Background: an optimization exercise with open tools, aiming at small area and a short achievable clock period. Do not read the settings as production practice.
RTL that was checked went through simulation tests only; none was proved equivalent to the original.
Some runs may be left out. An edit can pass the tests and still lose a function that they never use.
Only the layout flow was run in run 13; the RTL was not checked for function there.
The clock port is modelled as an ideal driver; clocking choices that lean on that would not hold on a real chip.
Treat power and IR drop as tool artefacts here; the default activity estimate runs too high for this design.

`design.v`:
```
module spi_slave_interface(MOSI, SS_n, tx_data, tx_valid, clk, rst_n, MISO, rx_data, rx_valid);
	parameter IDLE = 3'b000, CHK_CMD = 3'b001, WRITE = 3'b010, READ_ADD = 3'b011, READ_DATA = 3'b100;
	input MOSI, SS_n, tx_valid, clk, rst_n;
	input [7:0] tx_data;
	output reg MISO, rx_valid;
	output reg [9:0] rx_data;
	reg [2:0] cs, ns;
	reg read;
	reg [3:0] counter;
	always @(posedge clk) begin
		if(~rst_n) begin
			cs <= IDLE;
		end
		else begin
			cs <= ns;
		end
	end
	always @(*) begin
		case(cs)
			IDLE:
				if(SS_n) begin
					ns = IDLE;
				end
				else begin
					ns = CHK_CMD;
				end
			CHK_CMD:
				if(SS_n) begin
					ns = IDLE;
				end
				else if(~SS_n && MOSI && ~read) begin
					ns = READ_ADD;
				end
				else if(~SS_n && MOSI && read) begin
					ns = READ_DATA;
				end
				else begin
					ns = WRITE;
				end
			READ_ADD:
				if(SS_n) begin
					ns = IDLE;
				end
				else begin
					ns = READ_ADD;
				end
			READ_DATA:
				if(SS_n) begin
					ns = IDLE;
				end
				else begin
					ns = READ_DATA;
				end
			WRITE:
				if(SS_n) begin
					ns = IDLE;
				end
				else begin
					ns = WRITE;
				end
			default: ns = IDLE;
		endcase
	end
	always @(posedge clk) begin
		if(~rst_n) begin
			read <= 0;
			MISO <= 0;
			rx_valid <= 0;
			rx_data <= 0;
			counter <= 9;
		end
		else begin
			if(cs == WRITE) begin
				rx_valid <= 0;
				rx_data[counter] <= MOSI;
				counter <= counter -1;
				if(counter == 4'b0000) begin
					rx_valid <= 1;
					counter <= 9;
				end
			end
			else if(cs == READ_ADD) begin
				rx_valid <= 0;
				rx_data[counter] <= MOSI;
				counter <= counter -1;
				if(counter == 4'b0000) begin
					rx_valid <= 1;
					counter <= 9;
					read <= 1;
				end
			end
			else if(cs == READ_DATA) begin
				if(tx_valid) begin
					MISO <= tx_data[counter];
					counter <= counter -1;
					if(counter == 4'b0000) begin
						counter <= 9;
					end
				end
				else begin
					rx_valid <= 0;
					rx_data[counter] <= MOSI;
					counter <= counter -1;
					if(counter == 4'b0000) begin
						rx_valid <= 1;
						counter <= 7;
						read <= 0;
					end
				end
			end
		end
	end
endmodule
module ram(din, rx_valid, clk, rst_n, dout, tx_valid);
	parameter MEM_DEPTH = 256, ADDR_SIZE = 8;
	input [9:0] din;
	input rx_valid, clk, rst_n;
	output [7:0] dout;
	output tx_valid;
	reg [7:0] mem [MEM_DEPTH-1:0];
	reg [ADDR_SIZE-1:0] write_addr, read_addr;
	reg [7:0] dout_r;
	reg tx_valid_r;
	wire rd_cmd = rx_valid && (din[9:8] == 2'b11);
	assign dout = rd_cmd ? mem[read_addr] : dout_r;
	assign tx_valid = rx_valid ? rd_cmd : tx_valid_r;
	always @(posedge clk) begin
		if(rx_valid && (din[9:8] == 2'b01)) begin
			mem[write_addr] <= din[7:0];
		end
	end
	always @(posedge clk) begin
		if(~rst_n) begin
			dout_r <= 0;
			tx_valid_r <= 0;
			write_addr <= 0;
			read_addr <= 0;
		end
		else begin
			if(rx_valid) begin
				if(din[9:8] == 2'b00) begin
					write_addr <= din[7:0];
					tx_valid_r <= 0;
				end
				else if(din[9:8] == 2'b01) begin
					tx_valid_r <= 0;
				end
				else if(din[9:8] == 2'b10) begin
					read_addr <= din[7:0];
					tx_valid_r <= 0;
				end
				else if (din[9:8] == 2'b11) begin
					dout_r <= mem[read_addr];
					tx_valid_r <= 1;
				end
			end
		end
	end
endmodule
module spi(MOSI, SS_n, clk, rst_n, MISO);
	input MOSI, SS_n, clk, rst_n;
	output MISO;
	wire [9:0] rx_data;
	wire rx_valid, tx_valid;
	wire [7:0] tx_data;
	spi_slave_interface slave(.MOSI(MOSI), .SS_n(SS_n), .tx_data(tx_data), .tx_valid(tx_valid), .clk(clk), .rst_n(rst_n), .MISO(MISO), .rx_data(rx_data), .rx_valid(rx_valid));
	ram mem(.din(rx_data), .rx_valid(rx_valid), .clk(clk), .rst_n(rst_n), .dout(tx_data), .tx_valid(tx_valid));
endmodule
```
`run.sh`:
```
#!/bin/bash
# synth_recipe.tcl (not shown) runs the flow's synth.tcl, then flattens the netlist and writes it again
# the make line also repeats each setting of config.mk as NAME=value (left out here)
make -C /OpenROAD-flow-scripts/flow DESIGN_CONFIG=/design/flow/config.mk WORK_HOME=/design/flow/orfs CLKGATE_MAP_FILE= SYNTH_SCRIPT=/design/flow/synth_recipe.tcl finish
```
`config.mk`:
```
export PLATFORM = sky130hd
export DESIGN_NAME = spi
export DESIGN_NICKNAME = spi
export VERILOG_FILES = /design/flow/design.v
export SDC_FILE = /design/flow/constraint.sdc
export NUM_CORES = 4
export LEC_CHECK = 0
export CAP_MARGIN = 20
export CORE_MARGIN = 2
export CORE_UTILIZATION = 40
export SLEW_MARGIN = 20
```
`constraint.sdc`:
```
create_clock -name core_clock -period 5.5 [get_ports {clk}]
set_input_delay 1.1000 -clock core_clock [delete_from_list [all_inputs] [get_ports {clk}]]
set_output_delay 1.1000 -clock core_clock [all_outputs]
set_load 0.01 [all_outputs]
```
==> impl_metrics.csv, run 1 <==
group,metric,value,unit
outcome,outcome,"finished clean",
logic_synthesis,synth-edff-count,2048,
timing,fin_tns_setup,0,ns
logic_synthesis,synth-seq-area-share,0.756,
cells_and_area,drive_above_1_share,0.196,
floorplan,die_w,459,um
setup_path,critical_path.max_fanout,30,
setup_path,arrival,5.18,ns
logic_synthesis,synth_nets,4195,
global_routing,overflow,0,
cells_and_area,mostFrequentLayoutCells,"edfxtp_1 (2048), mux4_2 (379), nor2_1 (357)",
timing,rsz0062_at_grt,"no",
clocking,insertion_delay,0.87,ns
timing,final-max-slew-violation-count,0,
global_routing,antenna_found_initial,9,
clocking,cts_resized,0,
logic_synthesis,ys_ff_latch,2101,
timing,finClkSkew,0.0527,ns
logic_synthesis,synthAdderAreaFrac,0.000605,
cells_and_area,reg_top3,"mem.mem (2048), slave.rx_data (10)",
floorplan,fp.dieH,459,um
place,pre_cts_ws,1.19,ns
drt,drtIter0Drc,5701,
clocking,clockRootBuffer,"clkbuf_16",
floorplan,core_area,0.205,mm^2
logic_synthesis,synthSimpleGateAreaFrac,0.0379,
logic_synthesis,avgSynthCellArea,19.8,um^2
logic_synthesis,synth_area_leader_cell,"edfxtp_1",
job,maxCapViolations,0,
timing,tightest_slew,1.30,ns
drt,first_pass_iters,6,
logic_synthesis,ys.flop_type,"edfxtp_1",
setup_path,cp.required,6.25,ns
logic_synthesis,synth.area.top_cells,"edfxtp_1 (74%), mux4_2 (10%), mux2i_1 (3.5%), nor2_1 (1.7%), dfxtp_1 (1.3%)",
timing,min_period_over_period,0.805,
timing,setup_ws,1.07,ns
==> run 1: worst paths after layout <==
path / cells after the start / slack (ns) / start / to
min reg2reg: 2 / 0.51 / mem.read_addr[7]$_SDFFE_PN0P_ / mem.read_addr[7]$_SDFFE_PN0P_
min: 2 / 0.51 / mem.read_addr[7]$_SDFFE_PN0P_ / mem.read_addr[7]$_SDFFE_PN0P_
max: 10 / 1.07 / flip-flop / slave.MISO$_SDFFE_PN0P_
max reg2reg: 10 / 1.07 / flip-flop / slave.MISO$_SDFFE_PN0P_
==> run 1: through the flow <==
step / hold slack (ns) / cells
3_5_place_dp: 0.496 / 6755
3_3_place_gp: 0.479 / 6753
2_1_floorplan: 0.459 / 4187
5_1_grt: 0.530 / 7158
6_report: 0.512 / 7160
4_1_cts: 0.511 / 7151
==> run 1: worst max-delay path, cell delays in order (launching register included) <==
cell,delay (ns)
dfxtp_4,0.81
buf_4,0.46
and2_2,0.84
a22oi_1,0.19
a31oi_1,0.35
a21oi_1,0.10
o21ai_0,0.77
nor4_1,0.18
a211oi_1,0.31
a21o_1,0.17
nand4_1,0.09
==> run 1: cells in the mapped netlist, types with 52 or more instances <==
library cell,count
edfxtp_1,2048
mux4_2,379
nor2_1,367
mux2i_1,287
nand2_1,107
clkbuf_1,79
nand3_1,66
o22ai_1,62
a21oi_1,58
a22oi_1,58
buf_2,58
dfxtp_1,53
o221ai_1,52
==> run 1: cell families (layout without fill, tap and decap cells) <==
logic type               count (synthesis)  after routing
AO/OA/AOI/OAI                          399            399
XOR/XNOR                                 2              2
adder cells (fa/ha/maj)                  4              4
buffers and inverters                  272            555
flip-flops                            2101           2101
multiplexers                           703            703
other                                    0              2
AND/OR/NAND/NOR                        706            706
==> run 1: cell type report <==
class | count | area, um^2 | area share
diodes | 2 | 5.00 | 0.0000539
flip-flops and latches | 2101 | 62600 | 0.674
repair buffers | 143 | 1510 | 0.0163
multi-input cells | 1814 | 18400 | 0.198
well taps | 2688 | 3360 | 0.0362
inverters | 16 | 61.3 | 0.000660
clock buffers | 255 | 5510 | 0.0593
clock inverters | 141 | 1460 | 0.0158
==> run 1: routing by layer <==
layer,share of wire,up-vias,GRT usage
li1,-,17460,-
met1,0.41,22987,0.307
met2,0.46,2183,0.336
met3,0.093,450,0.0456
met4,0.041,2,0.0831
met5,0.000052,-,0
### Signal wires on met1, run 1

Supply wires on this layer in gray.
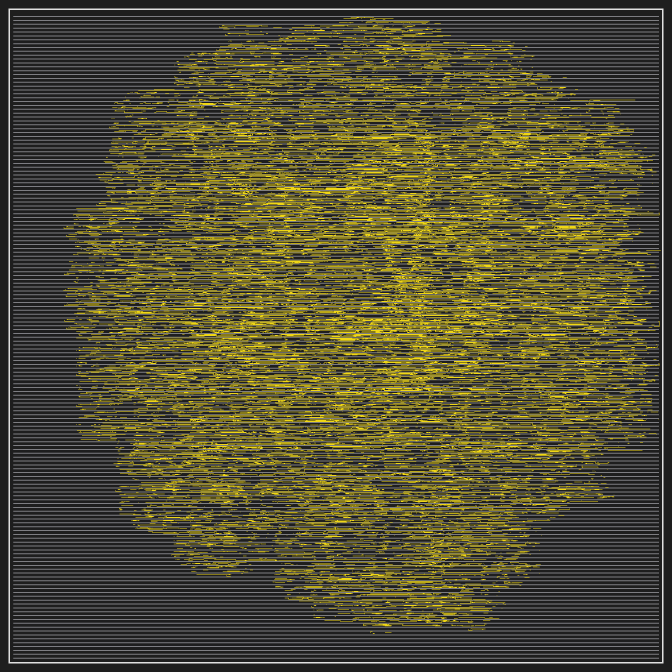
share of all routed wire: 41%
nets with wire on the layer: 4221
main direction: horizontal

### M2 wires, run 1

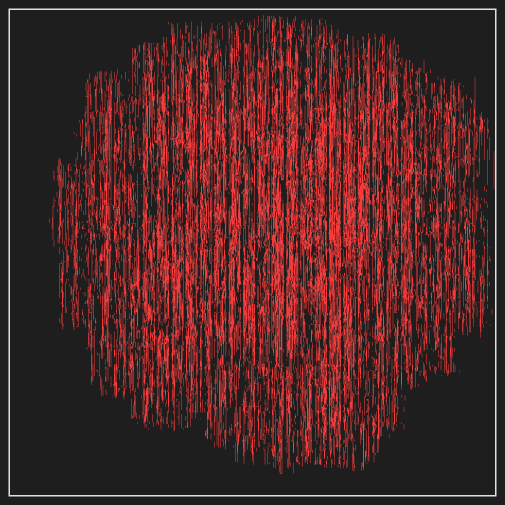
share of all routed wire: 46%
wire length on this layer: 107 mm

### Metal 3, run 1

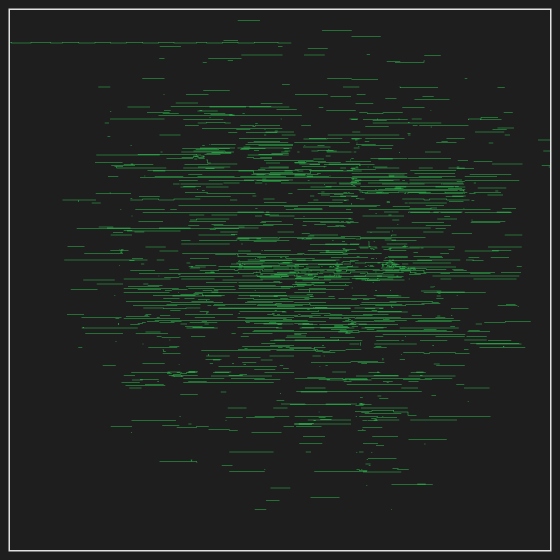
main direction: horizontal
nets with wire on the layer: 507
longest straight run: 256 um
share of all routed wire: 9.3%
wire length on this layer: 21.6 mm

### Met4 routing, run 1

Supply wires on this layer in gray.
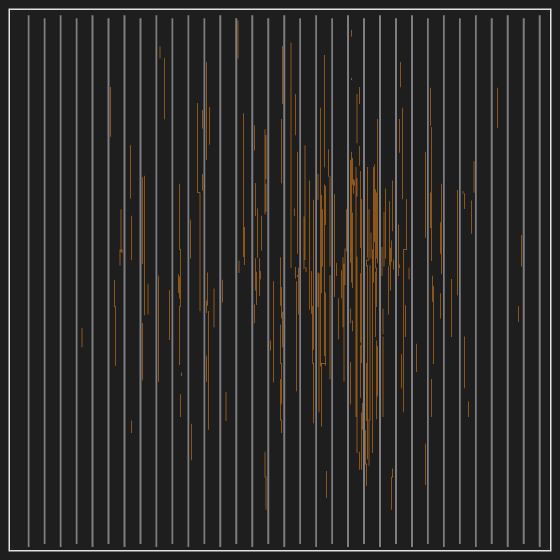
wire length on this layer: 9420 um
share of all routed wire: 4.1%

--- run 2 (diff from run 1) ---
==> design.v (replaced) <==
module spi_slave_interface(MOSI, SS_n, clk, rst_n, MISO, wr_addr, wr_data, rd_addr, rd_data);
	input MOSI, SS_n, clk, rst_n;
	output reg MISO;
	output reg [7:0] wr_addr, wr_data, rd_addr;
	input [7:0] rd_data;
	reg [4:0] cnt;
	reg [8:0] sh;
	reg at11;
	reg [7:0] waddr;
	wire [7:0] byte_in = {sh[6:0], MOSI};
	always @(posedge clk) begin
		sh <= {sh[7:0], MOSI};
		if (~rst_n || SS_n) cnt <= 0;
		else cnt <= cnt + 1'b1;
		at11 <= rst_n && ~SS_n && (cnt == 5'd10);
		MISO <= rd_data[3'd3 - cnt[2:0]];
	end
	always @(posedge clk) begin
		if (~rst_n) waddr <= 0;
		else if (at11 && sh[8:7] == 2'b00) waddr <= byte_in;
	end
	always @(posedge clk) begin
		if (at11 && sh[8:7] == 2'b01) begin
			wr_addr <= waddr;
			wr_data <= byte_in;
		end
		if (at11 && sh[8:7] == 2'b10) rd_addr <= byte_in;
	end
endmodule
module ram(clk, rst_n, wr_addr, wr_data, rd_addr, rd_data);
	input clk, rst_n;
	input [7:0] wr_addr, wr_data, rd_addr;
	output reg [7:0] rd_data;
	reg [2:0] ph;
	reg [7:0] tap;
	wire wr_hit = (ph == wr_addr[2:0]);
	wire rd_hit = (ph - 3'd2 == rd_addr[2:0]);
	always @(posedge clk) begin
		ph <= ph + 1'b1;	 
	end
	genvar j, r;
	generate
		for (j = 0; j < 8; j = j + 1) begin : plane
			wire [31:0] f0;
			for (r = 0; r < 32; r = r + 1) begin : rg
				reg [7:0] f;
				always @(posedge clk) begin
					f[7:1] <= f[6:0];
					f[0] <= (wr_hit && wr_addr[7:3] == r) ? wr_data[j] : f[7];
				end
				assign f0[r] = f[0];
			end
			always @(posedge clk) begin
				tap[j] <= f0[rd_addr[7:3]];
				if (rd_hit) rd_data[j] <= tap[j];
			end
		end
	endgenerate
endmodule
module spi(MOSI, SS_n, clk, rst_n, MISO);
	input MOSI, SS_n, clk, rst_n;
	output MISO;
	wire [7:0] wr_addr, wr_data, rd_addr, rd_data;
	spi_slave_interface slave(.MOSI(MOSI), .SS_n(SS_n), .clk(clk), .rst_n(rst_n), .MISO(MISO),
		.wr_addr(wr_addr), .wr_data(wr_data), .rd_addr(rd_addr), .rd_data(rd_data));
	ram mem(.clk(clk), .rst_n(rst_n), .wr_addr(wr_addr), .wr_data(wr_data), .rd_addr(rd_addr), .rd_data(rd_data));
endmodule
--- a/config.mk
+++ b/config.mk
@@ -8,4 +8,5 @@
 export CAP_MARGIN = 20
 export CORE_MARGIN = 2
 export CORE_UTILIZATION = 40
+export SETUP_SLACK_MARGIN = 3.5
 export SLEW_MARGIN = 20
==> run 2 against run 1 <==
- still clean
- synthesized cell count is 38% lower
- die area is 41% lower
- register-to-register slack better by 2.1 ns
- final cell count is 36% lower
- critical path depth is 5 lower
- setup slack better by 2.1 ns
- critical path type unchanged
- critical endpoint is now mem.tap[7]$_DFF_P_
==> impl_metrics.csv, run 2 <==
group,metric,value,unit
outcome,outcome,"finished clean",
cells_and_area,drive_above_1_share,0.254,
global_routing,antenna_found_initial,2,
logic_synthesis,ys_ff_latch,2115,
cells_and_area,reg_top3,"mem.plane.rg.f (2048), slave.sh (9)",
logic_synthesis,ys.flop_type,"dfxtp_1",
floorplan,core_area,0.120,mm^2
timing,min_period_over_period,0.419,
logic_synthesis,synth-seq-area-share,0.881,
setup_path,worstPathCellList,"buf_6 > buf_16 > mux4_2 > mux4_2 > mux2_4",
timing,finClkSkew,0.0184,ns
timing,final-max-slew-violation-count,0,
logic_synthesis,synth-edff-count,32,
logic_synthesis,netlist_top_cells_count,"dfxtp_1 (2083), mux2_2 (260), mux4_2 (82), clkbuf_1 (37), edfxtp_1 (32)",
timing,fin_tns_setup,0,ns
drt,drtIter0Drc,1029,
setup_path,critical-path-max-stage-delay,0.59,ns
setup_path,path_buf_inv,2,
floorplan,fp.dieH,352,um
global_routing,overflow,0,
timing,rsz0062_at_grt,"yes",
cells_and_area,fin_cells,4566,
job,maxCapViolations,0,
logic_synthesis,synth_area_leader_cell,"dfxtp_1",
setup_path,critical_path.max_fanout,8,
cells_and_area,mostFrequentLayoutCells,"dfxtp_1 (2080), mux2_2 (188), clkbuf_16 (182)",
drt,first_pass_iters,5,
setup_path,crit_family,"multiplexers",
place,place_inst,4196,
[run 2: cell count changes in the layout (fill, tap and decap cells not counted), moves of 60 or more]
cell      before   now
mux2_4         0    77
nand3_1       63     3
nor2_1       357     8
o22ai_1       62     0
edfxtp_1    2048    32
dfxtp_1       39  2080
mux4_2       379    82
mux2i_1      287     8
buf_4        104    25
nand2_1      106     4
mux2_2        10   188
clkinv_1      63     0
[run 2: metrics by stage]
step | worst slack [ns] | hold WS (ns)
6_report | 3.20 | 0.316
5_1_grt | 3.14 | 0.320
4_1_cts | 3.14 | 0.313
3_5_place_dp | 2.33 | 0.312
3_3_place_gp | 2.39 | 0.309
2_1_floorplan | 3.51 | 0.310
[run 2: cell type report]
cell class	count	area [um^2]
fillers	9719	62100
multi-input cells	447	6180
repair buffers	68	936
diodes	2	5.00
inverters	2	7.51
flip-flops and latches	2115	42700
clock inverters	72	877
clock buffers	248	5160
well taps	1612	2020
[run 2: path summary, 6_finish.rpt]
path | from | endpoint | slack [ns] | cells past startpoint
min | mem.plane[3].rg[21].f[1]$_DFF_P_ | mem.plane[3].rg[21].f[2]$_DFF_P_ | 0.32 | 0
max reg2reg | slave.rd_addr[4]$_DFFE_PP_ | mem.tap[7]$_DFF_P_ | 3.20 | 5
max | slave.rd_addr[4]$_DFFE_PP_ | mem.tap[7]$_DFF_P_ | 3.20 | 5
min reg2reg | mem.plane[3].rg[21].f[1]$_DFF_P_ | mem.plane[3].rg[21].f[2]$_DFF_P_ | 0.32 | 0
[run 2: worst register-to-register path: stages (launching register included)]
cell and delay [ns]:
edfxtp_1 0.42, buf_6 0.19, buf_16 0.18, mux4_2 0.52
mux4_2 0.59, mux2_4 0.30
[run 2: layer usage]
metal  share of wire  GRT usage
met3           0.049     0.0339
met2            0.44      0.190
met1            0.50      0.180
met5               0          0
met4           0.018     0.0408
[run 2: timing repair]
action | in CTS | in global routing
pin swaps | 18 | 7
setup buffers | 34 | 9
gates resized for setup | 128 | 46
setup endpoints to repair | 257 | 241
cloned | 3 | 2
hold buffers | 0 | 0
### Routing congestion map, run 2

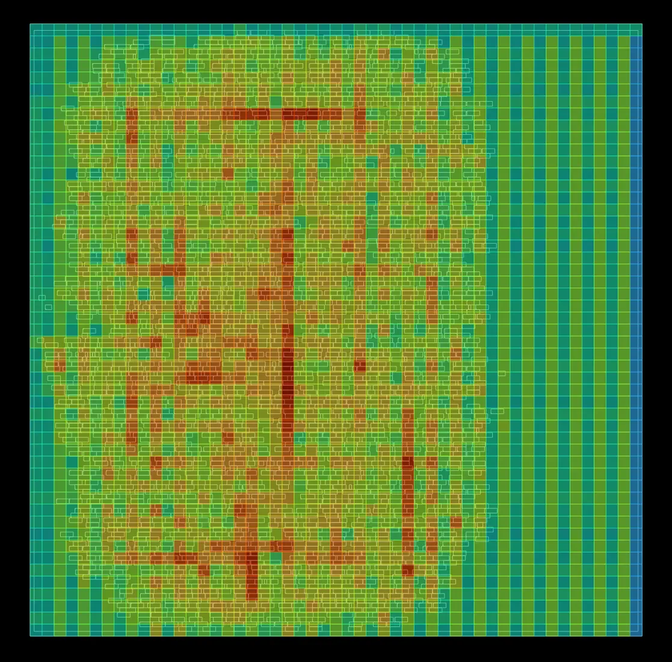
M1 GR Usage: 0.180
M2 GR Usage: 0.190
gr busiest metal: met2
share of the core filled with cells: 0.482
GRT Total Usage: 0.127

### Met4 routing, run 2

Supply wires on this layer in gray.
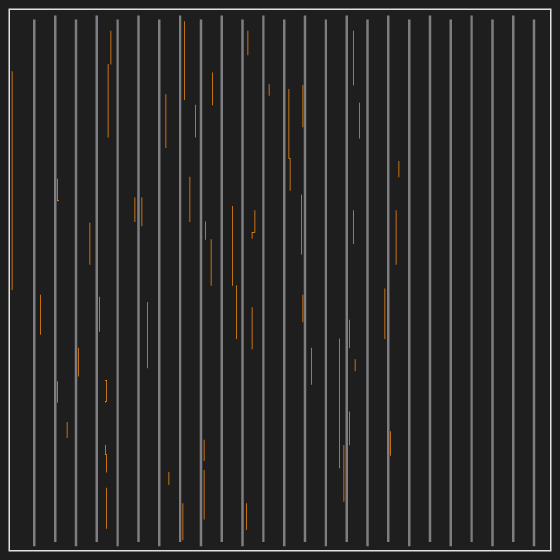
wire length on this layer: 1450 um
share of all routed wire: 1.8%
longest straight run: 142 um
main direction: vertical
nets with wire on the layer: 19

### Metal 3, run 2

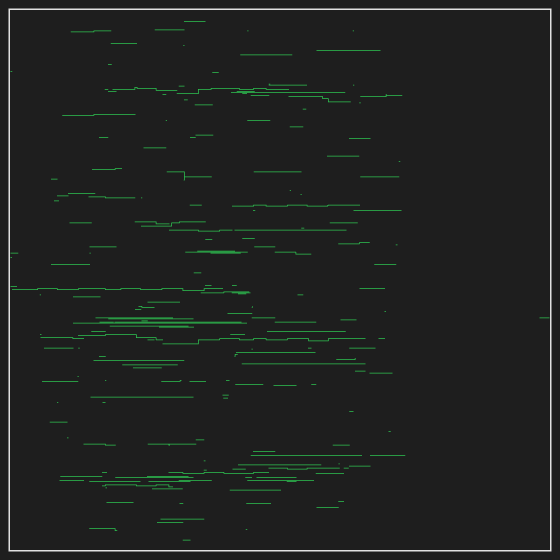
nets with wire on the layer: 62
wire length on this layer: 3840 um
share of all routed wire: 4.9%
longest straight run: 113 um
main direction: horizontal

--- run 3 (diff from run 2) ---
--- a/config.mk
+++ b/config.mk
@@ -8,5 +8,7 @@
 export CAP_MARGIN = 20
 export CORE_MARGIN = 2
 export CORE_UTILIZATION = 40
+export CTS_CLUSTER_DIAMETER = 60
+export CTS_CLUSTER_SIZE = 36
 export SETUP_SLACK_MARGIN = 3.5
 export SLEW_MARGIN = 20
==> run 3 against run 2 <==
- via count fell by 4.5%
- register-to-register slack got worse by 0.03 ns
- critical endpoint is now mem.tap[3]$_DFF_P_
- synthesized cell count unchanged
- die area did not move
- still clean on timing, DRC and antenna
- global-route usage fell by 0.74 points
==> impl_metrics.csv, run 3 <==
group,metric,value,unit
drt,first_pass_iters,6,
drt,vias,17829,
floorplan,fp.dieH,352,um
global_routing,antenna_found_initial,2,
logic_synthesis,ys_async_sr_fraction,0,
drt,ant_nets,0,
floorplan,core_area,0.120,mm^2
global_routing,overflow,0,
setup_path,cp.required,6.06,ns
logic_synthesis,netlist_top_cells_count,"dfxtp_1 (2083), mux2_2 (260), mux4_2 (82), clkbuf_1 (37), edfxtp_1 (32)",
logic_synthesis,synth_area_leader_cell,"dfxtp_1",
cells_and_area,reg_top3,"mem.plane.rg.f (2048), slave.sh (9)",
timing,min_period_over_period,0.425,
timing,holdWs,0.318,ns
place,place_inst,4196,
floorplan,num_rows,127,
logic_synthesis,avgSynthCellArea,18.5,um^2
logic_synthesis,synth-seq-area-share,0.881,
logic_synthesis,synth-edff-count,32,
clocking,clk_pin_slew,0.12,ns
timing,final-max-slew-violation-count,0,
cells_and_area,fill_cells,10080,
timing,finClkSkew,0.0256,ns
cells_and_area,largest_register_ffs,2048,
logic_synthesis,ys_types,32,
timing,hold_viol,0,
logic_synthesis,ys_ff_latch,2115,
timing,relSlewSlack,0.253,
logic_synthesis,synth_most_common_cell,"dfxtp_1",
cells_and_area,mostFrequentLayoutCells,"dfxtp_1 (2079), mux2_2 (195), mux4_2 (82), clkbuf_16 (82), mux2_4 (70)",
drt,post_drt_wl_per_cell,17.2,um
drt,vias_per_cell,4.08,
clocking,insertion_delay,0.67,ns
floorplan,io_pins,5,
drt,drtIter0Drc,1131,
timing,fin_tns_setup,0,ns
cells_and_area,drive_above_1_share,0.209,
setup_path,critical_path.max_fanout,8,
logic_synthesis,ys.flop_type,"dfxtp_1",
outcome,outcome,"finished clean",
cells_and_area,fin_cells,4372,
place,dpl_cell_area,0.0504,mm^2
job,maxCapViolations,0,
setup_path,ff2ff_setup_slack,3.16,ns
timing,rsz0062_at_grt,"yes",
-- run 3: final timing paths --
kind	start	endpoint	depth (start not counted)
worst min-delay path	mem.plane[7].rg[2].f[6]$_DFF_P_	mem.plane[7].rg[2].f[7]$_DFF_P_	0
worst min register to register	mem.plane[7].rg[2].f[6]$_DFF_P_	mem.plane[7].rg[2].f[7]$_DFF_P_	0
worst max register to register	slave.rd_addr[4]$_DFFE_PP_	mem.tap[3]$_DFF_P_	6
worst max-delay path	slave.rd_addr[4]$_DFFE_PP_	mem.tap[3]$_DFF_P_	6
-- run 3: cells by family after synthesis --
kind of cell / Yosys count / synth area share
flops: 2115 / 0.881
mux: 355 / 0.101
simple gates: 76 / 0.0101
buf+inv: 52 / 0.00434
xor+xnor: 12 / 0.00217
fa+ha+maj: 3 / 0.000775
compound gates: 1 / 0.000103
-- run 3: final cells by class --
cell class	count	area (um^2)	share of cell area
Antenna cell	2	5.00	0.0000925
Timing Repair Buffer	69	875	0.0162
Clock inverter	34	473	0.00874
Clock buffer	91	2050	0.0379
Multi-Input combinational cell	447	6040	0.112
Inverter	2	7.51	0.000139
Sequential cell	2115	42700	0.788
Tap cell	1612	2020	0.0373
-- run 3: per-layer routing --
layer	GRT usage	wire length, um	up-vias
met1	0.180	39200	8838
li1	-	-	8715
met5	0	0	-
met2	0.179	32200	204
met4	0.0354	1360	0
met3	0.0178	2390	72
-- run 3: critical path, cell delays in order, from the launching register on --
cell	delay, ns
edfxtp_1	0.40
buf_6	0.12
buf_12	0.11
buf_12	0.15
mux4_2	0.58
mux4_2	0.57
mux2_4	0.29
-- run 3: repair_timing --
item | in CTS | in global routing
pin swaps | 18 | 3
resized for setup | 115 | 31
buffers inserted | 37 | 7
hold buffers | 0 | 0
cloned | 3 | 2
setup endpoints to repair | 262 | 218
-- run 3: stage by stage --
stage / setup slack, ns / utilization
2_1_floorplan: 3.51 / -
3_3_place_gp: 2.39 / 0.420
3_5_place_dp: 2.33 / 0.420
4_1_cts: 3.18 / 0.449
5_1_grt: 3.14 / 0.451
6_report: 3.16 / 0.451
### Routing congestion map, run 3

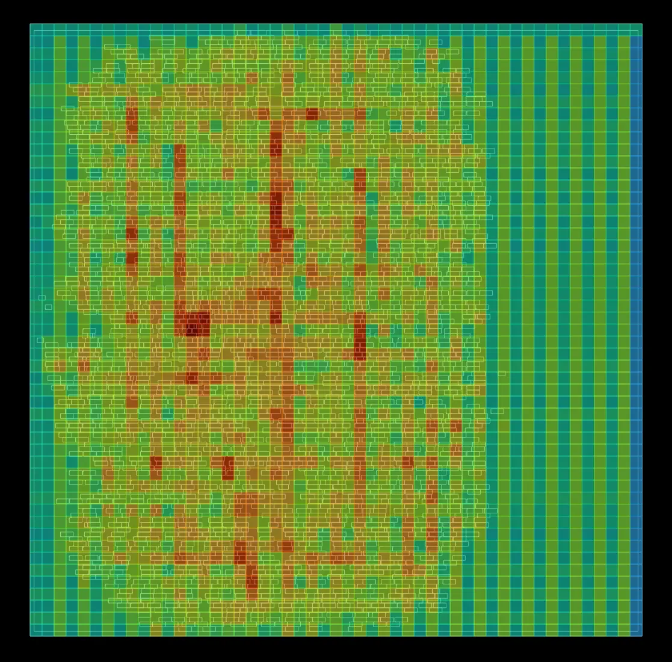
M3 GR Usage: 0.0178
share of the core filled with cells: 0.451
M1 GR Usage: 0.180
GRT Total Usage: 0.120

### Met4 routing, run 3

Supply wires on this layer in gray.
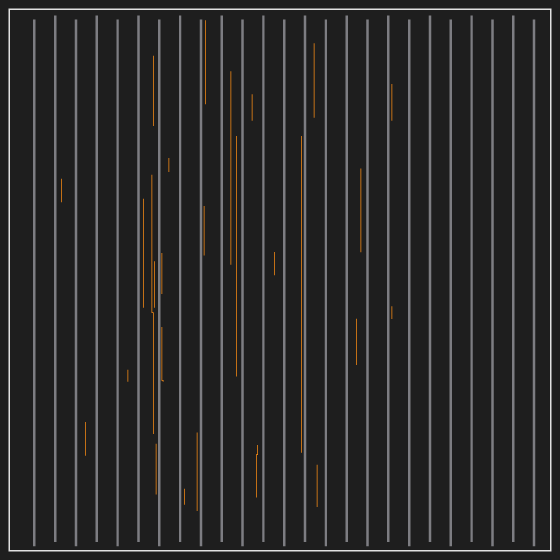
wire length on this layer: 1360 um
longest straight run: 206 um
main direction: vertical

### Metal 3, run 3

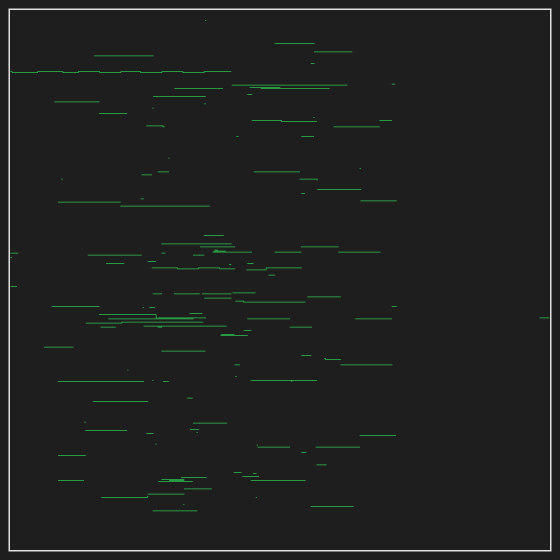
nets with wire on the layer: 59
main direction: horizontal
share of all routed wire: 3.2%
longest straight run: 75.0 um
wire length on this layer: 2390 um

--- run 4 (diff from run 3) ---
--- a/config.mk
+++ b/config.mk
@@ -8,7 +8,7 @@
 export CAP_MARGIN = 20
 export CORE_MARGIN = 2
 export CORE_UTILIZATION = 40
-export CTS_CLUSTER_DIAMETER = 60
-export CTS_CLUSTER_SIZE = 36
+export CTS_CLUSTER_DIAMETER = 100
+export CTS_CLUSTER_SIZE = 30
 export SETUP_SLACK_MARGIN = 3.5
 export SLEW_MARGIN = 20
==> run 4 against run 3 <==
- register-to-register slack improved by 0.02 ns
- sequential cell count did not move
- sequential share of layout area grew 0.21 points
- global-route usage is 0.058 points higher
- routed wire length about the same
- still clean on timing, DRC and antenna
- core utilization fell by 0.12 points
- hold slack improved by 0.0062 ns
- first-iteration DRC count down 2.6%
==> impl_metrics.csv, run 4 <==
group,metric,value,unit
floorplan,io_pins,5,
timing,finClkSkew,0.0238,ns
setup_path,ff2ff_setup_slack,3.18,ns
logic_synthesis,synth_area_leader_cell,"dfxtp_1",
clocking,cts_hold_buf,0,
logic_synthesis,netlist_top_cells_count,"dfxtp_1 (2083), mux2_2 (260), mux4_2 (82), clkbuf_1 (37), edfxtp_1 (32)",
logic_synthesis,ys.flop_type,"dfxtp_1",
place,dpl_cell_area,0.0504,mm^2
drt,vias,17829,
logic_synthesis,synth-edff-count,32,
setup_path,critical_path.max_fanout,8,
setup_path,startpoint,"slave.rd_addr[4]$_DFFE_PP_",
logic_synthesis,ys_types,32,
setup_path,ff2ff_path_depth,5,
outcome,outcome,"finished clean",
logic_synthesis,synthAdderAreaFrac,0.000775,
cells_and_area,fin_cells,4343,
logic_synthesis,synth_compound_area_frac,0.000103,
floorplan,fp.dieH,352,um
logic_synthesis,muxShareOfSynthArea,0.101,
place,place_inst,4196,
logic_synthesis,synth_xor_xnor_area_share,0.00217,
timing,setup_ws,3.18,ns
timing,rsz0062_at_grt,"yes",
drt,drtIter0Drc,1102,
logic_synthesis,ys_ff_latch,2115,
run 4: area by class of cell:
cell class | instances | area [um^2]
diodes | 1 | 2.50
clock buffers | 87 | 2050
clock inverters | 2 | 18.8
fillers | 10068 | 66000
inverters | 2 | 7.51
multi-input cells | 447 | 6200
flip-flops and latches | 2115 | 42700
well taps | 1612 | 2020
repair buffers | 77 | 1030
run 4: worst register-to-register path, delay by kind of cell (launching register included):
kind	cells	cell delay (ns)
flops	1	0.45
mux	3	1.46
buf+inv	2	0.30
run 4: worst min path at each step:
stage,slack (ns),from,end,cells after the start
5_1_grt,0.33,mem.plane[7].rg[13].f[5]$_DFF_P_,mem.plane[7].rg[13].f[6]$_DFF_P_,0
6_report,0.32,mem.plane[2].rg[18].f[4]$_DFF_P_,mem.plane[2].rg[18].f[5]$_DFF_P_,0
3_5_place_dp,0.31,mem.plane[4].rg[11].f[6]$_DFF_P_,mem.plane[4].rg[11].f[7]$_DFF_P_,0
2_1_floorplan,0.31,mem.plane[0].rg[0].f[1]$_DFF_P_,mem.plane[0].rg[0].f[2]$_DFF_P_,0
3_3_place_gp,0.31,mem.plane[4].rg[30].f[5]$_DFF_P_,mem.plane[4].rg[30].f[6]$_DFF_P_,0
4_1_cts,0.32,mem.plane[5].rg[24].f[6]$_DFF_P_,mem.plane[5].rg[24].f[7]$_DFF_P_,0
run 4: routing by layer:
metal / wire length (um) / vias to the layer above / global-route usage / part of all wire
met3: 3050 / 88 / 0.0193 / 0.041
li1: - / 8692 / - / -
met4: 1400 / 0 / 0.0347 / 0.019
met1: 38600 / 8831 / 0.180 / 0.51
met2: 32100 / 218 / 0.180 / 0.43
met5: 0 / - / 0 / 0
run 4: what timing repair did:
action / in CTS / in global routing
endpoints found under the setup margin: 257 / 237
resized for setup: 130 / 49
cloned: 3 / 2
pin swaps: 20 / 10
buffers inserted: 38 / 13
run 4: cell families after synthesis:
logic type      count (synthesis)
flops                        2115
fa+ha+maj                       3
xor+xnor                       12
buf+inv                        52
mux                           355
simple gates                   76
compound gates                  1
### Signal wires on met1, run 4

Supply wires on this layer in gray.
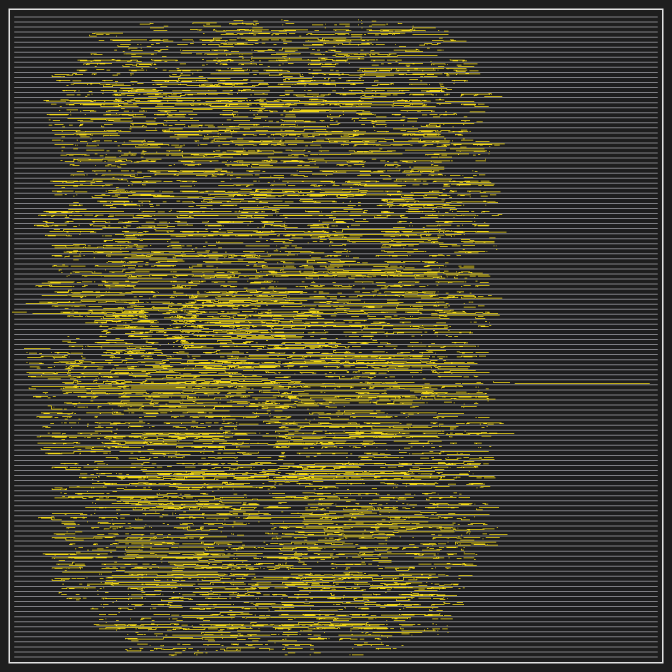
longest straight run: 84.7 um
main direction: horizontal

### Routing congestion map, run 4

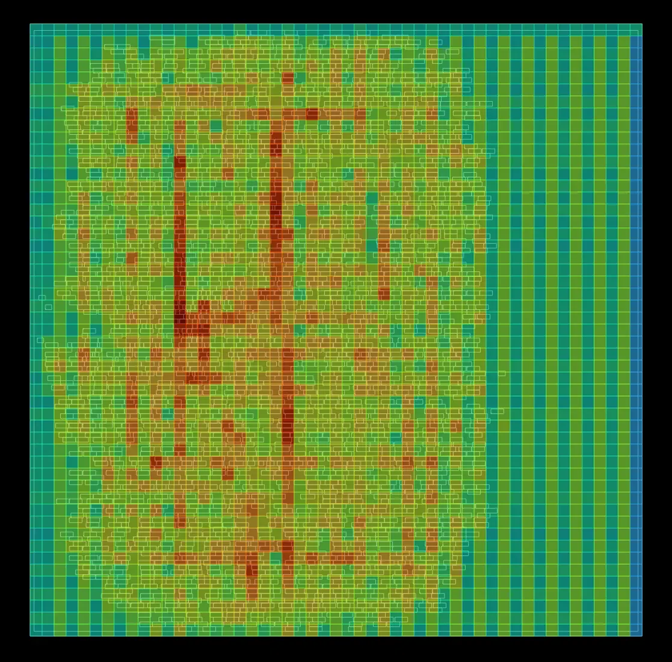
gr busiest metal: met1
M2 GR Usage: 0.180
M1 GR Usage: 0.180
Avg WL per Cell: 17.3 um
GRT Total Usage: 0.120

### Met4 routing, run 4

Supply wires on this layer in gray.
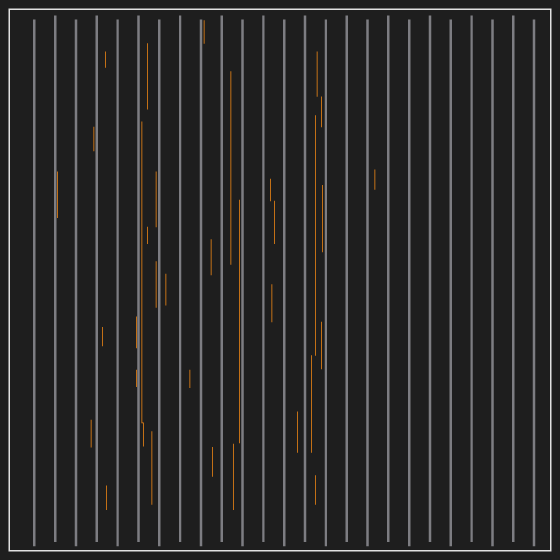
main direction: vertical
share of all routed wire: 1.9%

--- run 5 (diff from run 4) ---
--- a/config.mk
+++ b/config.mk
@@ -8,7 +8,4 @@
 export CAP_MARGIN = 20
 export CORE_MARGIN = 2
 export CORE_UTILIZATION = 40
-export CTS_CLUSTER_DIAMETER = 100
-export CTS_CLUSTER_SIZE = 30
-export SETUP_SLACK_MARGIN = 3.5
 export SLEW_MARGIN = 20
==> run 5 against run 4 <==
- core utilization grew 1.9 points
- register-to-register slack lost 0.33 ns
- synthesized area is the same
- design area grew 4.1%
- fmax shrank 15%
- hold slack lost 0.0073 ns
- clock-buffer cell count grew 173
- synthesized cell count is the same
==> impl_metrics.csv, run 5 <==
group,metric,value,unit
global_routing,met1_usage,0.181,
floorplan,io_pins,5,
min_path,hold_path_depth,0,
setup_path,critical_path.max_fanout,1,
cells_and_area,final_net_count,2771,
logic_synthesis,ys_types,32,
logic_synthesis,ys_async_sr_fraction,0,
clocking,cts_hold_buf,0,
timing,min_period,2.74,ns
min_path,hold_start,"mem.plane[5].rg[26].f[4]$_DFF_P_",
logic_synthesis,synth-edff-count,32,
floorplan,initial_utilization,0.404,
cells_and_area,fin_cells,4509,
floorplan,fp.dieH,352,um
setup_path,crit_family,"buffers and inverters",
global_routing,grt_first_pass_wirelength,117000,um
global_routing,met2_usage,0.180,
timing,rsz0062_at_grt,"no",
place,io_buffers,4,
logic_synthesis,ys.flop_type,"dfxtp_1",
clocking,postCtsSetupBuffers,0,
clocking,insertion_delay,0.76,ns
logic_synthesis,ys_ff_latch,2115,
cells_and_area,multi_input_area,0.00555,mm^2
drt,ant_nets,0,
timing,setup_ws,2.76,ns
place,place_inst,4196,
global_routing,top_usage_layer,"met1",
logic_synthesis,netlist_top_cells_count,"dfxtp_1 (2083), mux2_2 (260), mux4_2 (82), clkbuf_1 (37), edfxtp_1 (32)",
clocking,cts_tree,"done",
global_routing,grtUsageMet3,0.0292,
setup_path,startpoint,"slave.MISO$_DFF_P_",
setup_path,end_kind,"output pin",
floorplan,num_rows,127,
cells_and_area,reg_top3,"mem.plane.rg.f (2048), slave.sh (9)",
cells_and_area,fill_cells,9958,
logic_synthesis,synthCells,2614,
drt,drtIter0Drc,1007,
clocking,cts_resized,0,
min_path,whs_endpoint,"mem.plane[5].rg[26].f[5]$_DFF_P_",
setup_path,ff2ff_path_depth,4,
cells_and_area,seqCellArea,0.0427,mm^2
logic_synthesis,synth_area_leader_cell,"dfxtp_1",
drt,vias,18408,
timing,finClkSkew,0.0237,ns
outcome,outcome,"finished clean",
clocking,clk_pin_slew,0.06,ns
setup_path,ff2ff_setup_slack,2.85,ns
setup_path,crit_slowest_cell,"clkdlybuf4s50_1",
drt,post_drt_wl_per_cell,16.9,um
==> run 5: area by class of cell <==
| cell class | count | area share |
|---|---|---|
| repair buffers | 21 | 0.00298 |
| clock buffers | 260 | 0.0942 |
| well taps | 1612 | 0.0359 |
| diodes | 2 | 0.0000890 |
| inverters | 2 | 0.000134 |
| flip-flops and latches | 2115 | 0.759 |
| clock inverters | 50 | 0.00913 |
| multi-input cells | 447 | 0.0988 |
==> run 5: metrics by stage <==
stage / hold slack (ns) / cell area, um^2
2_1_floorplan: 0.310 / 48400
3_3_place_gp: 0.310 / 50400
3_5_place_dp: 0.312 / 50400
4_1_cts: 0.310 / 56200
5_1_grt: 0.318 / 56200
6_report: 0.317 / 56200
==> run 5: worst max-delay path by stage <==
stage,to,slack [ns],depth (start not counted)
2_1_floorplan,mem.tap[0]$_DFF_P_,3.39,5
3_3_place_gp,mem.tap[6]$_DFF_P_,2.87,4
3_5_place_dp,mem.tap[6]$_DFF_P_,2.82,4
4_1_cts,MISO,2.65,1
5_1_grt,MISO,2.63,1
6_report,MISO,2.76,1
==> run 5: logic make-up (layout without fill, tap and decap cells) <==
group           count (synthesis)  after routing  share of synthesized area
compound gates                  1              1                   0.000103
mux                           355            355                      0.101
fa+ha+maj                       3              3                   0.000775
simple gates                   76             76                     0.0101
xor+xnor                       12             12                    0.00217
flops                        2115           2115                      0.881
buf+inv                        52            333                    0.00434
other cells                     0              2                          0
==> run 5: metal layers <==
layer | share of wire | vias to the layer above
met1 | 0.51 | 9047
met2 | 0.42 | 320
met3 | 0.045 | 132
li1 | - | 8909
met4 | 0.024 | 0
met5 | 0 | -
### Routing congestion map, run 5

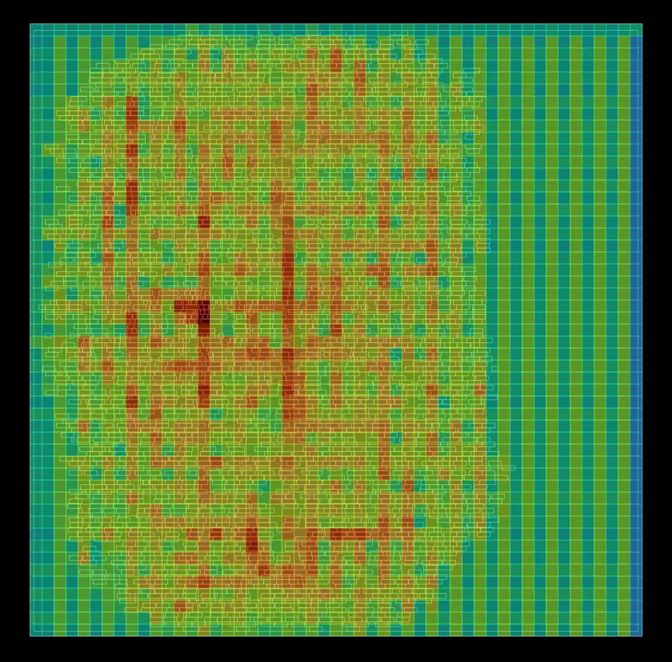
GRT Total Usage: 0.125
share of the core filled with cells: 0.469

### Met4 routing, run 5

Supply wires on this layer in gray.
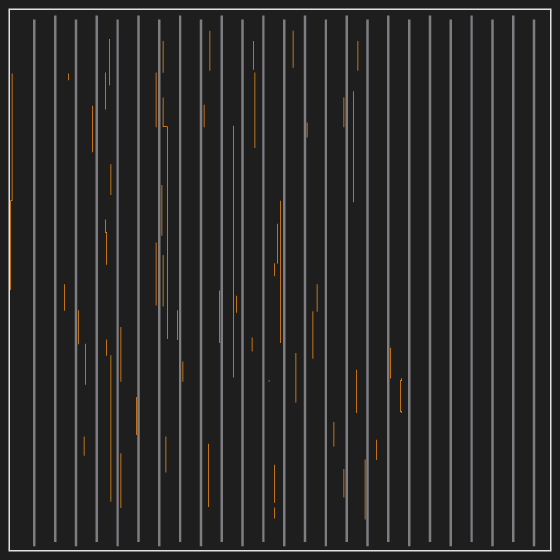
nets with wire on the layer: 23
main direction: vertical
longest straight run: 164 um
wire length on this layer: 1840 um

### Signal wires on met1, run 5

Supply wires on this layer in gray.
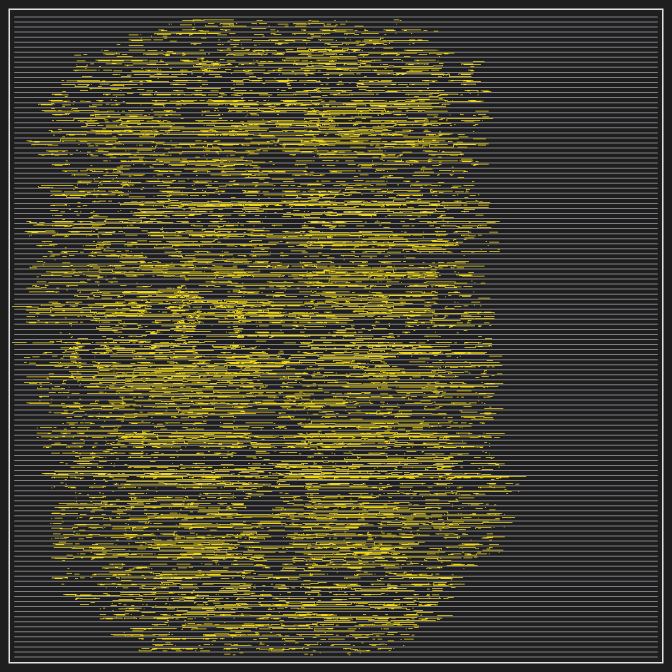
main direction: horizontal
longest straight run: 89.2 um

--- run 6 (diff from run 5) ---
--- a/design.v
+++ b/design.v
@@ -32,7 +32,7 @@
 	input [7:0] wr_addr, wr_data, rd_addr;
 	output reg [7:0] rd_data;
 	reg [2:0] ph;
-	reg [7:0] tap;
+	reg [1:0] half [0:7];
 	wire wr_hit = (ph == wr_addr[2:0]);
 	wire rd_hit = (ph - 3'd2 == rd_addr[2:0]);
 	always @(posedge clk) begin
@@ -51,8 +51,9 @@
 				assign f0[r] = f[0];
 			end
 			always @(posedge clk) begin
-				tap[j] <= f0[rd_addr[7:3]];
-				if (rd_hit) rd_data[j] <= tap[j];
+				half[j][0] <= f0[{1'b0, rd_addr[6:3]}];
+				half[j][1] <= f0[{1'b1, rd_addr[6:3]}];
+				if (rd_hit) rd_data[j] <= half[j][rd_addr[7]];
 			end
 		end
 	endgenerate
--- a/config.mk
+++ b/config.mk
@@ -8,4 +8,7 @@
 export CAP_MARGIN = 20
 export CORE_MARGIN = 2
 export CORE_UTILIZATION = 40
+export CTS_CLUSTER_DIAMETER = 100
+export CTS_CLUSTER_SIZE = 30
+export SETUP_SLACK_MARGIN = 3.2
 export SLEW_MARGIN = 20
==> run 6 against run 5 <==
- critical path depth is 3 higher
- via count fell by 3.2%
- core utilization down 2.6 points
- final cell count fell by 3.4%
- critical path type is now flip-flop to flip-flop
- largest cell class unchanged
==> impl_metrics.csv, run 6 <==
group,metric,value,unit
outcome,outcome,"finished clean",
drt,vias,17814,
clocking,postCtsSetupBuffers,10,
cells_and_area,reg_top3,"mem.plane.rg.f (2048), mem.half (16), slave.sh (9)",
timing,setup_ws,3.20,ns
floorplan,num_rows,127,
logic_synthesis,synth-edff-count,32,
logic_synthesis,ys_async_sr_fraction,0,
cells_and_area,stdcell_area,0.0532,mm^2
drt,ant_nets,0,
setup_path,critical_path.max_fanout,8,
clocking,cts_resized,20,
logic_synthesis,netlist_top_cells_count,"dfxtp_1 (2091), mux2_2 (264), mux4_2 (66), clkbuf_1 (41), nand2_1 (33)",
floorplan,io_pins,5,
cells_and_area,multi_input_area,0.00573,mm^2
floorplan,core_area,0.120,mm^2
logic_synthesis,ys.flop_type,"dfxtp_1",
cells_and_area,fill_cells,10291,
place,dpl_cell_area,0.0506,mm^2
drt,drtIter0Drc,948,
cells_and_area,final_net_count,2738,
cells_and_area,fin_cells,4355,
place,pre_cts_ws,2.58,ns
clocking,cts_buffers,81,
floorplan,initial_utilization,0.404,
floorplan,fp.dieH,353,um
place,io_buffers,4,
clocking,cts_tree,"done",
global_routing,grt_first_pass_wirelength,114000,um
clocking,clk_pin_slew,0.11,ns
global_routing,grt_pass1_vias,18789,
clocking,insertion_delay,0.68,ns
setup_path,end_kind,"flip-flop",
timing,min_period,2.30,ns
timing,finClkSkew,0.0435,ns
cells_and_area,seqCellArea,0.0428,mm^2
logic_synthesis,synthCells,2665,
clocking,cts_hold_buf,0,
timing,holdWs,0.302,ns
timing,rsz0062_at_grt,"yes",
logic_synthesis,ys_ff_latch,2123,
logic_synthesis,ys_types,36,
==> run 6: cell types whose count changed in the layout (fill, tap and decap cells not counted), sizes merged, moves of 3 or more <==
cell / previous run / this run
clkinv: 32 / 3
mux4: 82 / 66
nand3: 3 / 8
nor2b: 8 / 15
buf: 17 / 33
dfxtp: 2083 / 2091
inv: 9 / 3
a22oi: 0 / 32
nand2: 20 / 33
clkbuf: 260 / 90
xor2: 8 / 5
nor3: 1 / 5
nand3b: 4 / 1
bufinv: 9 / 0
==> run 6: layer usage <==
| metal | vias up | wire [um] | global-route usage |
|---|---|---|---|
| li1 | 8767 | - | - |
| met1 | 8782 | 37500 | 0.171 |
| met2 | 175 | 32900 | 0.187 |
| met3 | 90 | 2270 | 0.0196 |
| met4 | 0 | 1430 | 0.0349 |
| met5 | - | 0 | 0 |
==> run 6: cell type report <==
cell class / count / area share
multi-input combinational: 487 / 0.108
timing repair buffer: 36 / 0.00781
clock inverter: 4 / 0.00134
clock buffer: 90 / 0.0399
tap: 1612 / 0.0379
inverter: 2 / 0.000141
antenna: 1 / 0.0000470
sequential: 2123 / 0.805
==> run 6: cells by family after synthesis <==
group / count (synthesis) / synth area share
AOI/OAI and AO/OA: 33 / 0.00504
xor gates and xnor gates: 9 / 0.00208
adders and majority gates: 3 / 0.000772
buffers and inverters: 55 / 0.00443
DFF: 2123 / 0.881
muxes: 339 / 0.0936
and+or+nand+nor: 103 / 0.0135
==> run 6: worst paths after layout <==
check | end | startpoint | slack (ns) | cells after the start
setup / recovery | mem.plane[0].rg[13].f[0]$_DFF_P_ | slave.wr_addr[4]$_DFFE_PP_ | 3.20 | 4
hold / removal | mem.plane[4].rg[6].f[4]$_DFF_P_ | mem.plane[4].rg[6].f[3]$_DFF_P_ | 0.30 | 0
setup reg to reg | mem.plane[0].rg[13].f[0]$_DFF_P_ | slave.wr_addr[4]$_DFFE_PP_ | 3.20 | 4
hold reg to reg | mem.plane[4].rg[6].f[4]$_DFF_P_ | mem.plane[4].rg[6].f[3]$_DFF_P_ | 0.30 | 0
==> run 6: worst max-delay path: stages (launching register included) <==
cell,delay (ns)
edfxtp_1,0.52
nand2b_1,0.24
nor2_1,0.48
nand2_1,0.51
mux2_2,0.43
### Routing congestion map, run 6

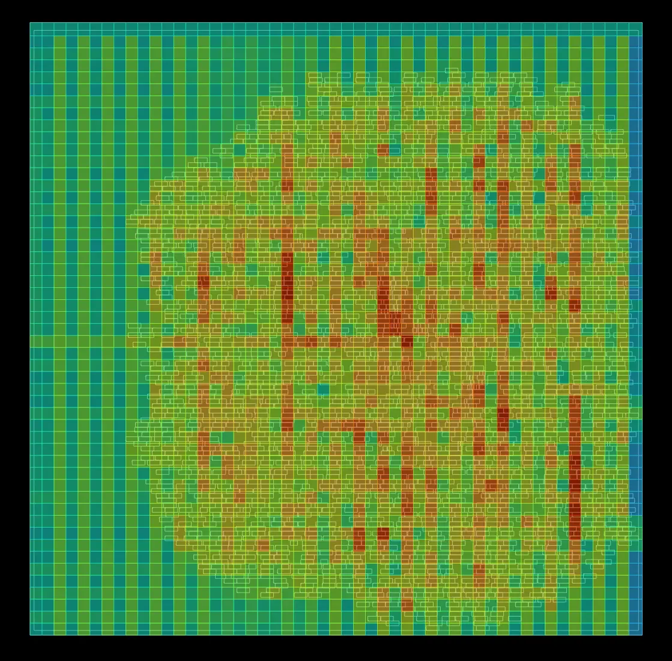
M3 GR Usage: 0.0196
GRT Total Usage: 0.119
share of the core filled with cells: 0.442
M2 GR Usage: 0.187
Avg WL per Cell: 17.0 um

### M2 wires, run 6

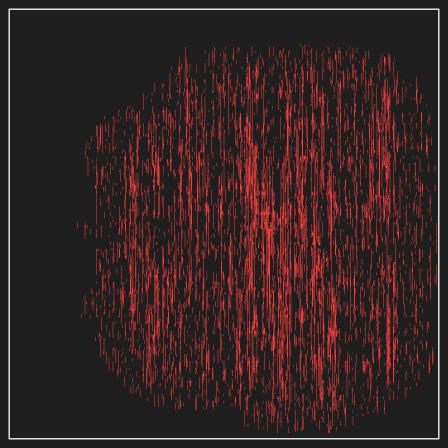
wire length on this layer: 32.9 mm
nets with wire on the layer: 2436
longest straight run: 126 um

### Signal wires on met1, run 6

Supply wires on this layer in gray.
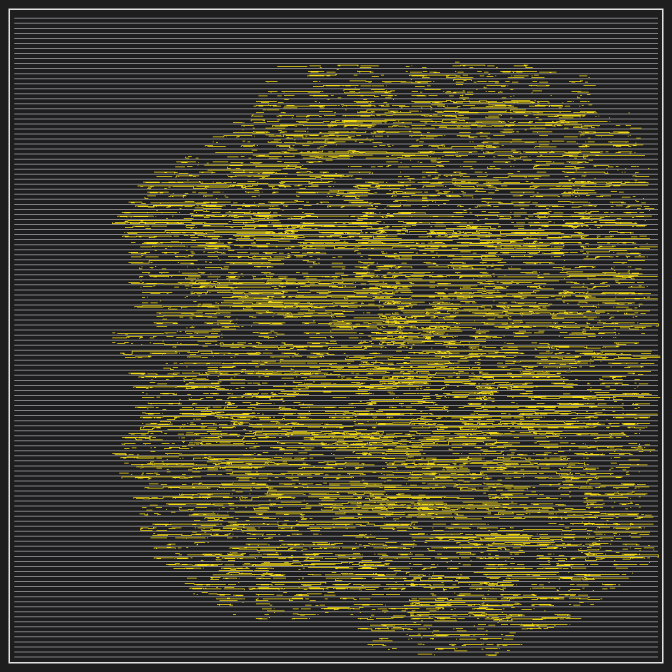
wire length on this layer: 37.5 mm
nets with wire on the layer: 2716

--- run 7 (diff from run 6) ---
--- a/config.mk
+++ b/config.mk
@@ -10,5 +10,5 @@
 export CORE_UTILIZATION = 40
 export CTS_CLUSTER_DIAMETER = 100
 export CTS_CLUSTER_SIZE = 30
-export SETUP_SLACK_MARGIN = 3.2
+export SETUP_SLACK_MARGIN = 3.5
 export SLEW_MARGIN = 20
==> run 7 against run 6 <==
- still clean
- final cell count grew 1.3%
- via count grew 1.8%
- clock-buffer cell count is the same
- routed wire length grew 4.1%
==> impl_metrics.csv, run 7 <==
group,metric,value,unit
floorplan,io_pins,5,
place,dpl_cell_area,0.0506,mm^2
clocking,clk_pin_slew,0.10,ns
global_routing,grtUsageTotal,0.122,
clocking,cts_tree,"done",
logic_synthesis,ys_ff_latch,2123,
logic_synthesis,ys_types,36,
cells_and_area,reg_top3,"mem.plane.rg.f (2048), mem.half (16), slave.sh (9)",
floorplan,fp.dieH,353,um
logic_synthesis,netlist_top_cells_count,"dfxtp_1 (2091), mux2_2 (264), mux4_2 (66), clkbuf_1 (41), nand2_1 (33)",
cells_and_area,seqCellArea,0.0428,mm^2
setup_path,r2r-start,"slave.rd_addr[3]$_DFFE_PP_",
global_routing,met1_usage,0.175,
cells_and_area,final_net_count,2793,
global_routing,grtUsageMet3,0.0195,
setup_path,end_kind,"output pin",
clocking,cts_buffers,81,
floorplan,initial_utilization,0.404,
place,io_buffers,4,
clocking,insertion_delay,0.68,ns
outcome,outcome,"finished clean",
min_path,whs_endpoint,"mem.plane[4].rg[6].f[4]$_DFF_P_",
drt,ant_nets,0,
setup_path,ff2ff_setup_slack,3.40,ns
cells_and_area,fill_cells,10122,
logic_synthesis,ys_async_sr_fraction,0,
setup_path,startpoint,"slave.MISO$_DFF_P_",
cells_and_area,fin_util,0.453,
cells_and_area,multi_input_area,0.00624,mm^2
floorplan,core_area,0.120,mm^2
global_routing,top_usage_layer,"met2",
timing,finClkSkew,0.0433,ns
setup_path,crit_slowest_cell,"dfxtp_2",
-- run 7: per-layer routing --
layer  up-vias  share of wire
li1       8884              -
met1      8970           0.51
met2       191           0.44
met3        98          0.031
met4         0          0.022
met5         -              0
-- run 7: final cells by class --
type	instances	share of cell area
tap	1612	0.0370
sequential	2123	0.786
clock inverter	4	0.00131
inverter	2	0.000138
antenna	1	0.0000459
multi-input combinational	487	0.115
clock buffer	90	0.0390
timing repair buffer	91	0.0217
-- run 7: kinds of logic after synthesis --
logic type | Yosys count | share of synthesized area
AO/OA/AOI/OAI | 33 | 0.00504
XOR/XNOR | 9 | 0.00208
adder cells (fa/ha/maj) | 3 | 0.000772
buffers and inverters | 55 | 0.00443
flip-flops | 2123 | 0.881
multiplexers | 339 | 0.0936
AND/OR/NAND/NOR | 103 | 0.0135
-- run 7: how the worst max path moves through the flow --
stage,to,slack (ns),depth (start not counted)
floorplan,mem.plane[0].rg[3].f[0]$_DFF_P_,3.59,4
global placement,mem.plane[3].rg[0].f[0]$_DFF_P_,2.59,3
detailed placement,mem.plane[0].rg[0].f[0]$_DFF_P_,2.58,3
CTS,MISO,3.23,1
global route,MISO,3.24,1
finish,MISO,3.30,1
-- run 7: timing repair --
| item | in CTS | in global routing |
|---|---|---|
| pin swaps | 22 | 22 |
| gates resized for setup | 87 | 100 |
| endpoints found under the setup margin | 273 | 249 |
| cloned | 3 | 1 |
| setup buffers | 34 | 33 |
-- run 7: worst register-to-register path: stages (launching register included) --
cell and delay, ns:
edfxtp_1 0.45, buf_4 0.15, buf_6 0.12, buf_12 0.17
mux4_2 0.56, a22oi_1 0.43, nand2_1 0.10
-- run 7: through the flow --
stage	hold WS [ns]	setup WS (ns)	cells
after floorplan	0.310	3.59	2665
after global placement	0.310	2.59	4244
after detailed placement	0.312	2.58	4244
after CTS	0.302	3.23	4375
after global routing	0.298	3.24	4409
final	0.302	3.30	4410
### Signal wires on met1, run 7

Supply wires on this layer in gray.
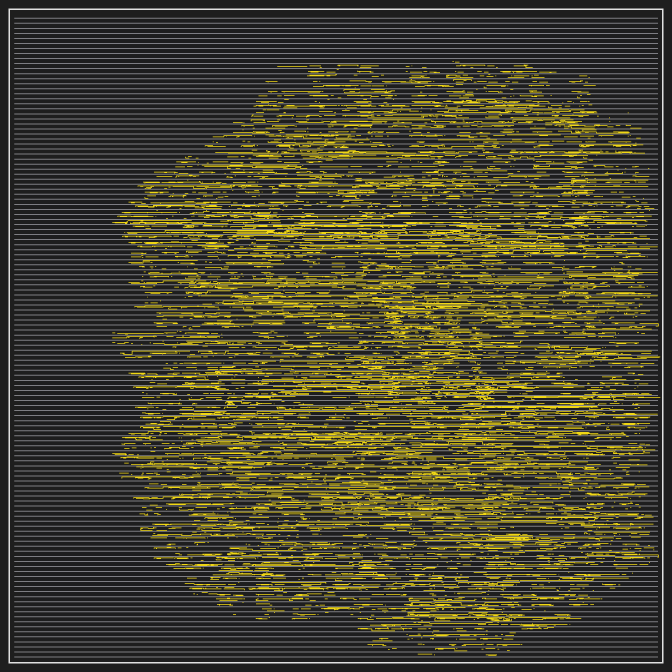
wire length on this layer: 39.0 mm
share of all routed wire: 51%

### Metal 3, run 7

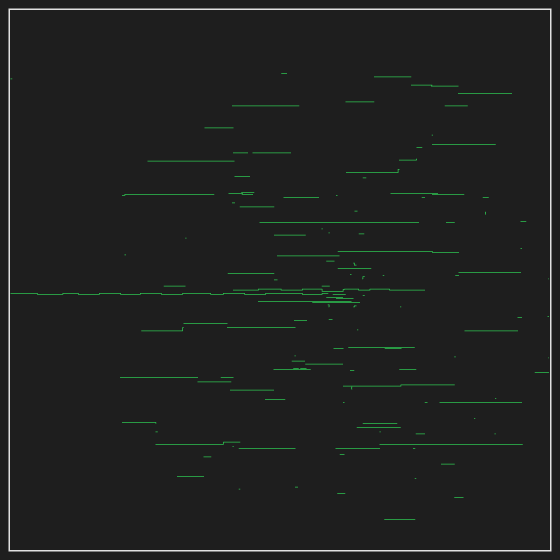
nets with wire on the layer: 48
share of all routed wire: 3.1%

### M2 wires, run 7

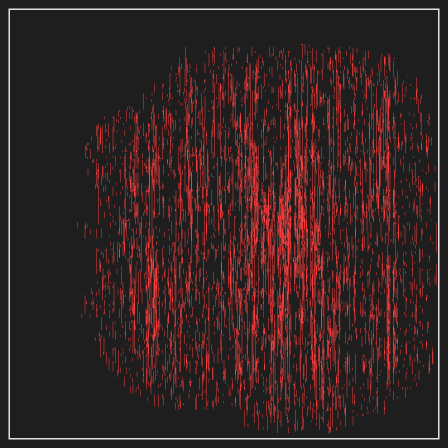
main direction: vertical
nets with wire on the layer: 2489
share of all routed wire: 44%

--- run 8 (diff from run 7) ---
--- a/config.mk
+++ b/config.mk
@@ -7,8 +7,9 @@
 export LEC_CHECK = 0
 export CAP_MARGIN = 20
 export CORE_MARGIN = 2
-export CORE_UTILIZATION = 40
+export CORE_UTILIZATION = 65
 export CTS_CLUSTER_DIAMETER = 100
 export CTS_CLUSTER_SIZE = 30
+export PLACE_DENSITY = 0.75
 export SETUP_SLACK_MARGIN = 3.5
 export SLEW_MARGIN = 20
==> run 8 against run 7 <==
- first-iteration DRC count grew 3.0%
- fmax fell by 1.8%
- hold slack improved by 0.0042 ns
- synthesized cell count stayed put
==> impl_metrics.csv, run 8 <==
group,metric,value,unit
place,dpl.hpwl,43400,um
clocking,cts_tree,"done",
setup_path,cp.required,6.05,ns
place,io_buffers,4,
cells_and_area,fill_cells,4300,
cells_and_area,largest_register_ffs,2048,
global_routing,grt_max_degree,33,
setup_path,critical_path.max_fanout,8,
timing,tightest_slew,0.998,ns
timing,min_period_over_period,0.408,
cells_and_area,multi_input_area,0.00606,mm^2
logic_synthesis,synth_area_leader_cell,"dfxtp_1",
global_routing,overflow,0,
global_routing,grt_pass1_vias,19016,
floorplan,fp.dieH,278,um
logic_synthesis,ys_async_sr_fraction,0,
timing,holdWs,0.306,ns
setup_path,ff2ff_setup_slack,3.25,ns
setup_path,r2r-start,"slave.wr_addr[7]$_DFFE_PP_",
drt,ant_nets,0,
clocking,insertion_delay,0.67,ns
drt,vias,18290,
outcome,outcome,"finished clean",
clocking,cts_buffers,80,
setup_path,critical-path-max-stage-delay,0.64,ns
logic_synthesis,ys.flop_type,"dfxtp_1",
logic_synthesis,ys_ff_latch,2123,
floorplan,core_area,0.0742,mm^2
logic_synthesis,synthCells,2665,
cells_and_area,seqCellArea,0.0428,mm^2
floorplan,initial_utilization,0.655,
min_path,hold_path_depth,0,
clocking,clk_pin_slew,0.11,ns
timing,fmax,445,MHz
min_path,whs_endpoint,"mem.plane[6].rg[16].f[3]$_DFF_P_",
timing,finClkSkew,0.0390,ns
setup_path,path_class,"flip-flop to flip-flop",
logic_synthesis,netlist_top_cells_count,"dfxtp_1 (2091), mux2_2 (264), mux4_2 (66), clkbuf_1 (41), nand2_1 (33)",
logic_synthesis,ys_warn_count,3,
global_routing,grtUsageTotal,0.196,
cells_and_area,final_net_count,2771,
setup_path,startpoint,"slave.wr_addr[7]$_DFFE_PP_",
setup_path,crit_slowest_cell,"edfxtp_1",
drt,vias_per_cell,4.88,
cells_and_area,reg_top3,"mem.plane.rg.f (2048), mem.half (16), slave.sh (9)",
floorplan,io_pins,5,
setup_path,end_kind,"flip-flop",
logic_synthesis,ys_types,36,
-- run 8: area by class of cell --
cell class	count	area share
Antenna cell	2	0.0000943
Inverter	2	0.000141
Sequential cell	2123	0.807
Tap cell	969	0.0228
Clock inverter	5	0.000825
Multi-Input combinational cell	487	0.114
Timing Repair Buffer	70	0.0167
Clock buffer	87	0.0386
-- run 8: routing by layer --
| metal | share of wire | global-route usage | vias up |
|---|---|---|---|
| met4 | 0.017 | 0.0580 | 0 |
| met1 | 0.48 | 0.285 | 9037 |
| li1 | - | - | 8851 |
| met5 | 0 | 0 | - |
| met2 | 0.46 | 0.307 | 296 |
| met3 | 0.042 | 0.0324 | 106 |
-- run 8: metrics by stage --
stage	utilization	std cells	setup WS (ns)	cell area, um^2
finish	0.716	3745	3.25	53100
global route	0.715	3744	3.16	53100
CTS	0.709	3727	3.27	52600
detailed placement	0.671	3601	2.85	49800
global placement	0.671	3601	2.88	49800
floorplan	-	2665	3.59	48600
-- run 8: how the worst max path moves through the flow --
stage | endpoint | cells past startpoint
CTS | mem.plane[1].rg[20].f[0]$_DFF_P_ | 3
global placement | mem.half[0][0]$_DFF_P_ | 4
floorplan | mem.plane[0].rg[3].f[0]$_DFF_P_ | 4
detailed placement | mem.half[0][0]$_DFF_P_ | 4
finish | mem.plane[4].rg[16].f[0]$_DFF_P_ | 3
global route | mem.plane[4].rg[16].f[0]$_DFF_P_ | 3
-- run 8: cells by family after synthesis --
kind of cell    synth area share
compound gates           0.00504
xor+xnor                 0.00208
fa+ha+maj               0.000772
buf+inv                  0.00443
flops                      0.881
mux                       0.0936
simple gates              0.0135
-- run 8: worst max-delay path, delay by kind of cell, from the launching register on --
family        cells  cell delay (ns)
mux               1             0.44
flops             1             0.64
simple gates      2             1.04
-- run 8: timing repair --
item | 4_1_cts | 5_1_grt
endpoints found under the setup margin | 273 | 246
hold buffers | 0 | 0
cloned | 1 | 0
pin swaps | 17 | 17
gates resized for setup | 44 | 84
setup buffers | 33 | 16
### Signal wires on met1, run 8

Supply wires on this layer in gray.
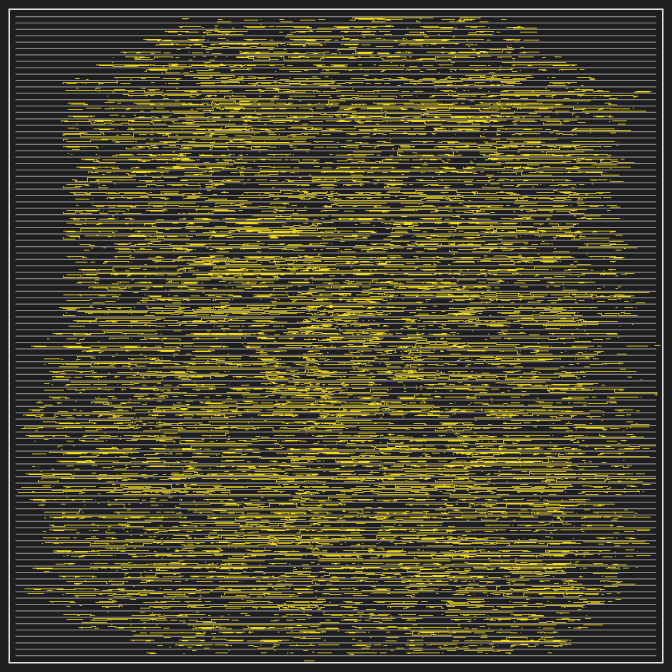
nets with wire on the layer: 2754
main direction: horizontal
longest straight run: 84.2 um
wire length on this layer: 37.0 mm
share of all routed wire: 48%

### Routing congestion map, run 8

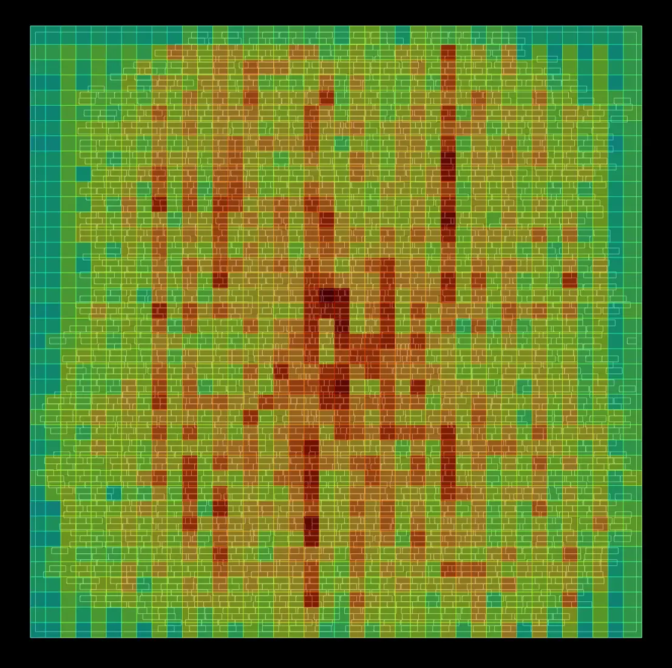
M1 GR Usage: 0.285
M3 GR Usage: 0.0324

### Met4 routing, run 8

Supply wires on this layer in gray.
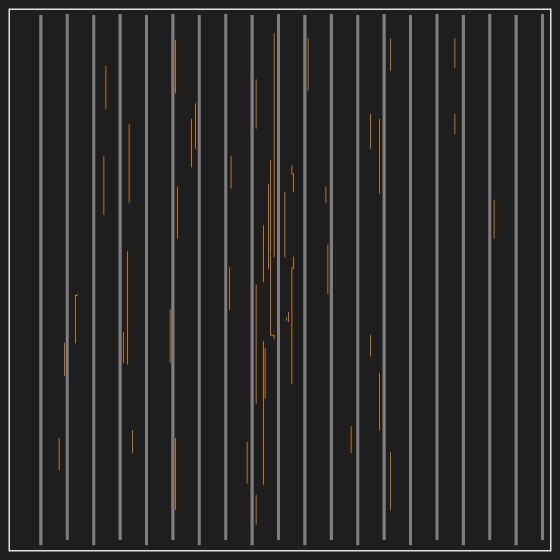
wire length on this layer: 1320 um
nets with wire on the layer: 22
main direction: vertical

--- run 9 (diff from run 8) ---
==> design.v (replaced) <==
module spi_slave_interface(MOSI, SS_n, clk, rst_n, MISO, word, waddr, ld_wd, ld_ra, rd_data);
	input MOSI, SS_n, clk, rst_n;
	output reg MISO;
	output [7:0] word;
	output reg [7:0] waddr;
	output ld_wd, ld_ra;
	input [7:0] rd_data;
	reg [4:0] cnt;
	reg [8:0] sh;
	reg at11;
	assign word = {sh[6:0], MOSI};
	assign ld_wd = at11 && sh[8:7] == 2'b01;
	assign ld_ra = at11 && sh[8:7] == 2'b10;
	always @(posedge clk) begin
		sh <= {sh[7:0], MOSI};
		if (~rst_n || SS_n) cnt <= 0;
		else cnt <= cnt + 1'b1;
		at11 <= rst_n && ~SS_n && (cnt == 5'd10);
		MISO <= rd_data[3'd3 - cnt[2:0]];
	end
	always @(posedge clk) begin
		if (~rst_n) waddr <= 0;
		else if (at11 && sh[8:7] == 2'b00) waddr <= word;
	end
endmodule
module ram(clk, word, waddr, ld_wd, ld_ra, rd_data);
	input clk;
	input [7:0] word, waddr;
	input ld_wd, ld_ra;
	output reg [7:0] rd_data;
	reg [7:0] wa, wd, ra;
	reg [3:0] ph;
	reg wr_hit;
	reg [1:0] half [0:7];
	wire [7:0] wa_n = ld_wd ? waddr : wa;
	wire [3:0] ph_rd = ph - 4'd2;
	wire rd_hit = (ph_rd[2:0] == ra[2:0]);
	always @(posedge clk) begin
		ph <= ph + 1'b1;	 
		wa <= wa_n;
		if (ld_wd) wd <= word;
		if (ld_ra) ra <= word;
		wr_hit <= (ph[2:0] + 3'd1 == wa_n[2:0]);
	end
	genvar j, r;
	generate
		for (j = 0; j < 8; j = j + 1) begin : plane
			wire [31:0] f0;
			wire wbit = wd[j] ^ ph[3];
			for (r = 0; r < 32; r = r + 1) begin : rg
				reg [7:0] f;
				always @(posedge clk) begin
					f[7:1] <= f[6:0];
					f[0] <= (wr_hit && wa[7:3] == r) ? wbit : ~f[7];
				end
				assign f0[r] = f[0];
			end
			always @(posedge clk) begin
				half[j][0] <= f0[{1'b0, ra[6:3]}];
				half[j][1] <= f0[{1'b1, ra[6:3]}];
				if (rd_hit) rd_data[j] <= half[j][ra[7]] ^ ph_rd[3];
			end
		end
	endgenerate
endmodule
module spi(MOSI, SS_n, clk, rst_n, MISO);
	input MOSI, SS_n, clk, rst_n;
	output MISO;
	wire [7:0] word, waddr, rd_data;
	wire ld_wd, ld_ra;
	spi_slave_interface slave(.MOSI(MOSI), .SS_n(SS_n), .clk(clk), .rst_n(rst_n), .MISO(MISO),
		.word(word), .waddr(waddr), .ld_wd(ld_wd), .ld_ra(ld_ra), .rd_data(rd_data));
	ram mem(.clk(clk), .word(word), .waddr(waddr), .ld_wd(ld_wd), .ld_ra(ld_ra), .rd_data(rd_data));
endmodule
--- a/config.mk
+++ b/config.mk
@@ -7,9 +7,8 @@
 export LEC_CHECK = 0
 export CAP_MARGIN = 20
 export CORE_MARGIN = 2
-export CORE_UTILIZATION = 65
+export CORE_UTILIZATION = 40
 export CTS_CLUSTER_DIAMETER = 100
 export CTS_CLUSTER_SIZE = 30
-export PLACE_DENSITY = 0.75
-export SETUP_SLACK_MARGIN = 3.5
+export SETUP_SLACK_MARGIN = 3.8
 export SLEW_MARGIN = 20
==> run 9 against run 8 <==
- design area up 3.1%
- critical path type is now flip-flop to output pin
- hold slack better by 0.012 ns
- sequential share of layout area down 2.4 points
- routed wire length up 8.8%
- synthesized area down 0.21%
- clock skew down 0.010 ns
- clock-buffer cell count up 4
- sequential cell count up 2
- critical endpoint is now MISO
- largest cell class unchanged
- register-to-register slack better by 0.38 ns
==> impl_metrics.csv, run 9 <==
group,metric,value,unit
outcome,outcome,"finished clean",
cells_and_area,fin_util,0.455,
logic_synthesis,synthCells,2688,
floorplan,core_area,0.120,mm^2
logic_synthesis,synthSimpleGateAreaFrac,0.0127,
clocking,insertion_delay,0.67,ns
setup_path,end_kind,"output pin",
place,dpl.hpwl,47200,um
cells_and_area,stdcell_area,0.0547,mm^2
timing,fmax,449,MHz
logic_synthesis,synth_compound_area_frac,0.00495,
logic_synthesis,synth_xor_xnor_area_share,0.00503,
timing,finClkSkew,0.0290,ns
timing,min_period_over_period,0.405,
setup_path,critical-path-max-stage-delay,0.36,ns
logic_synthesis,netlist_top_cells_count,"dfxtp_1 (2096), mux2i_1 (272), mux4_2 (66), clkbuf_1 (40), a22oi_1 (32)",
setup_path,ff2ff_path_depth,8,
clocking,cts_hold_buf,0,
logic_synthesis,synth_area_leader_cell,"dfxtp_1",
setup_path,cp.required,4.40,ns
logic_synthesis,ys_async_sr_fraction,0,
timing,holdWs,0.318,ns
floorplan,initial_utilization,0.404,
cells_and_area,final_net_count,2843,
logic_synthesis,ys_ff_latch,2125,
drt,vias_per_cell,4.18,
place,pre_cts_ws,3.02,ns
timing,setup_ws,3.27,ns
setup_path,ff2ff_setup_slack,3.63,ns
setup_path,critical_path.max_fanout,1,
logic_synthesis,ys_types,39,
global_routing,overflow,0,
global_routing,grt_pass1_vias,18881,
logic_synthesis,ys_warn_count,3,
clocking,clk_pin_slew,0.10,ns
logic_synthesis,synthAdderAreaFrac,0.00129,
floorplan,io_pins,5,
min_path,hold_path_depth,0,
clocking,cts_tree,"done",
floorplan,fp.dieH,352,um
logic_synthesis,ys.flop_type,"dfxtp_1",
logic_synthesis,synth_top_family_by_area,"multiplexers",
global_routing,grt_max_degree,33,
setup_path,path_class,"flip-flop to output pin",
cells_and_area,reg_top3,"mem.plane.rg.f (2048), mem.half (16), slave.sh (9)",
logic_synthesis,muxShareOfSynthArea,0.0877,
setup_path,crit_slowest_cell,"dfxtp_2",
clocking,cts_buffers,80,
setup_path,crit_family,"flip-flops",
## run 9: kinds of logic (layout without fill, tap and decap cells)
group,after synthesis,count (layout)
muxes,342,342
buffers and inverters,63,221
and+or+nand+nor,94,94
AOI/OAI and AO/OA,32,32
DFF,2125,2125
adders and majority gates,5,5
xor gates and xnor gates,27,27
other,0,1
## run 9: final cells by class
cell class                 count  area, um^2
antenna                        1        2.50
clock buffer                  91        2130
clock inverter                 3        32.5
fill                       10113       65400
inverter                       5        18.8
multi-input combinational    500        6030
sequential                  2125       42800
tap                         1612        2020
timing repair buffer         122        1650
## run 9: per-layer routing
| layer | routed length (um) | GRT usage | vias to the layer above |
|---|---|---|---|
| li1 | - | - | 9001 |
| met1 | 42400 | 0.194 | 9277 |
| met2 | 36400 | 0.199 | 253 |
| met3 | 3030 | 0.0216 | 89 |
| met4 | 1280 | 0.0328 | 0 |
| met5 | 0 | 0 | - |
## run 9: final timing paths
check / startpoint / end
hold reg to reg: mem.plane[0].rg[17].f[3]$_DFF_P_ / mem.plane[0].rg[17].f[4]$_DFF_P_
setup reg to reg: mem.ra[3]$_DFFE_PP_ / mem.half[6][1]$_DFF_P_
setup / recovery: slave.MISO$_DFF_P_ / MISO
hold / removal: mem.plane[0].rg[17].f[3]$_DFF_P_ / mem.plane[0].rg[17].f[4]$_DFF_P_
## run 9: metrics by stage
stage | std cells
4_1_cts | 4435
5_1_grt | 4458
2_1_floorplan | 2688
3_5_place_dp | 4265
3_3_place_gp | 4263
6_report | 4459
## run 9: timing repair
item                       4_1_cts  5_1_grt
resized for setup              111       41
setup buffers                   66       22
gates cloned                    10        1
pin swaps                       36       32
setup endpoints to repair      290      200
### Static IR drop, run 9

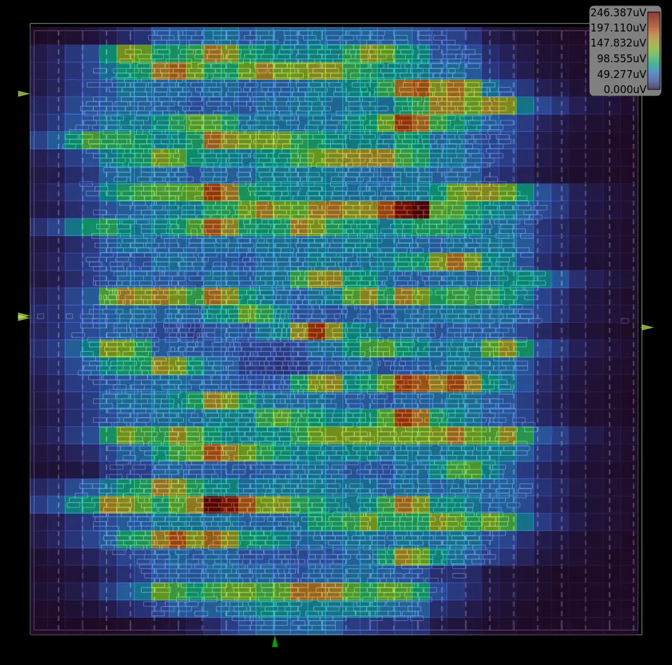

### Routing congestion map, run 9

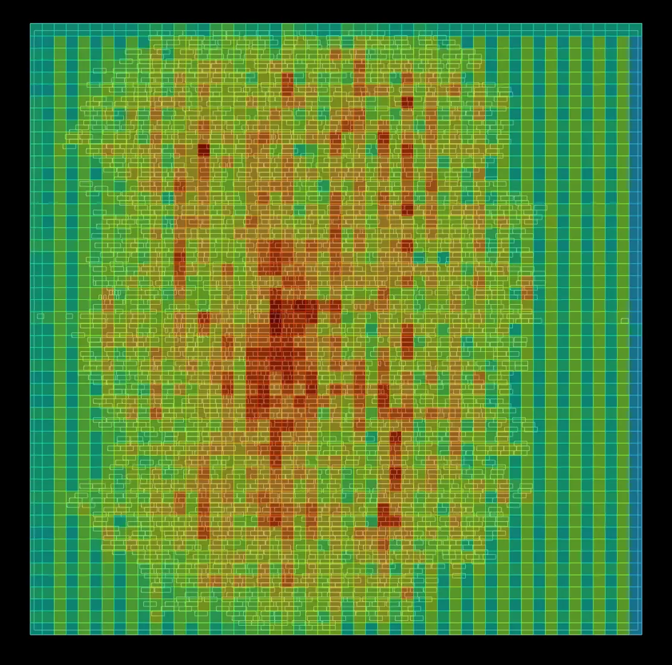
M1 GR Usage: 0.194
GRT Total Usage: 0.131
gr busiest metal: met2
M2 GR Usage: 0.199

### Met4 routing, run 9

Supply wires on this layer in gray.
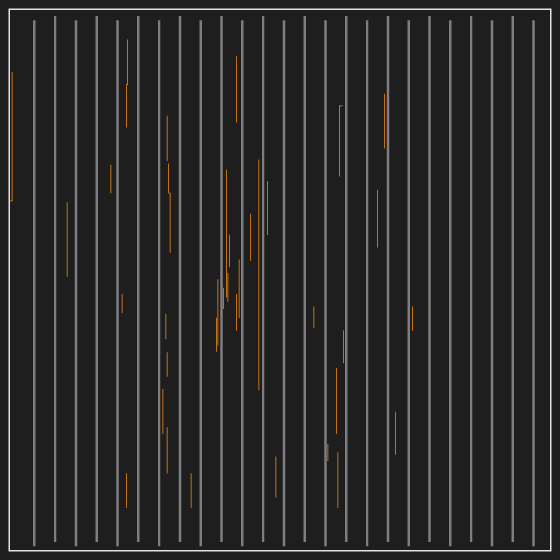
main direction: vertical
share of all routed wire: 1.5%
wire length on this layer: 1280 um
longest straight run: 150 um
nets with wire on the layer: 20

--- run 10 (diff from run 9) ---
--- a/config.mk
+++ b/config.mk
@@ -10,5 +10,5 @@
 export CORE_UTILIZATION = 40
 export CTS_CLUSTER_DIAMETER = 100
 export CTS_CLUSTER_SIZE = 30
-export SETUP_SLACK_MARGIN = 3.8
+export SETUP_SLACK_MARGIN = 3.5
 export SLEW_MARGIN = 20
==> run 10 against run 9 <==
- critical path type unchanged
- synthesized cell count unchanged
- clock-buffer cell count down 2
- via count down 2.9%
- die area unchanged
- still clean
- synthesized area unchanged
- routed wire length down 8.5%
- hold slack worse by 0.0074 ns
- setup slack better by 0.014 ns
- sequential share of layout area up 1.6 points
==> impl_metrics.csv, run 10 <==
group,metric,value,unit
logic_synthesis,synth_area_leader_cell,"dfxtp_1",
setup_path,critical_path.max_fanout,1,
logic_synthesis,ys_types,39,
floorplan,fp.dieH,352,um
setup_path,critPathCapture,"MISO",
outcome,outcome,"finished clean",
floorplan,io_pins,5,
setup_path,cp.required,4.40,ns
setup_path,end_kind,"output pin",
floorplan,core_area,0.120,mm^2
global_routing,grt_max_degree,37,
setup_path,crit_family,"flip-flops",
global_routing,grt_pass1_vias,18913,
global_routing,overflow,0,
cells_and_area,fill_cells,10249,
setup_path,path_class,"flip-flop to output pin",
cells_and_area,diodes,0,
setup_path,r2r_end,"mem.half[2][1]$_DFF_P_",
timing,finClkSkew,0.0373,ns
timing,min_period_over_period,0.402,
setup_path,r2r-start,"mem.ra[3]$_DFFE_PP_",
clocking,insertion_delay,0.68,ns
setup_path,critical-path-max-stage-delay,0.34,ns
logic_synthesis,netlist_top_cells_count,"dfxtp_1 (2096), mux2i_1 (272), mux4_2 (66), clkbuf_1 (40), a22oi_1 (32)",
cells_and_area,reg_top3,"mem.plane.rg.f (2048), mem.half (16), slave.sh (9)",
setup_path,startpoint,"slave.MISO$_DFF_P_",
floorplan,initial_utilization,0.404,
logic_synthesis,ys.flop_type,"dfxtp_1",
logic_synthesis,ys_warn_count,3,
drt,vias_per_cell,4.11,
cells_and_area,stdcell_area,0.0537,mm^2
min_path,hold_path_depth,0,
setup_path,ff2ff_path_depth,6,
logic_synthesis,ys_ff_latch,2125,
logic_synthesis,synthCells,2688,
cells_and_area,seqCellArea,0.0428,mm^2
logic_synthesis,ys_async_sr_fraction,0,
clocking,clk_pin_slew,0.11,ns
## run 10: cell types whose count changed in the layout (fill, tap and decap cells not counted), moves of 10 or more
cell	change
buf_4	-19
a22oi_1	+11
a22oi_2	-11
buf_6	-16
nand2_2	+11
buf_12	-10
## run 10: metal layers
metal	vias up	routed length [um]	global-route usage
met5	-	0	0
met4	0	1990	0.0388
met3	100	1930	0.0190
li1	8866	-	-
met2	165	33400	0.190
met1	8945	38700	0.176
## run 10: metrics by stage
step                      setup slack [ns]  hold WS (ns)  cells
after detailed placement              2.90         0.312   4264
after CTS                             3.15         0.309   4383
after global placement                2.84         0.310   4264
final                                 3.29         0.310   4402
after floorplan                       3.65         0.310   2688
after global routing                  3.23         0.317   4402
## run 10: worst min path at each step
stage | start | end | slack (ns)
detailed placement | mem.plane[2].rg[31].f[1]$_DFF_P_ | mem.plane[2].rg[31].f[2]$_DFF_P_ | 0.31
floorplan | mem.plane[0].rg[0].f[1]$_DFF_P_ | mem.plane[0].rg[0].f[2]$_DFF_P_ | 0.31
global placement | mem.plane[1].rg[31].f[3]$_DFF_P_ | mem.plane[1].rg[31].f[4]$_DFF_P_ | 0.31
global route | mem.plane[2].rg[22].f[2]$_DFF_P_ | mem.plane[2].rg[22].f[3]$_DFF_P_ | 0.32
CTS | mem.plane[3].rg[21].f[4]$_DFF_P_ | mem.plane[3].rg[21].f[5]$_DFF_P_ | 0.31
finish | mem.plane[3].rg[21].f[4]$_DFF_P_ | mem.plane[3].rg[21].f[5]$_DFF_P_ | 0.31
## run 10: logic make-up after synthesis
| logic type | share of synthesized area |
|---|---|
| adder cells (fa/ha/maj) | 0.00129 |
| flip-flops | 0.883 |
| AO/OA/AOI/OAI | 0.00495 |
| buffers and inverters | 0.00575 |
| AND/OR/NAND/NOR | 0.0127 |
| XOR/XNOR | 0.00503 |
| multiplexers | 0.0877 |
## run 10: layout make-up
class / instances / area share
Clock buffer: 89 / 0.0391
Clock inverter: 6 / 0.00126
Inverter: 5 / 0.000350
Multi-Input combinational cell: 500 / 0.107
Sequential cell: 2125 / 0.798
Tap cell: 1612 / 0.0376
Timing Repair Buffer: 65 / 0.0160
## run 10: repair_timing
item / CTS / global route
setup endpoints to repair: 269 / 218
pin swaps: 10 / 13
cloned: 3 / 0
setup buffers: 21 / 19
resized for setup: 54 / 25
### Routing congestion map, run 10

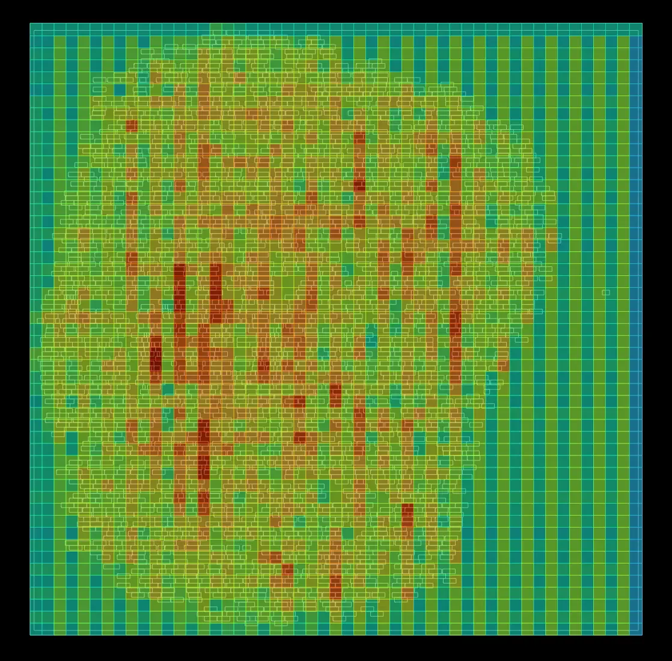
GRT Total Usage: 0.123
Avg WL per Cell: 17.3 um

### Static IR drop, run 10

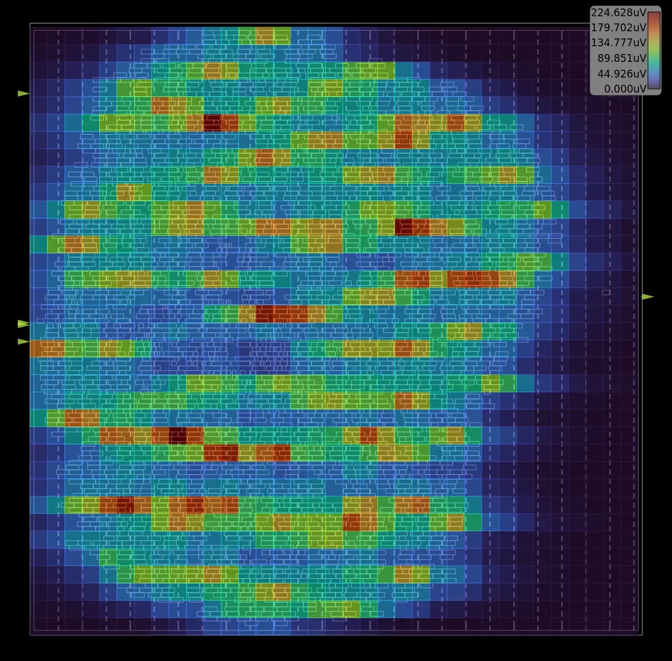

### M2 wires, run 10

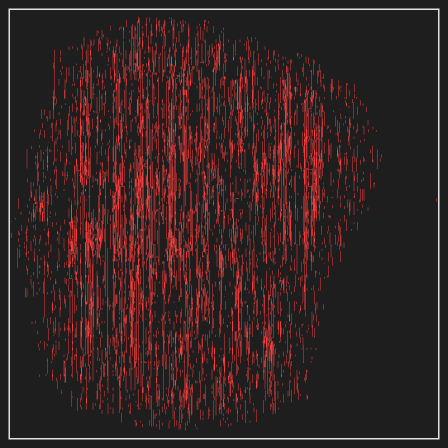
main direction: vertical
nets with wire on the layer: 2458

--- run 11 (diff from run 10) ---
==> flow/run.sh (new file) <==
#!/bin/bash
# The standard layout, except that the top of the clock tree is rebuilt after
# CTS: the clock port drives four buffers, one per region of the die, and each
# of those drives the leaf buffers of its region (see retree.tcl). Every tool's
# output goes to a log file of its own in this folder.
set -euo pipefail
R=orfs/results/sky130hd/spi/base
bash standard.sh cts > log_1_std_to_cts.txt 2>&1
cat > retree_run.tcl <<TCL
read_db $R/4_cts.odb
set NQ 4
source flow/retree.tcl
detailed_placement
check_placement
write_db $R/4_cts.odb
TCL
openroad -no_init -exit retree_run.tcl > log_2_retree.txt 2>&1
bash standard.sh finish > log_3_std_finish.txt 2>&1
==> flow/retree.tcl (new file) <==
# Replace the top of the clock tree (the root buffer and the level below it)
# by NQ buffers driven straight from the clock port, each driving the leaf
# buffers of one region of the die.
if {![info exists NQ]} { set NQ 4 }
set block [ord::get_db_block]
set clkport [$block findBTerm clk]
set clknet [$clkport getNet]
proc in_loads {net} {
  set r {}
  foreach it [$net getITerms] { if {[[$it getMTerm] getIoType] eq "INPUT"} { lappend r $it } }
  return $r
}
proc out_of {inst} {
  foreach it [$inst getITerms] { if {[[$it getMTerm] getIoType] eq "OUTPUT"} { return $it } }
  return ""
}
set top {}
set topnets {}
set leaves {}
set dummies {}
foreach r [in_loads $clknet] {
  set ri [$r getInst]
  lappend top $ri
  set rn [[out_of $ri] getNet]
  lappend topnets $rn
  foreach m [in_loads $rn] {
    set mi [$m getInst]
    set mo [out_of $mi]
    if {$mo eq "" || [$mo getNet] eq "NULL"} { lappend dummies $mi; continue }
    lappend top $mi
    set mn [$mo getNet]
    lappend topnets $mn
    foreach l [in_loads $mn] {
      set li [$l getInst]
      set lo [out_of $li]
      if {$lo eq "" || [$lo getNet] eq "NULL"} { lappend dummies $li; continue }
      lappend leaves $l
    }
  }
}
puts "retree: top buffers [llength $top], leaves [llength $leaves], dummy loads [llength $dummies]"
# split the leaves into NQ groups: NQ=4 by the medians of x then y within each half
proc xy {it} { set b [[$it getInst] getBBox]; return [list [expr {([$b xMin]+[$b xMax])/2}] [expr {([$b yMin]+[$b yMax])/2}]] }
proc split2 {its axis} {
  set s [lsort -integer -index 1 [lmap it $its { list $it [lindex [xy $it] $axis] }]]
  set h [expr {[llength $s]/2}]
  return [list [lmap p [lrange $s 0 [expr {$h-1}]] {lindex $p 0}] [lmap p [lrange $s $h end] {lindex $p 0}]]
}
set groups [list $leaves]
set axis 0
while {[llength $groups] < $NQ} {
  set ng {}
  foreach g $groups { foreach h [split2 $g $axis] { lappend ng $h } }
  set groups $ng
  set axis [expr {1-$axis}]
}
# disconnect and remove the old top of the tree
foreach it [concat $leaves] { $it disconnect }
foreach i [concat $top $dummies] { odb::dbInst_destroy $i }
foreach n $topnets { if {[$n getITermCount] == 0 && [$n getBTermCount] == 0} { odb::dbNet_destroy $n } }
set master [[ord::get_db] findMaster sky130_fd_sc_hd__clkbuf_16]
set k 0
foreach g $groups {
  set sx 0; set sy 0
  foreach it $g { lassign [xy $it] x y; incr sx $x; incr sy $y }
  set cx [expr {$sx/[llength $g]}]; set cy [expr {$sy/[llength $g]}]
  set inst [odb::dbInst_create $block $master "clkbuf_region_${k}_clk"]
  $inst setLocation $cx $cy
  $inst setPlacementStatus PLACED
  set net [odb::dbNet_create $block "clknet_region_${k}_clk"]
  $net setSigType CLOCK
  [$inst findITerm A] connect $clknet
  [$inst findITerm X] connect $net
  foreach it $g { $it connect $net }
  puts "retree: region $k: [llength $g] leaves, buffer at [expr {$cx/1000.0}] [expr {$cy/1000.0}]"
  incr k
}
==> standard.sh (new file) <==
#!/bin/bash
# synth_recipe.tcl (not shown) runs the flow's synth.tcl, then flattens the netlist and writes it again
# the make line also repeats each setting of config.mk as NAME=value (left out here)
make -C /OpenROAD-flow-scripts/flow DESIGN_CONFIG=/design/flow/config.mk WORK_HOME=/design/flow/orfs CLKGATE_MAP_FILE= SYNTH_SCRIPT=/design/flow/synth_recipe.tcl "${@:-finish}"
--- a/config.mk
+++ b/config.mk
@@ -8,7 +8,7 @@
 export CAP_MARGIN = 20
 export CORE_MARGIN = 2
 export CORE_UTILIZATION = 40
-export CTS_CLUSTER_DIAMETER = 100
-export CTS_CLUSTER_SIZE = 30
+export CTS_CLUSTER_DIAMETER = 80
+export CTS_CLUSTER_SIZE = 20
 export SETUP_SLACK_MARGIN = 3.5
 export SLEW_MARGIN = 20
removed: run.sh
==> run 11 against run 10 <==
- still clean
- setup slack gained 0.10 ns
- fmax grew 4.8%
- routed wire length grew 0.99%
- via count grew 1.1%
- register-to-register slack lost 0.05 ns
- non-clock buffer count grew 19
- die area is the same
- hold slack gained 0.012 ns
- critical path depth is the same
- highest routed layer unchanged
==> impl_metrics.csv, run 11 <==
group,metric,value,unit
outcome,outcome,"finished clean",
timing,setup_ws,3.39,ns
setup_path,r2r_end,"mem.half[2][1]$_DFF_P_",
logic_synthesis,synthCells,2688,
logic_synthesis,synth-edff-count,29,
setup_path,r2r-start,"mem.ra[3]$_DFFE_PP_",
setup_path,critical_path.max_fanout,1,
global_routing,grtUsageTotal,0.123,
setup_path,crit_family,"flip-flops",
cells_and_area,stdcell_area,0.0545,mm^2
floorplan,core_area,0.120,mm^2
setup_path,end_kind,"output pin",
logic_synthesis,ys_async_sr_fraction,0,
timing,finClkSkew,0.0244,ns
logic_synthesis,ys.flop_type,"dfxtp_1",
drt,wl_met3,2660,um
global_routing,grt_pass1_vias,19268,
timing,holdWs,0.322,ns
cells_and_area,fin_cells,4448,
setup_path,ff2ff_path_depth,6,
drt,post_drt_wl_per_cell,17.3,um
floorplan,fp.dieH,352,um
logic_synthesis,ys_types,39,
setup_path,path_class,"flip-flop to output pin",
clocking,insertion_delay,0.58,ns
logic_synthesis,ys_warn_count,3,
cells_and_area,diodes,0,
cells_and_area,fin_util,0.453,
logic_synthesis,ys_ff_latch,2125,
floorplan,num_rows,127,
cells_and_area,reg_top3,"mem.plane.rg.f (2048), mem.half (16), slave.sh (9)",
floorplan,io_pins,5,
cells_and_area,mostFrequentLayoutCells,"dfxtp_1 (2094), mux2i_1 (272), clkbuf_16 (114)",
drt,met2WireLength,33600,um
global_routing,grt_max_degree,37,
place,pre_cts_ws,2.90,ns
logic_synthesis,synth_area_leader_cell,"dfxtp_1",
floorplan,initial_utilization,0.404,
clocking,clk_pin_slew,0.08,ns
setup_path,startpoint,"slave.MISO$_DFF_P_",
place,place_inst,4264,
drt,drt-met1-wl,38400,um
logic_synthesis,netlist_top_cells_count,"dfxtp_1 (2096), mux2i_1 (272), mux4_2 (66), clkbuf_1 (40), a22oi_1 (32)",
setup_path,critical-path-max-stage-delay,0.33,ns
drt,vias_per_cell,4.11,
global_routing,overflow,0,
drt,top_layer_used,"met4",
setup_path,cp.required,4.40,ns
timing,min_period_over_period,0.384,
cells_and_area,layout_commonest_cell,"dfxtp_1",
setup_path,critPathCapture,"MISO",
## run 11: layout make-up
type | count | area, um^2
Buffer | 4 | 100
Clock buffer | 117 | 2740
Clock inverter | 5 | 46.3
Fill cell | 10183 | 65700
Inverter | 5 | 18.8
Multi-Input combinational cell | 500 | 5730
Sequential cell | 2125 | 42800
Tap cell | 1612 | 2020
Timing Repair Buffer | 80 | 972
## run 11: worst min-delay path by stage
stage	endpoint	slack [ns]	from	cells past startpoint
floorplan	mem.plane[0].rg[0].f[2]$_DFF_P_	0.31	mem.plane[0].rg[0].f[1]$_DFF_P_	0
global placement	mem.plane[1].rg[31].f[4]$_DFF_P_	0.31	mem.plane[1].rg[31].f[3]$_DFF_P_	0
detailed placement	mem.plane[2].rg[31].f[2]$_DFF_P_	0.31	mem.plane[2].rg[31].f[1]$_DFF_P_	0
CTS	mem.plane[7].rg[1].f[7]$_DFF_P_	0.31	mem.plane[7].rg[1].f[6]$_DFF_P_	0
global route	mem.plane[5].rg[17].f[7]$_DFF_P_	0.33	mem.plane[5].rg[17].f[6]$_DFF_P_	0
finish	mem.plane[5].rg[16].f[6]$_DFF_P_	0.32	mem.plane[5].rg[16].f[5]$_DFF_P_	0
## run 11: cells by family after synthesis
family          Yosys count  synth area share
buf+inv                  63           0.00575
compound gates           32           0.00495
flops                  2125             0.883
xor+xnor                 27           0.00503
mux                     342            0.0877
fa+ha+maj                 5           0.00129
simple gates             94            0.0127
## run 11: what timing repair did
| action | in CTS | in global routing |
|---|---|---|
| setup buffers | 23 | 32 |
| gates cloned | 2 | 1 |
| hold buffers | 0 | 0 |
| endpoints found under the setup margin | 264 | 174 |
| endpoints found under the hold margin | 0 | 0 |
| pin swaps | 17 | 15 |
| gates resized for setup | 52 | 20 |
## run 11: routing by layer
layer,global-route usage,up-vias
met5,0,-
met4,0.0355,0
met3,0.0202,123
met2,0.190,202
met1,0.177,8974
li1,-,8983
### Met4 routing, run 11

Supply wires on this layer in gray.
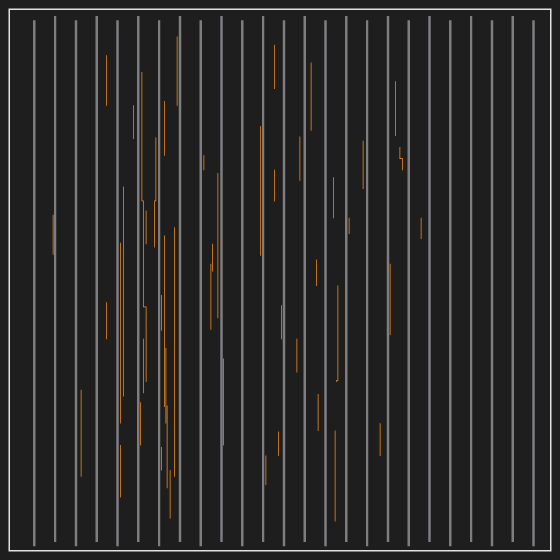
share of all routed wire: 2.9%
main direction: vertical

### M2 wires, run 11

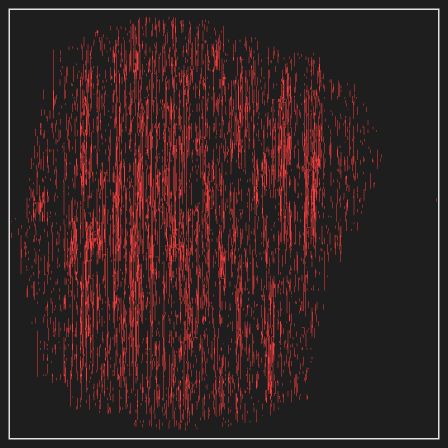
main direction: vertical
wire length on this layer: 33.6 mm
nets with wire on the layer: 2503
longest straight run: 143 um
share of all routed wire: 44%

### Static IR drop, run 11

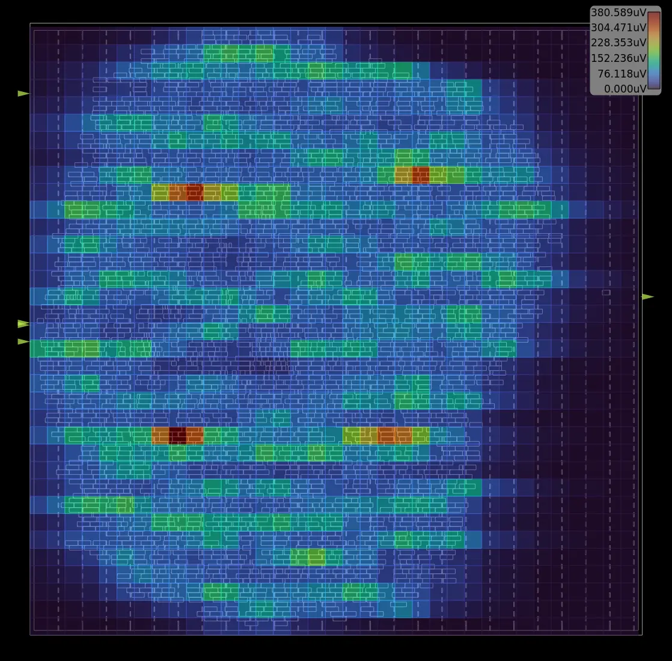

--- run 12 (diff from run 11) ---
--- a/config.mk
+++ b/config.mk
@@ -8,7 +8,7 @@
 export CAP_MARGIN = 20
 export CORE_MARGIN = 2
 export CORE_UTILIZATION = 40
-export CTS_CLUSTER_DIAMETER = 80
-export CTS_CLUSTER_SIZE = 20
+export CTS_CLUSTER_DIAMETER = 100
+export CTS_CLUSTER_SIZE = 30
 export SETUP_SLACK_MARGIN = 3.5
 export SLEW_MARGIN = 20
==> run 12 against run 11 <==
- still clean on timing, DRC and antenna
- critical path depth unchanged
- synthesized cell count unchanged
- sequential cell count unchanged
- via count decreased by 1.6%
- register-to-register slack improved by 0.07 ns
- routed wire length decreased by 1.2%
- die area unchanged
- first-iteration DRC count increased by 10%
- largest cell class unchanged
==> impl_metrics.csv, run 12 <==
group,metric,value,unit
floorplan,core_area,0.120,mm^2
logic_synthesis,ys.flop_type,"dfxtp_1",
clocking,insertion_delay,0.52,ns
timing,fin_tns_setup,0,ns
clocking,postCtsSetupBuffers,21,
outcome,outcome,"finished clean",
floorplan,num_rows,127,
setup_path,cp.required,4.40,ns
timing,relSlewSlack,0.521,
global_routing,grt_max_degree,37,
cells_and_area,diodes,0,
cells_and_area,final_net_count,2781,
drt,vias_per_cell,4.10,
setup_path,crit_family,"flip-flops",
floorplan,io_pins,5,
global_routing,grtUsageTotal,0.121,
setup_path,critPathCapture,"MISO",
cells_and_area,fin_cells,4391,
setup_path,cp.depth,1,
logic_synthesis,ys_ff_latch,2125,
place,place_inst,4264,
cells_and_area,multi_input_area,0.00574,mm^2
clocking,cts_resized,54,
setup_path,r2r-start,"mem.ra[3]$_DFFE_PP_",
setup_path,critical-path-max-stage-delay,0.34,ns
logic_synthesis,ys_types,39,
timing,finClkSkew,0.0312,ns
global_routing,overflow,0,
global_routing,grt_pass1_vias,18809,
cells_and_area,layout_commonest_cell,"dfxtp_1",
setup_path,ff2ff_path_depth,6,
timing,min_period_over_period,0.373,
place,io_buffers,4,
place,pre_cts_ws,2.90,ns
cells_and_area,drive_above_1_share,0.101,
floorplan,initial_utilization,0.404,
logic_synthesis,netlist_top_cells_count,"dfxtp_1 (2096), mux2i_1 (272), mux4_2 (66), clkbuf_1 (40), a22oi_1 (32)",
cells_and_area,seqCellArea,0.0428,mm^2
timing,holdWs,0.319,ns
setup_path,r2r_end,"mem.half[2][1]$_DFF_P_",
logic_synthesis,ys_warn_count,3,
logic_synthesis,ys_async_sr_fraction,0,
setup_path,arrival,0.95,ns
setup_path,path_class,"flip-flop to output pin",
logic_synthesis,synthCells,2688,
drt,drtIter0Drc,1028,
global_routing,antenna_found_initial,0,
min_path,holdCritPathClass,"flip-flop to flip-flop",
setup_path,critical_path.max_fanout,1,
floorplan,fp.dieH,352,um
logic_synthesis,synth_area_leader_cell,"dfxtp_1",
setup_path,startpoint,"slave.MISO$_DFF_P_",
[run 12: cells by family after synthesis]
kind of cell	synth area share
fa+ha+maj	0.00129
buf+inv	0.00575
mux	0.0877
simple gates	0.0127
xor+xnor	0.00503
flops	0.883
compound gates	0.00495
[run 12: worst min path at each step]
stage	start	to	slack, ns	depth (start not counted)
floorplan	mem.plane[0].rg[0].f[1]$_DFF_P_	mem.plane[0].rg[0].f[2]$_DFF_P_	0.31	0
global placement	mem.plane[1].rg[31].f[3]$_DFF_P_	mem.plane[1].rg[31].f[4]$_DFF_P_	0.31	0
detailed placement	mem.plane[2].rg[31].f[1]$_DFF_P_	mem.plane[2].rg[31].f[2]$_DFF_P_	0.31	0
CTS	mem.plane[3].rg[21].f[4]$_DFF_P_	mem.plane[3].rg[21].f[5]$_DFF_P_	0.31	0
global route	mem.plane[1].rg[21].f[6]$_DFF_P_	mem.plane[1].rg[21].f[7]$_DFF_P_	0.32	0
finish	mem.plane[1].rg[23].f[3]$_DFF_P_	mem.plane[1].rg[23].f[4]$_DFF_P_	0.32	0
[run 12: metrics by stage]
stage | util | cell area, um^2
after floorplan | - | 48500
after global placement | 0.421 | 50500
after detailed placement | 0.421 | 50500
after CTS | 0.444 | 53300
after global routing | 0.445 | 53400
final | 0.445 | 53400
[run 12: layer usage]
| metal | vias to the layer above | part of all wire | GRT usage |
|---|---|---|---|
| met4 | 0 | 0.026 | 0.0319 |
| li1 | 8843 | - | - |
| met3 | 96 | 0.027 | 0.0179 |
| met1 | 8884 | 0.51 | 0.176 |
| met5 | - | 0 | 0 |
| met2 | 164 | 0.44 | 0.190 |
[run 12: layout make-up]
cell class / count / share of cell area
Tap cell: 1612 / 0.0377
Clock inverter: 3 / 0.000773
Timing Repair Buffer: 64 / 0.0161
Buffer: 4 / 0.00187
Clock buffer: 78 / 0.0341
Sequential cell: 2125 / 0.802
Inverter: 5 / 0.000351
Multi-Input combinational cell: 500 / 0.107
### M2 wires, run 12

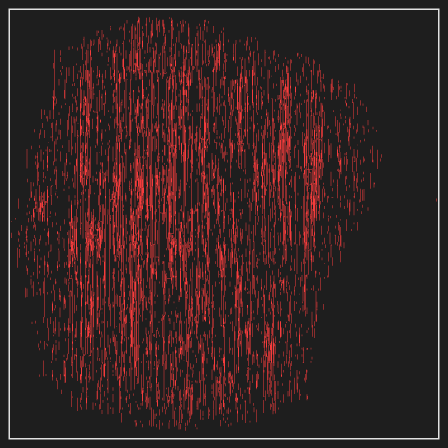
share of all routed wire: 44%
nets with wire on the layer: 2450

### Met4 routing, run 12

Supply wires on this layer in gray.
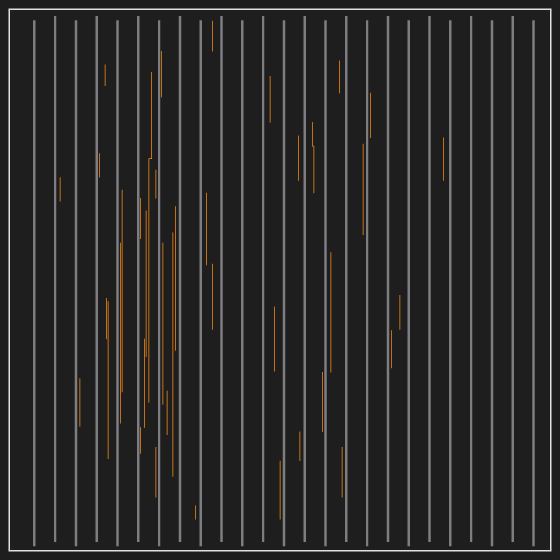
wire length on this layer: 1990 um
main direction: vertical

### Routing congestion map, run 12

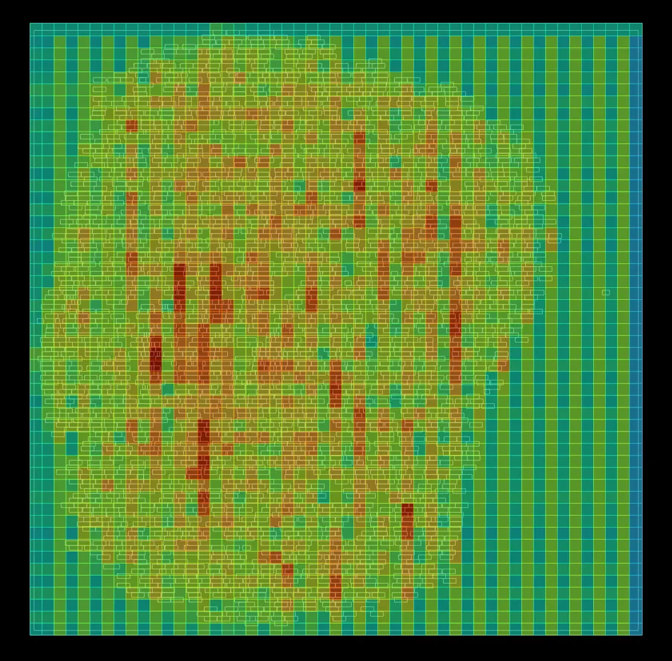
M1 GR Usage: 0.176
Avg WL per Cell: 17.3 um
share of the core filled with cells: 0.445

--- run 13 (diff from run 12) ---
--- a/design.v
+++ b/design.v
@@ -32,6 +32,7 @@
 	reg [3:0] ph;
 	reg wr_hit;
 	reg [1:0] half [0:7];
+	reg [3:0] rsel [0:1];
 	wire [7:0] wa_n = ld_wd ? waddr : wa;
 	wire [3:0] ph_rd = ph - 4'd2;
 	wire rd_hit = (ph_rd[2:0] == ra[2:0]);
@@ -40,6 +41,8 @@
 		wa <= wa_n;
 		if (ld_wd) wd <= word;
 		if (ld_ra) ra <= word;
+		rsel[0] <= ra[6:3];
+		rsel[1] <= ra[6:3];
 		wr_hit <= (ph[2:0] + 3'd1 == wa_n[2:0]);
 	end
 	genvar j, r;
@@ -56,8 +59,8 @@
 				assign f0[r] = f[0];
 			end
 			always @(posedge clk) begin
-				half[j][0] <= f0[{1'b0, ra[6:3]}];
-				half[j][1] <= f0[{1'b1, ra[6:3]}];
+				half[j][0] <= f0[{1'b0, rsel[j/4]}];
+				half[j][1] <= f0[{1'b1, rsel[j/4]}];
 				if (rd_hit) rd_data[j] <= half[j][ra[7]] ^ ph_rd[3];
 			end
 		end
--- a/flow/retree.tcl
+++ b/flow/retree.tcl
@@ -2,6 +2,8 @@
 # by NQ buffers driven straight from the clock port, each driving the leaf
 # buffers of one region of the die.
 if {![info exists NQ]} { set NQ 4 }
+if {![info exists REGION_CELL]} { set REGION_CELL {sky130_fd_sc_hd__clkbuf_16 A X} }
+if {![info exists LEAF_CELL]} { set LEAF_CELL {} }
 set block [ord::get_db_block]
 set clkport [$block findBTerm clk]
 set clknet [$clkport getNet]
@@ -58,7 +60,8 @@
 foreach it [concat $leaves] { $it disconnect }
 foreach i [concat $top $dummies] { odb::dbInst_destroy $i }
 foreach n $topnets { if {[$n getITermCount] == 0 && [$n getBTermCount] == 0} { odb::dbNet_destroy $n } }
-set master [[ord::get_db] findMaster sky130_fd_sc_hd__clkbuf_16]
+lassign $REGION_CELL rcell rin rout
+set master [[ord::get_db] findMaster $rcell]
 set k 0
 foreach g $groups {
   set sx 0; set sy 0
@@ -69,9 +72,31 @@
   $inst setPlacementStatus PLACED
   set net [odb::dbNet_create $block "clknet_region_${k}_clk"]
   $net setSigType CLOCK
-  [$inst findITerm A] connect $clknet
-  [$inst findITerm X] connect $net
+  [$inst findITerm $rin] connect $clknet
+  [$inst findITerm $rout] connect $net
   foreach it $g { $it connect $net }
   puts "retree: region $k: [llength $g] leaves, buffer at [expr {$cx/1000.0}] [expr {$cy/1000.0}]"
   incr k
 }
+
+# optionally rebuild the leaf buffers in another cell
+if {[llength $LEAF_CELL]} {
+  lassign $LEAF_CELL lcell lin lout
+  set lm [[ord::get_db] findMaster $lcell]
+  set n 0
+  foreach it $leaves {
+    set old [$it getInst]
+    set in [$it getNet]
+    set out [[out_of $old] getNet]
+    lassign [$old getLocation] x y
+    set nm [$old getName]
+    odb::dbInst_destroy $old
+    set new [odb::dbInst_create $block $lm $nm]
+    $new setLocation $x $y
+    $new setPlacementStatus PLACED
+    [$new findITerm $lin] connect $in
+    [$new findITerm $lout] connect $out
+    incr n
+  }
+  puts "retree: rebuilt $n leaves as $lcell"
+}
==> run 13 against run 12 <==
- still clean on timing, DRC and antenna
- fmax shrank 0.47%
- design area shrank 0.16%
- die area grew 0.16%
- critical path type unchanged
- largest cell class unchanged
==> impl_metrics.csv, run 13 <==
group,metric,value,unit
logic_synthesis,synth_top_family_by_area,"multiplexers",
setup_path,path_class,"flip-flop to output pin",
setup_path,ff2ff_path_depth,4,
logic_synthesis,ys_types,39,
global_routing,grtUsageTotal,0.123,
outcome,outcome,"finished clean",
drt,vias_per_cell,4.14,
logic_synthesis,synth_area_leader_cell,"dfxtp_1",
min_path,holdCritPathClass,"flip-flop to flip-flop",
logic_synthesis,ys_ff_latch,2129,
min_path,hold_path_depth,0,
timing,relSlewSlack,0.361,
setup_path,arrival,0.96,ns
cells_and_area,fin_util,0.444,
clocking,insertion_delay,0.53,ns
place,dpl_cell_area,0.0507,mm^2
setup_path,cp.required,4.40,ns
logic_synthesis,muxShareOfSynthArea,0.0875,
cells_and_area,drive_above_1_share,0.0933,
global_routing,grt_max_degree,35,
floorplan,initial_utilization,0.404,
floorplan,fp.dieH,353,um
logic_synthesis,synth_xor_xnor_area_share,0.00502,
logic_synthesis,ys.flop_type,"dfxtp_1",
drt,drtIter0Drc,998,
global_routing,overflow,0,
floorplan,num_rows,127,
logic_synthesis,ys_warn_count,4,
timing,holdWs,0.314,ns
setup_path,crit_family,"flip-flops",
cells_and_area,diodes,0,
cells_and_area,final_net_count,2777,
global_routing,grt_pass1_vias,18794,
global_routing,antenna_found_initial,2,
setup_path,cp.depth,1,
setup_path,critical-path-max-stage-delay,0.33,ns
place,pre_cts_ws,3.01,ns
timing,fin_tns_setup,0,ns
place,io_buffers,4,
-- run 13: changes by cell type in the layout (fill, tap and decap cells not counted), moves of 4 or more --
cell | before | now
a22oi_2 | 17 | 3
nand2_4 | 1 | 5
a22oi_1 | 15 | 29
nand2_2 | 12 | 8
-- run 13: final timing paths --
check,start,to
max,slave.MISO$_DFF_P_,MISO
min reg2reg,mem.plane[6].rg[5].f[4]$_DFF_P_,mem.plane[6].rg[5].f[5]$_DFF_P_
min,mem.plane[6].rg[5].f[4]$_DFF_P_,mem.plane[6].rg[5].f[5]$_DFF_P_
max reg2reg,mem.wa[3]$_DFFE_PN_,mem.plane[5].rg[16].f[0]$_DFF_P_
-- run 13: what timing repair did --
action | in CTS | in global routing
setup endpoints to repair | 237 | 87
resized for setup | 26 | 13
buffers inserted | 25 | 5
pin swaps | 11 | 5
-- run 13: metal layers --
| layer | vias up | wire length, um | track usage |
|---|---|---|---|
| met2 | 187 | 32500 | 0.187 |
| li1 | 8853 | - | - |
| met3 | 99 | 2380 | 0.0184 |
| met5 | - | 8 | 0 |
| met1 | 9010 | 40000 | 0.184 |
| met4 | 2 | 1640 | 0.0312 |
-- run 13: layout make-up --
type / instances / area (um^2) / area share
Sequential cell: 2129 / 42900 / 0.804
Multi-Input combinational cell: 500 / 5650 / 0.106
Tap cell: 1612 / 2020 / 0.0378
Clock buffer: 80 / 1850 / 0.0347
Timing Repair Buffer: 55 / 703 / 0.0132
Buffer: 4 / 100 / 0.00188
Clock inverter: 4 / 96.3 / 0.00181
Inverter: 5 / 18.8 / 0.000352
-- run 13: cells by family (layout without fill, tap and decap cells) --
group | count (synthesis) | after routing
XOR/XNOR | 27 | 27
AND/OR/NAND/NOR | 94 | 94
flip-flops | 2129 | 2129
AO/OA/AOI/OAI | 32 | 32
buffers and inverters | 63 | 148
multiplexers | 342 | 342
adder cells (fa/ha/maj) | 5 | 5
### Routing congestion map, run 13

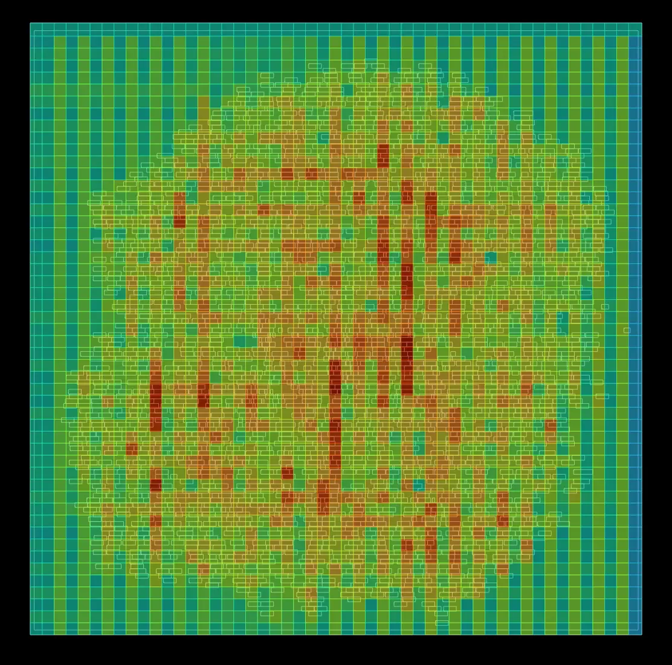
Avg WL per Cell: 17.4 um
M3 GR Usage: 0.0184
M2 GR Usage: 0.187
M1 GR Usage: 0.184

### Static IR drop, run 13

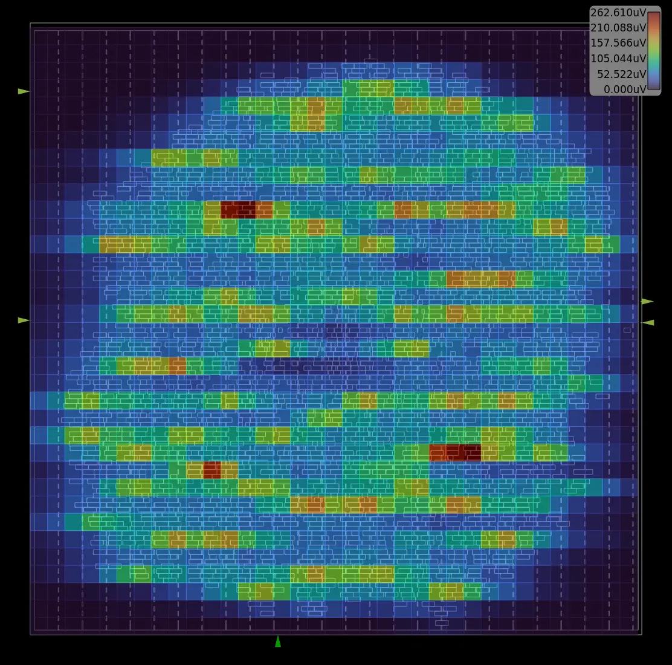

### Metal 3, run 13

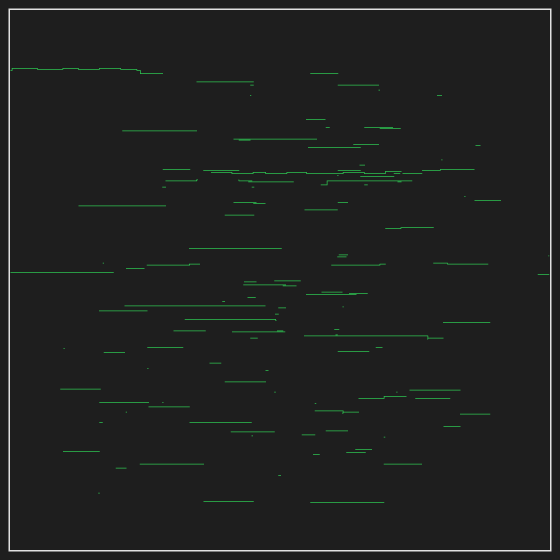
main direction: horizontal
nets with wire on the layer: 41
share of all routed wire: 3.1%

## re-timing with driven ports
In the flow no input, the clock included, has a driving cell. The finished layouts below were timed again as built, in two steps. Step 1, drivers: a clkbuf_16 drives clk and a buf_2 each remaining input, both assumed. Step 2 times the ports against the registers' clock, not the clock port: input delays grow and output delays shrink by t, the midpoint of the rising clock arrivals with the driver on. a / b / c = ideal / step 1 / step 2; a / b = the first two.
run	t, ns	setup WS [ns]	worst hold slack (ns)
run 1	0.939	1.074 / 1.074 / 1.074	0.512 / 0.512 / 0.512
run 2	0.824	3.198 / 3.152 / 3.132	0.316 / 0.316 / 0.316
run 3	0.728	3.164 / 3.164 / 3.111	0.318 / 0.318 / 0.318
run 4	0.728	3.181 / 3.181 / 3.139	0.324 / 0.324 / 0.324
run 5	0.812	2.764 / 2.703 / 2.849	0.317 / 0.317 / 0.317
run 6	0.721	3.203 / 3.203 / 3.142	0.302 / 0.302 / 0.302
run 7	0.723	3.295 / 3.224 / 3.091	0.302 / 0.302 / 0.302
run 8	0.716	3.254 / 3.254 / 3.191	0.306 / 0.306 / 0.306
run 9	0.722	3.272 / 3.207 / 3.204	0.318 / 0.318 / 0.318
run 10	0.719	3.287 / 3.225 / 3.265	0.310 / 0.310 / 0.310
run 11	0.711	3.388 / 3.248 / 3.237	0.322 / 0.322 / 0.322
run 12	0.643	3.448 / 3.311 / 3.254	0.319 / 0.319 / 0.319
run 13	0.647	3.438 / 3.296 / 3.176	0.314 / 0.314 / 0.314
After both steps setup and hold are still met in every run listed. For run 13, which loses most, drivers alone change the setup slack by -0.142 ns; drivers and shift together by -0.262 ns.
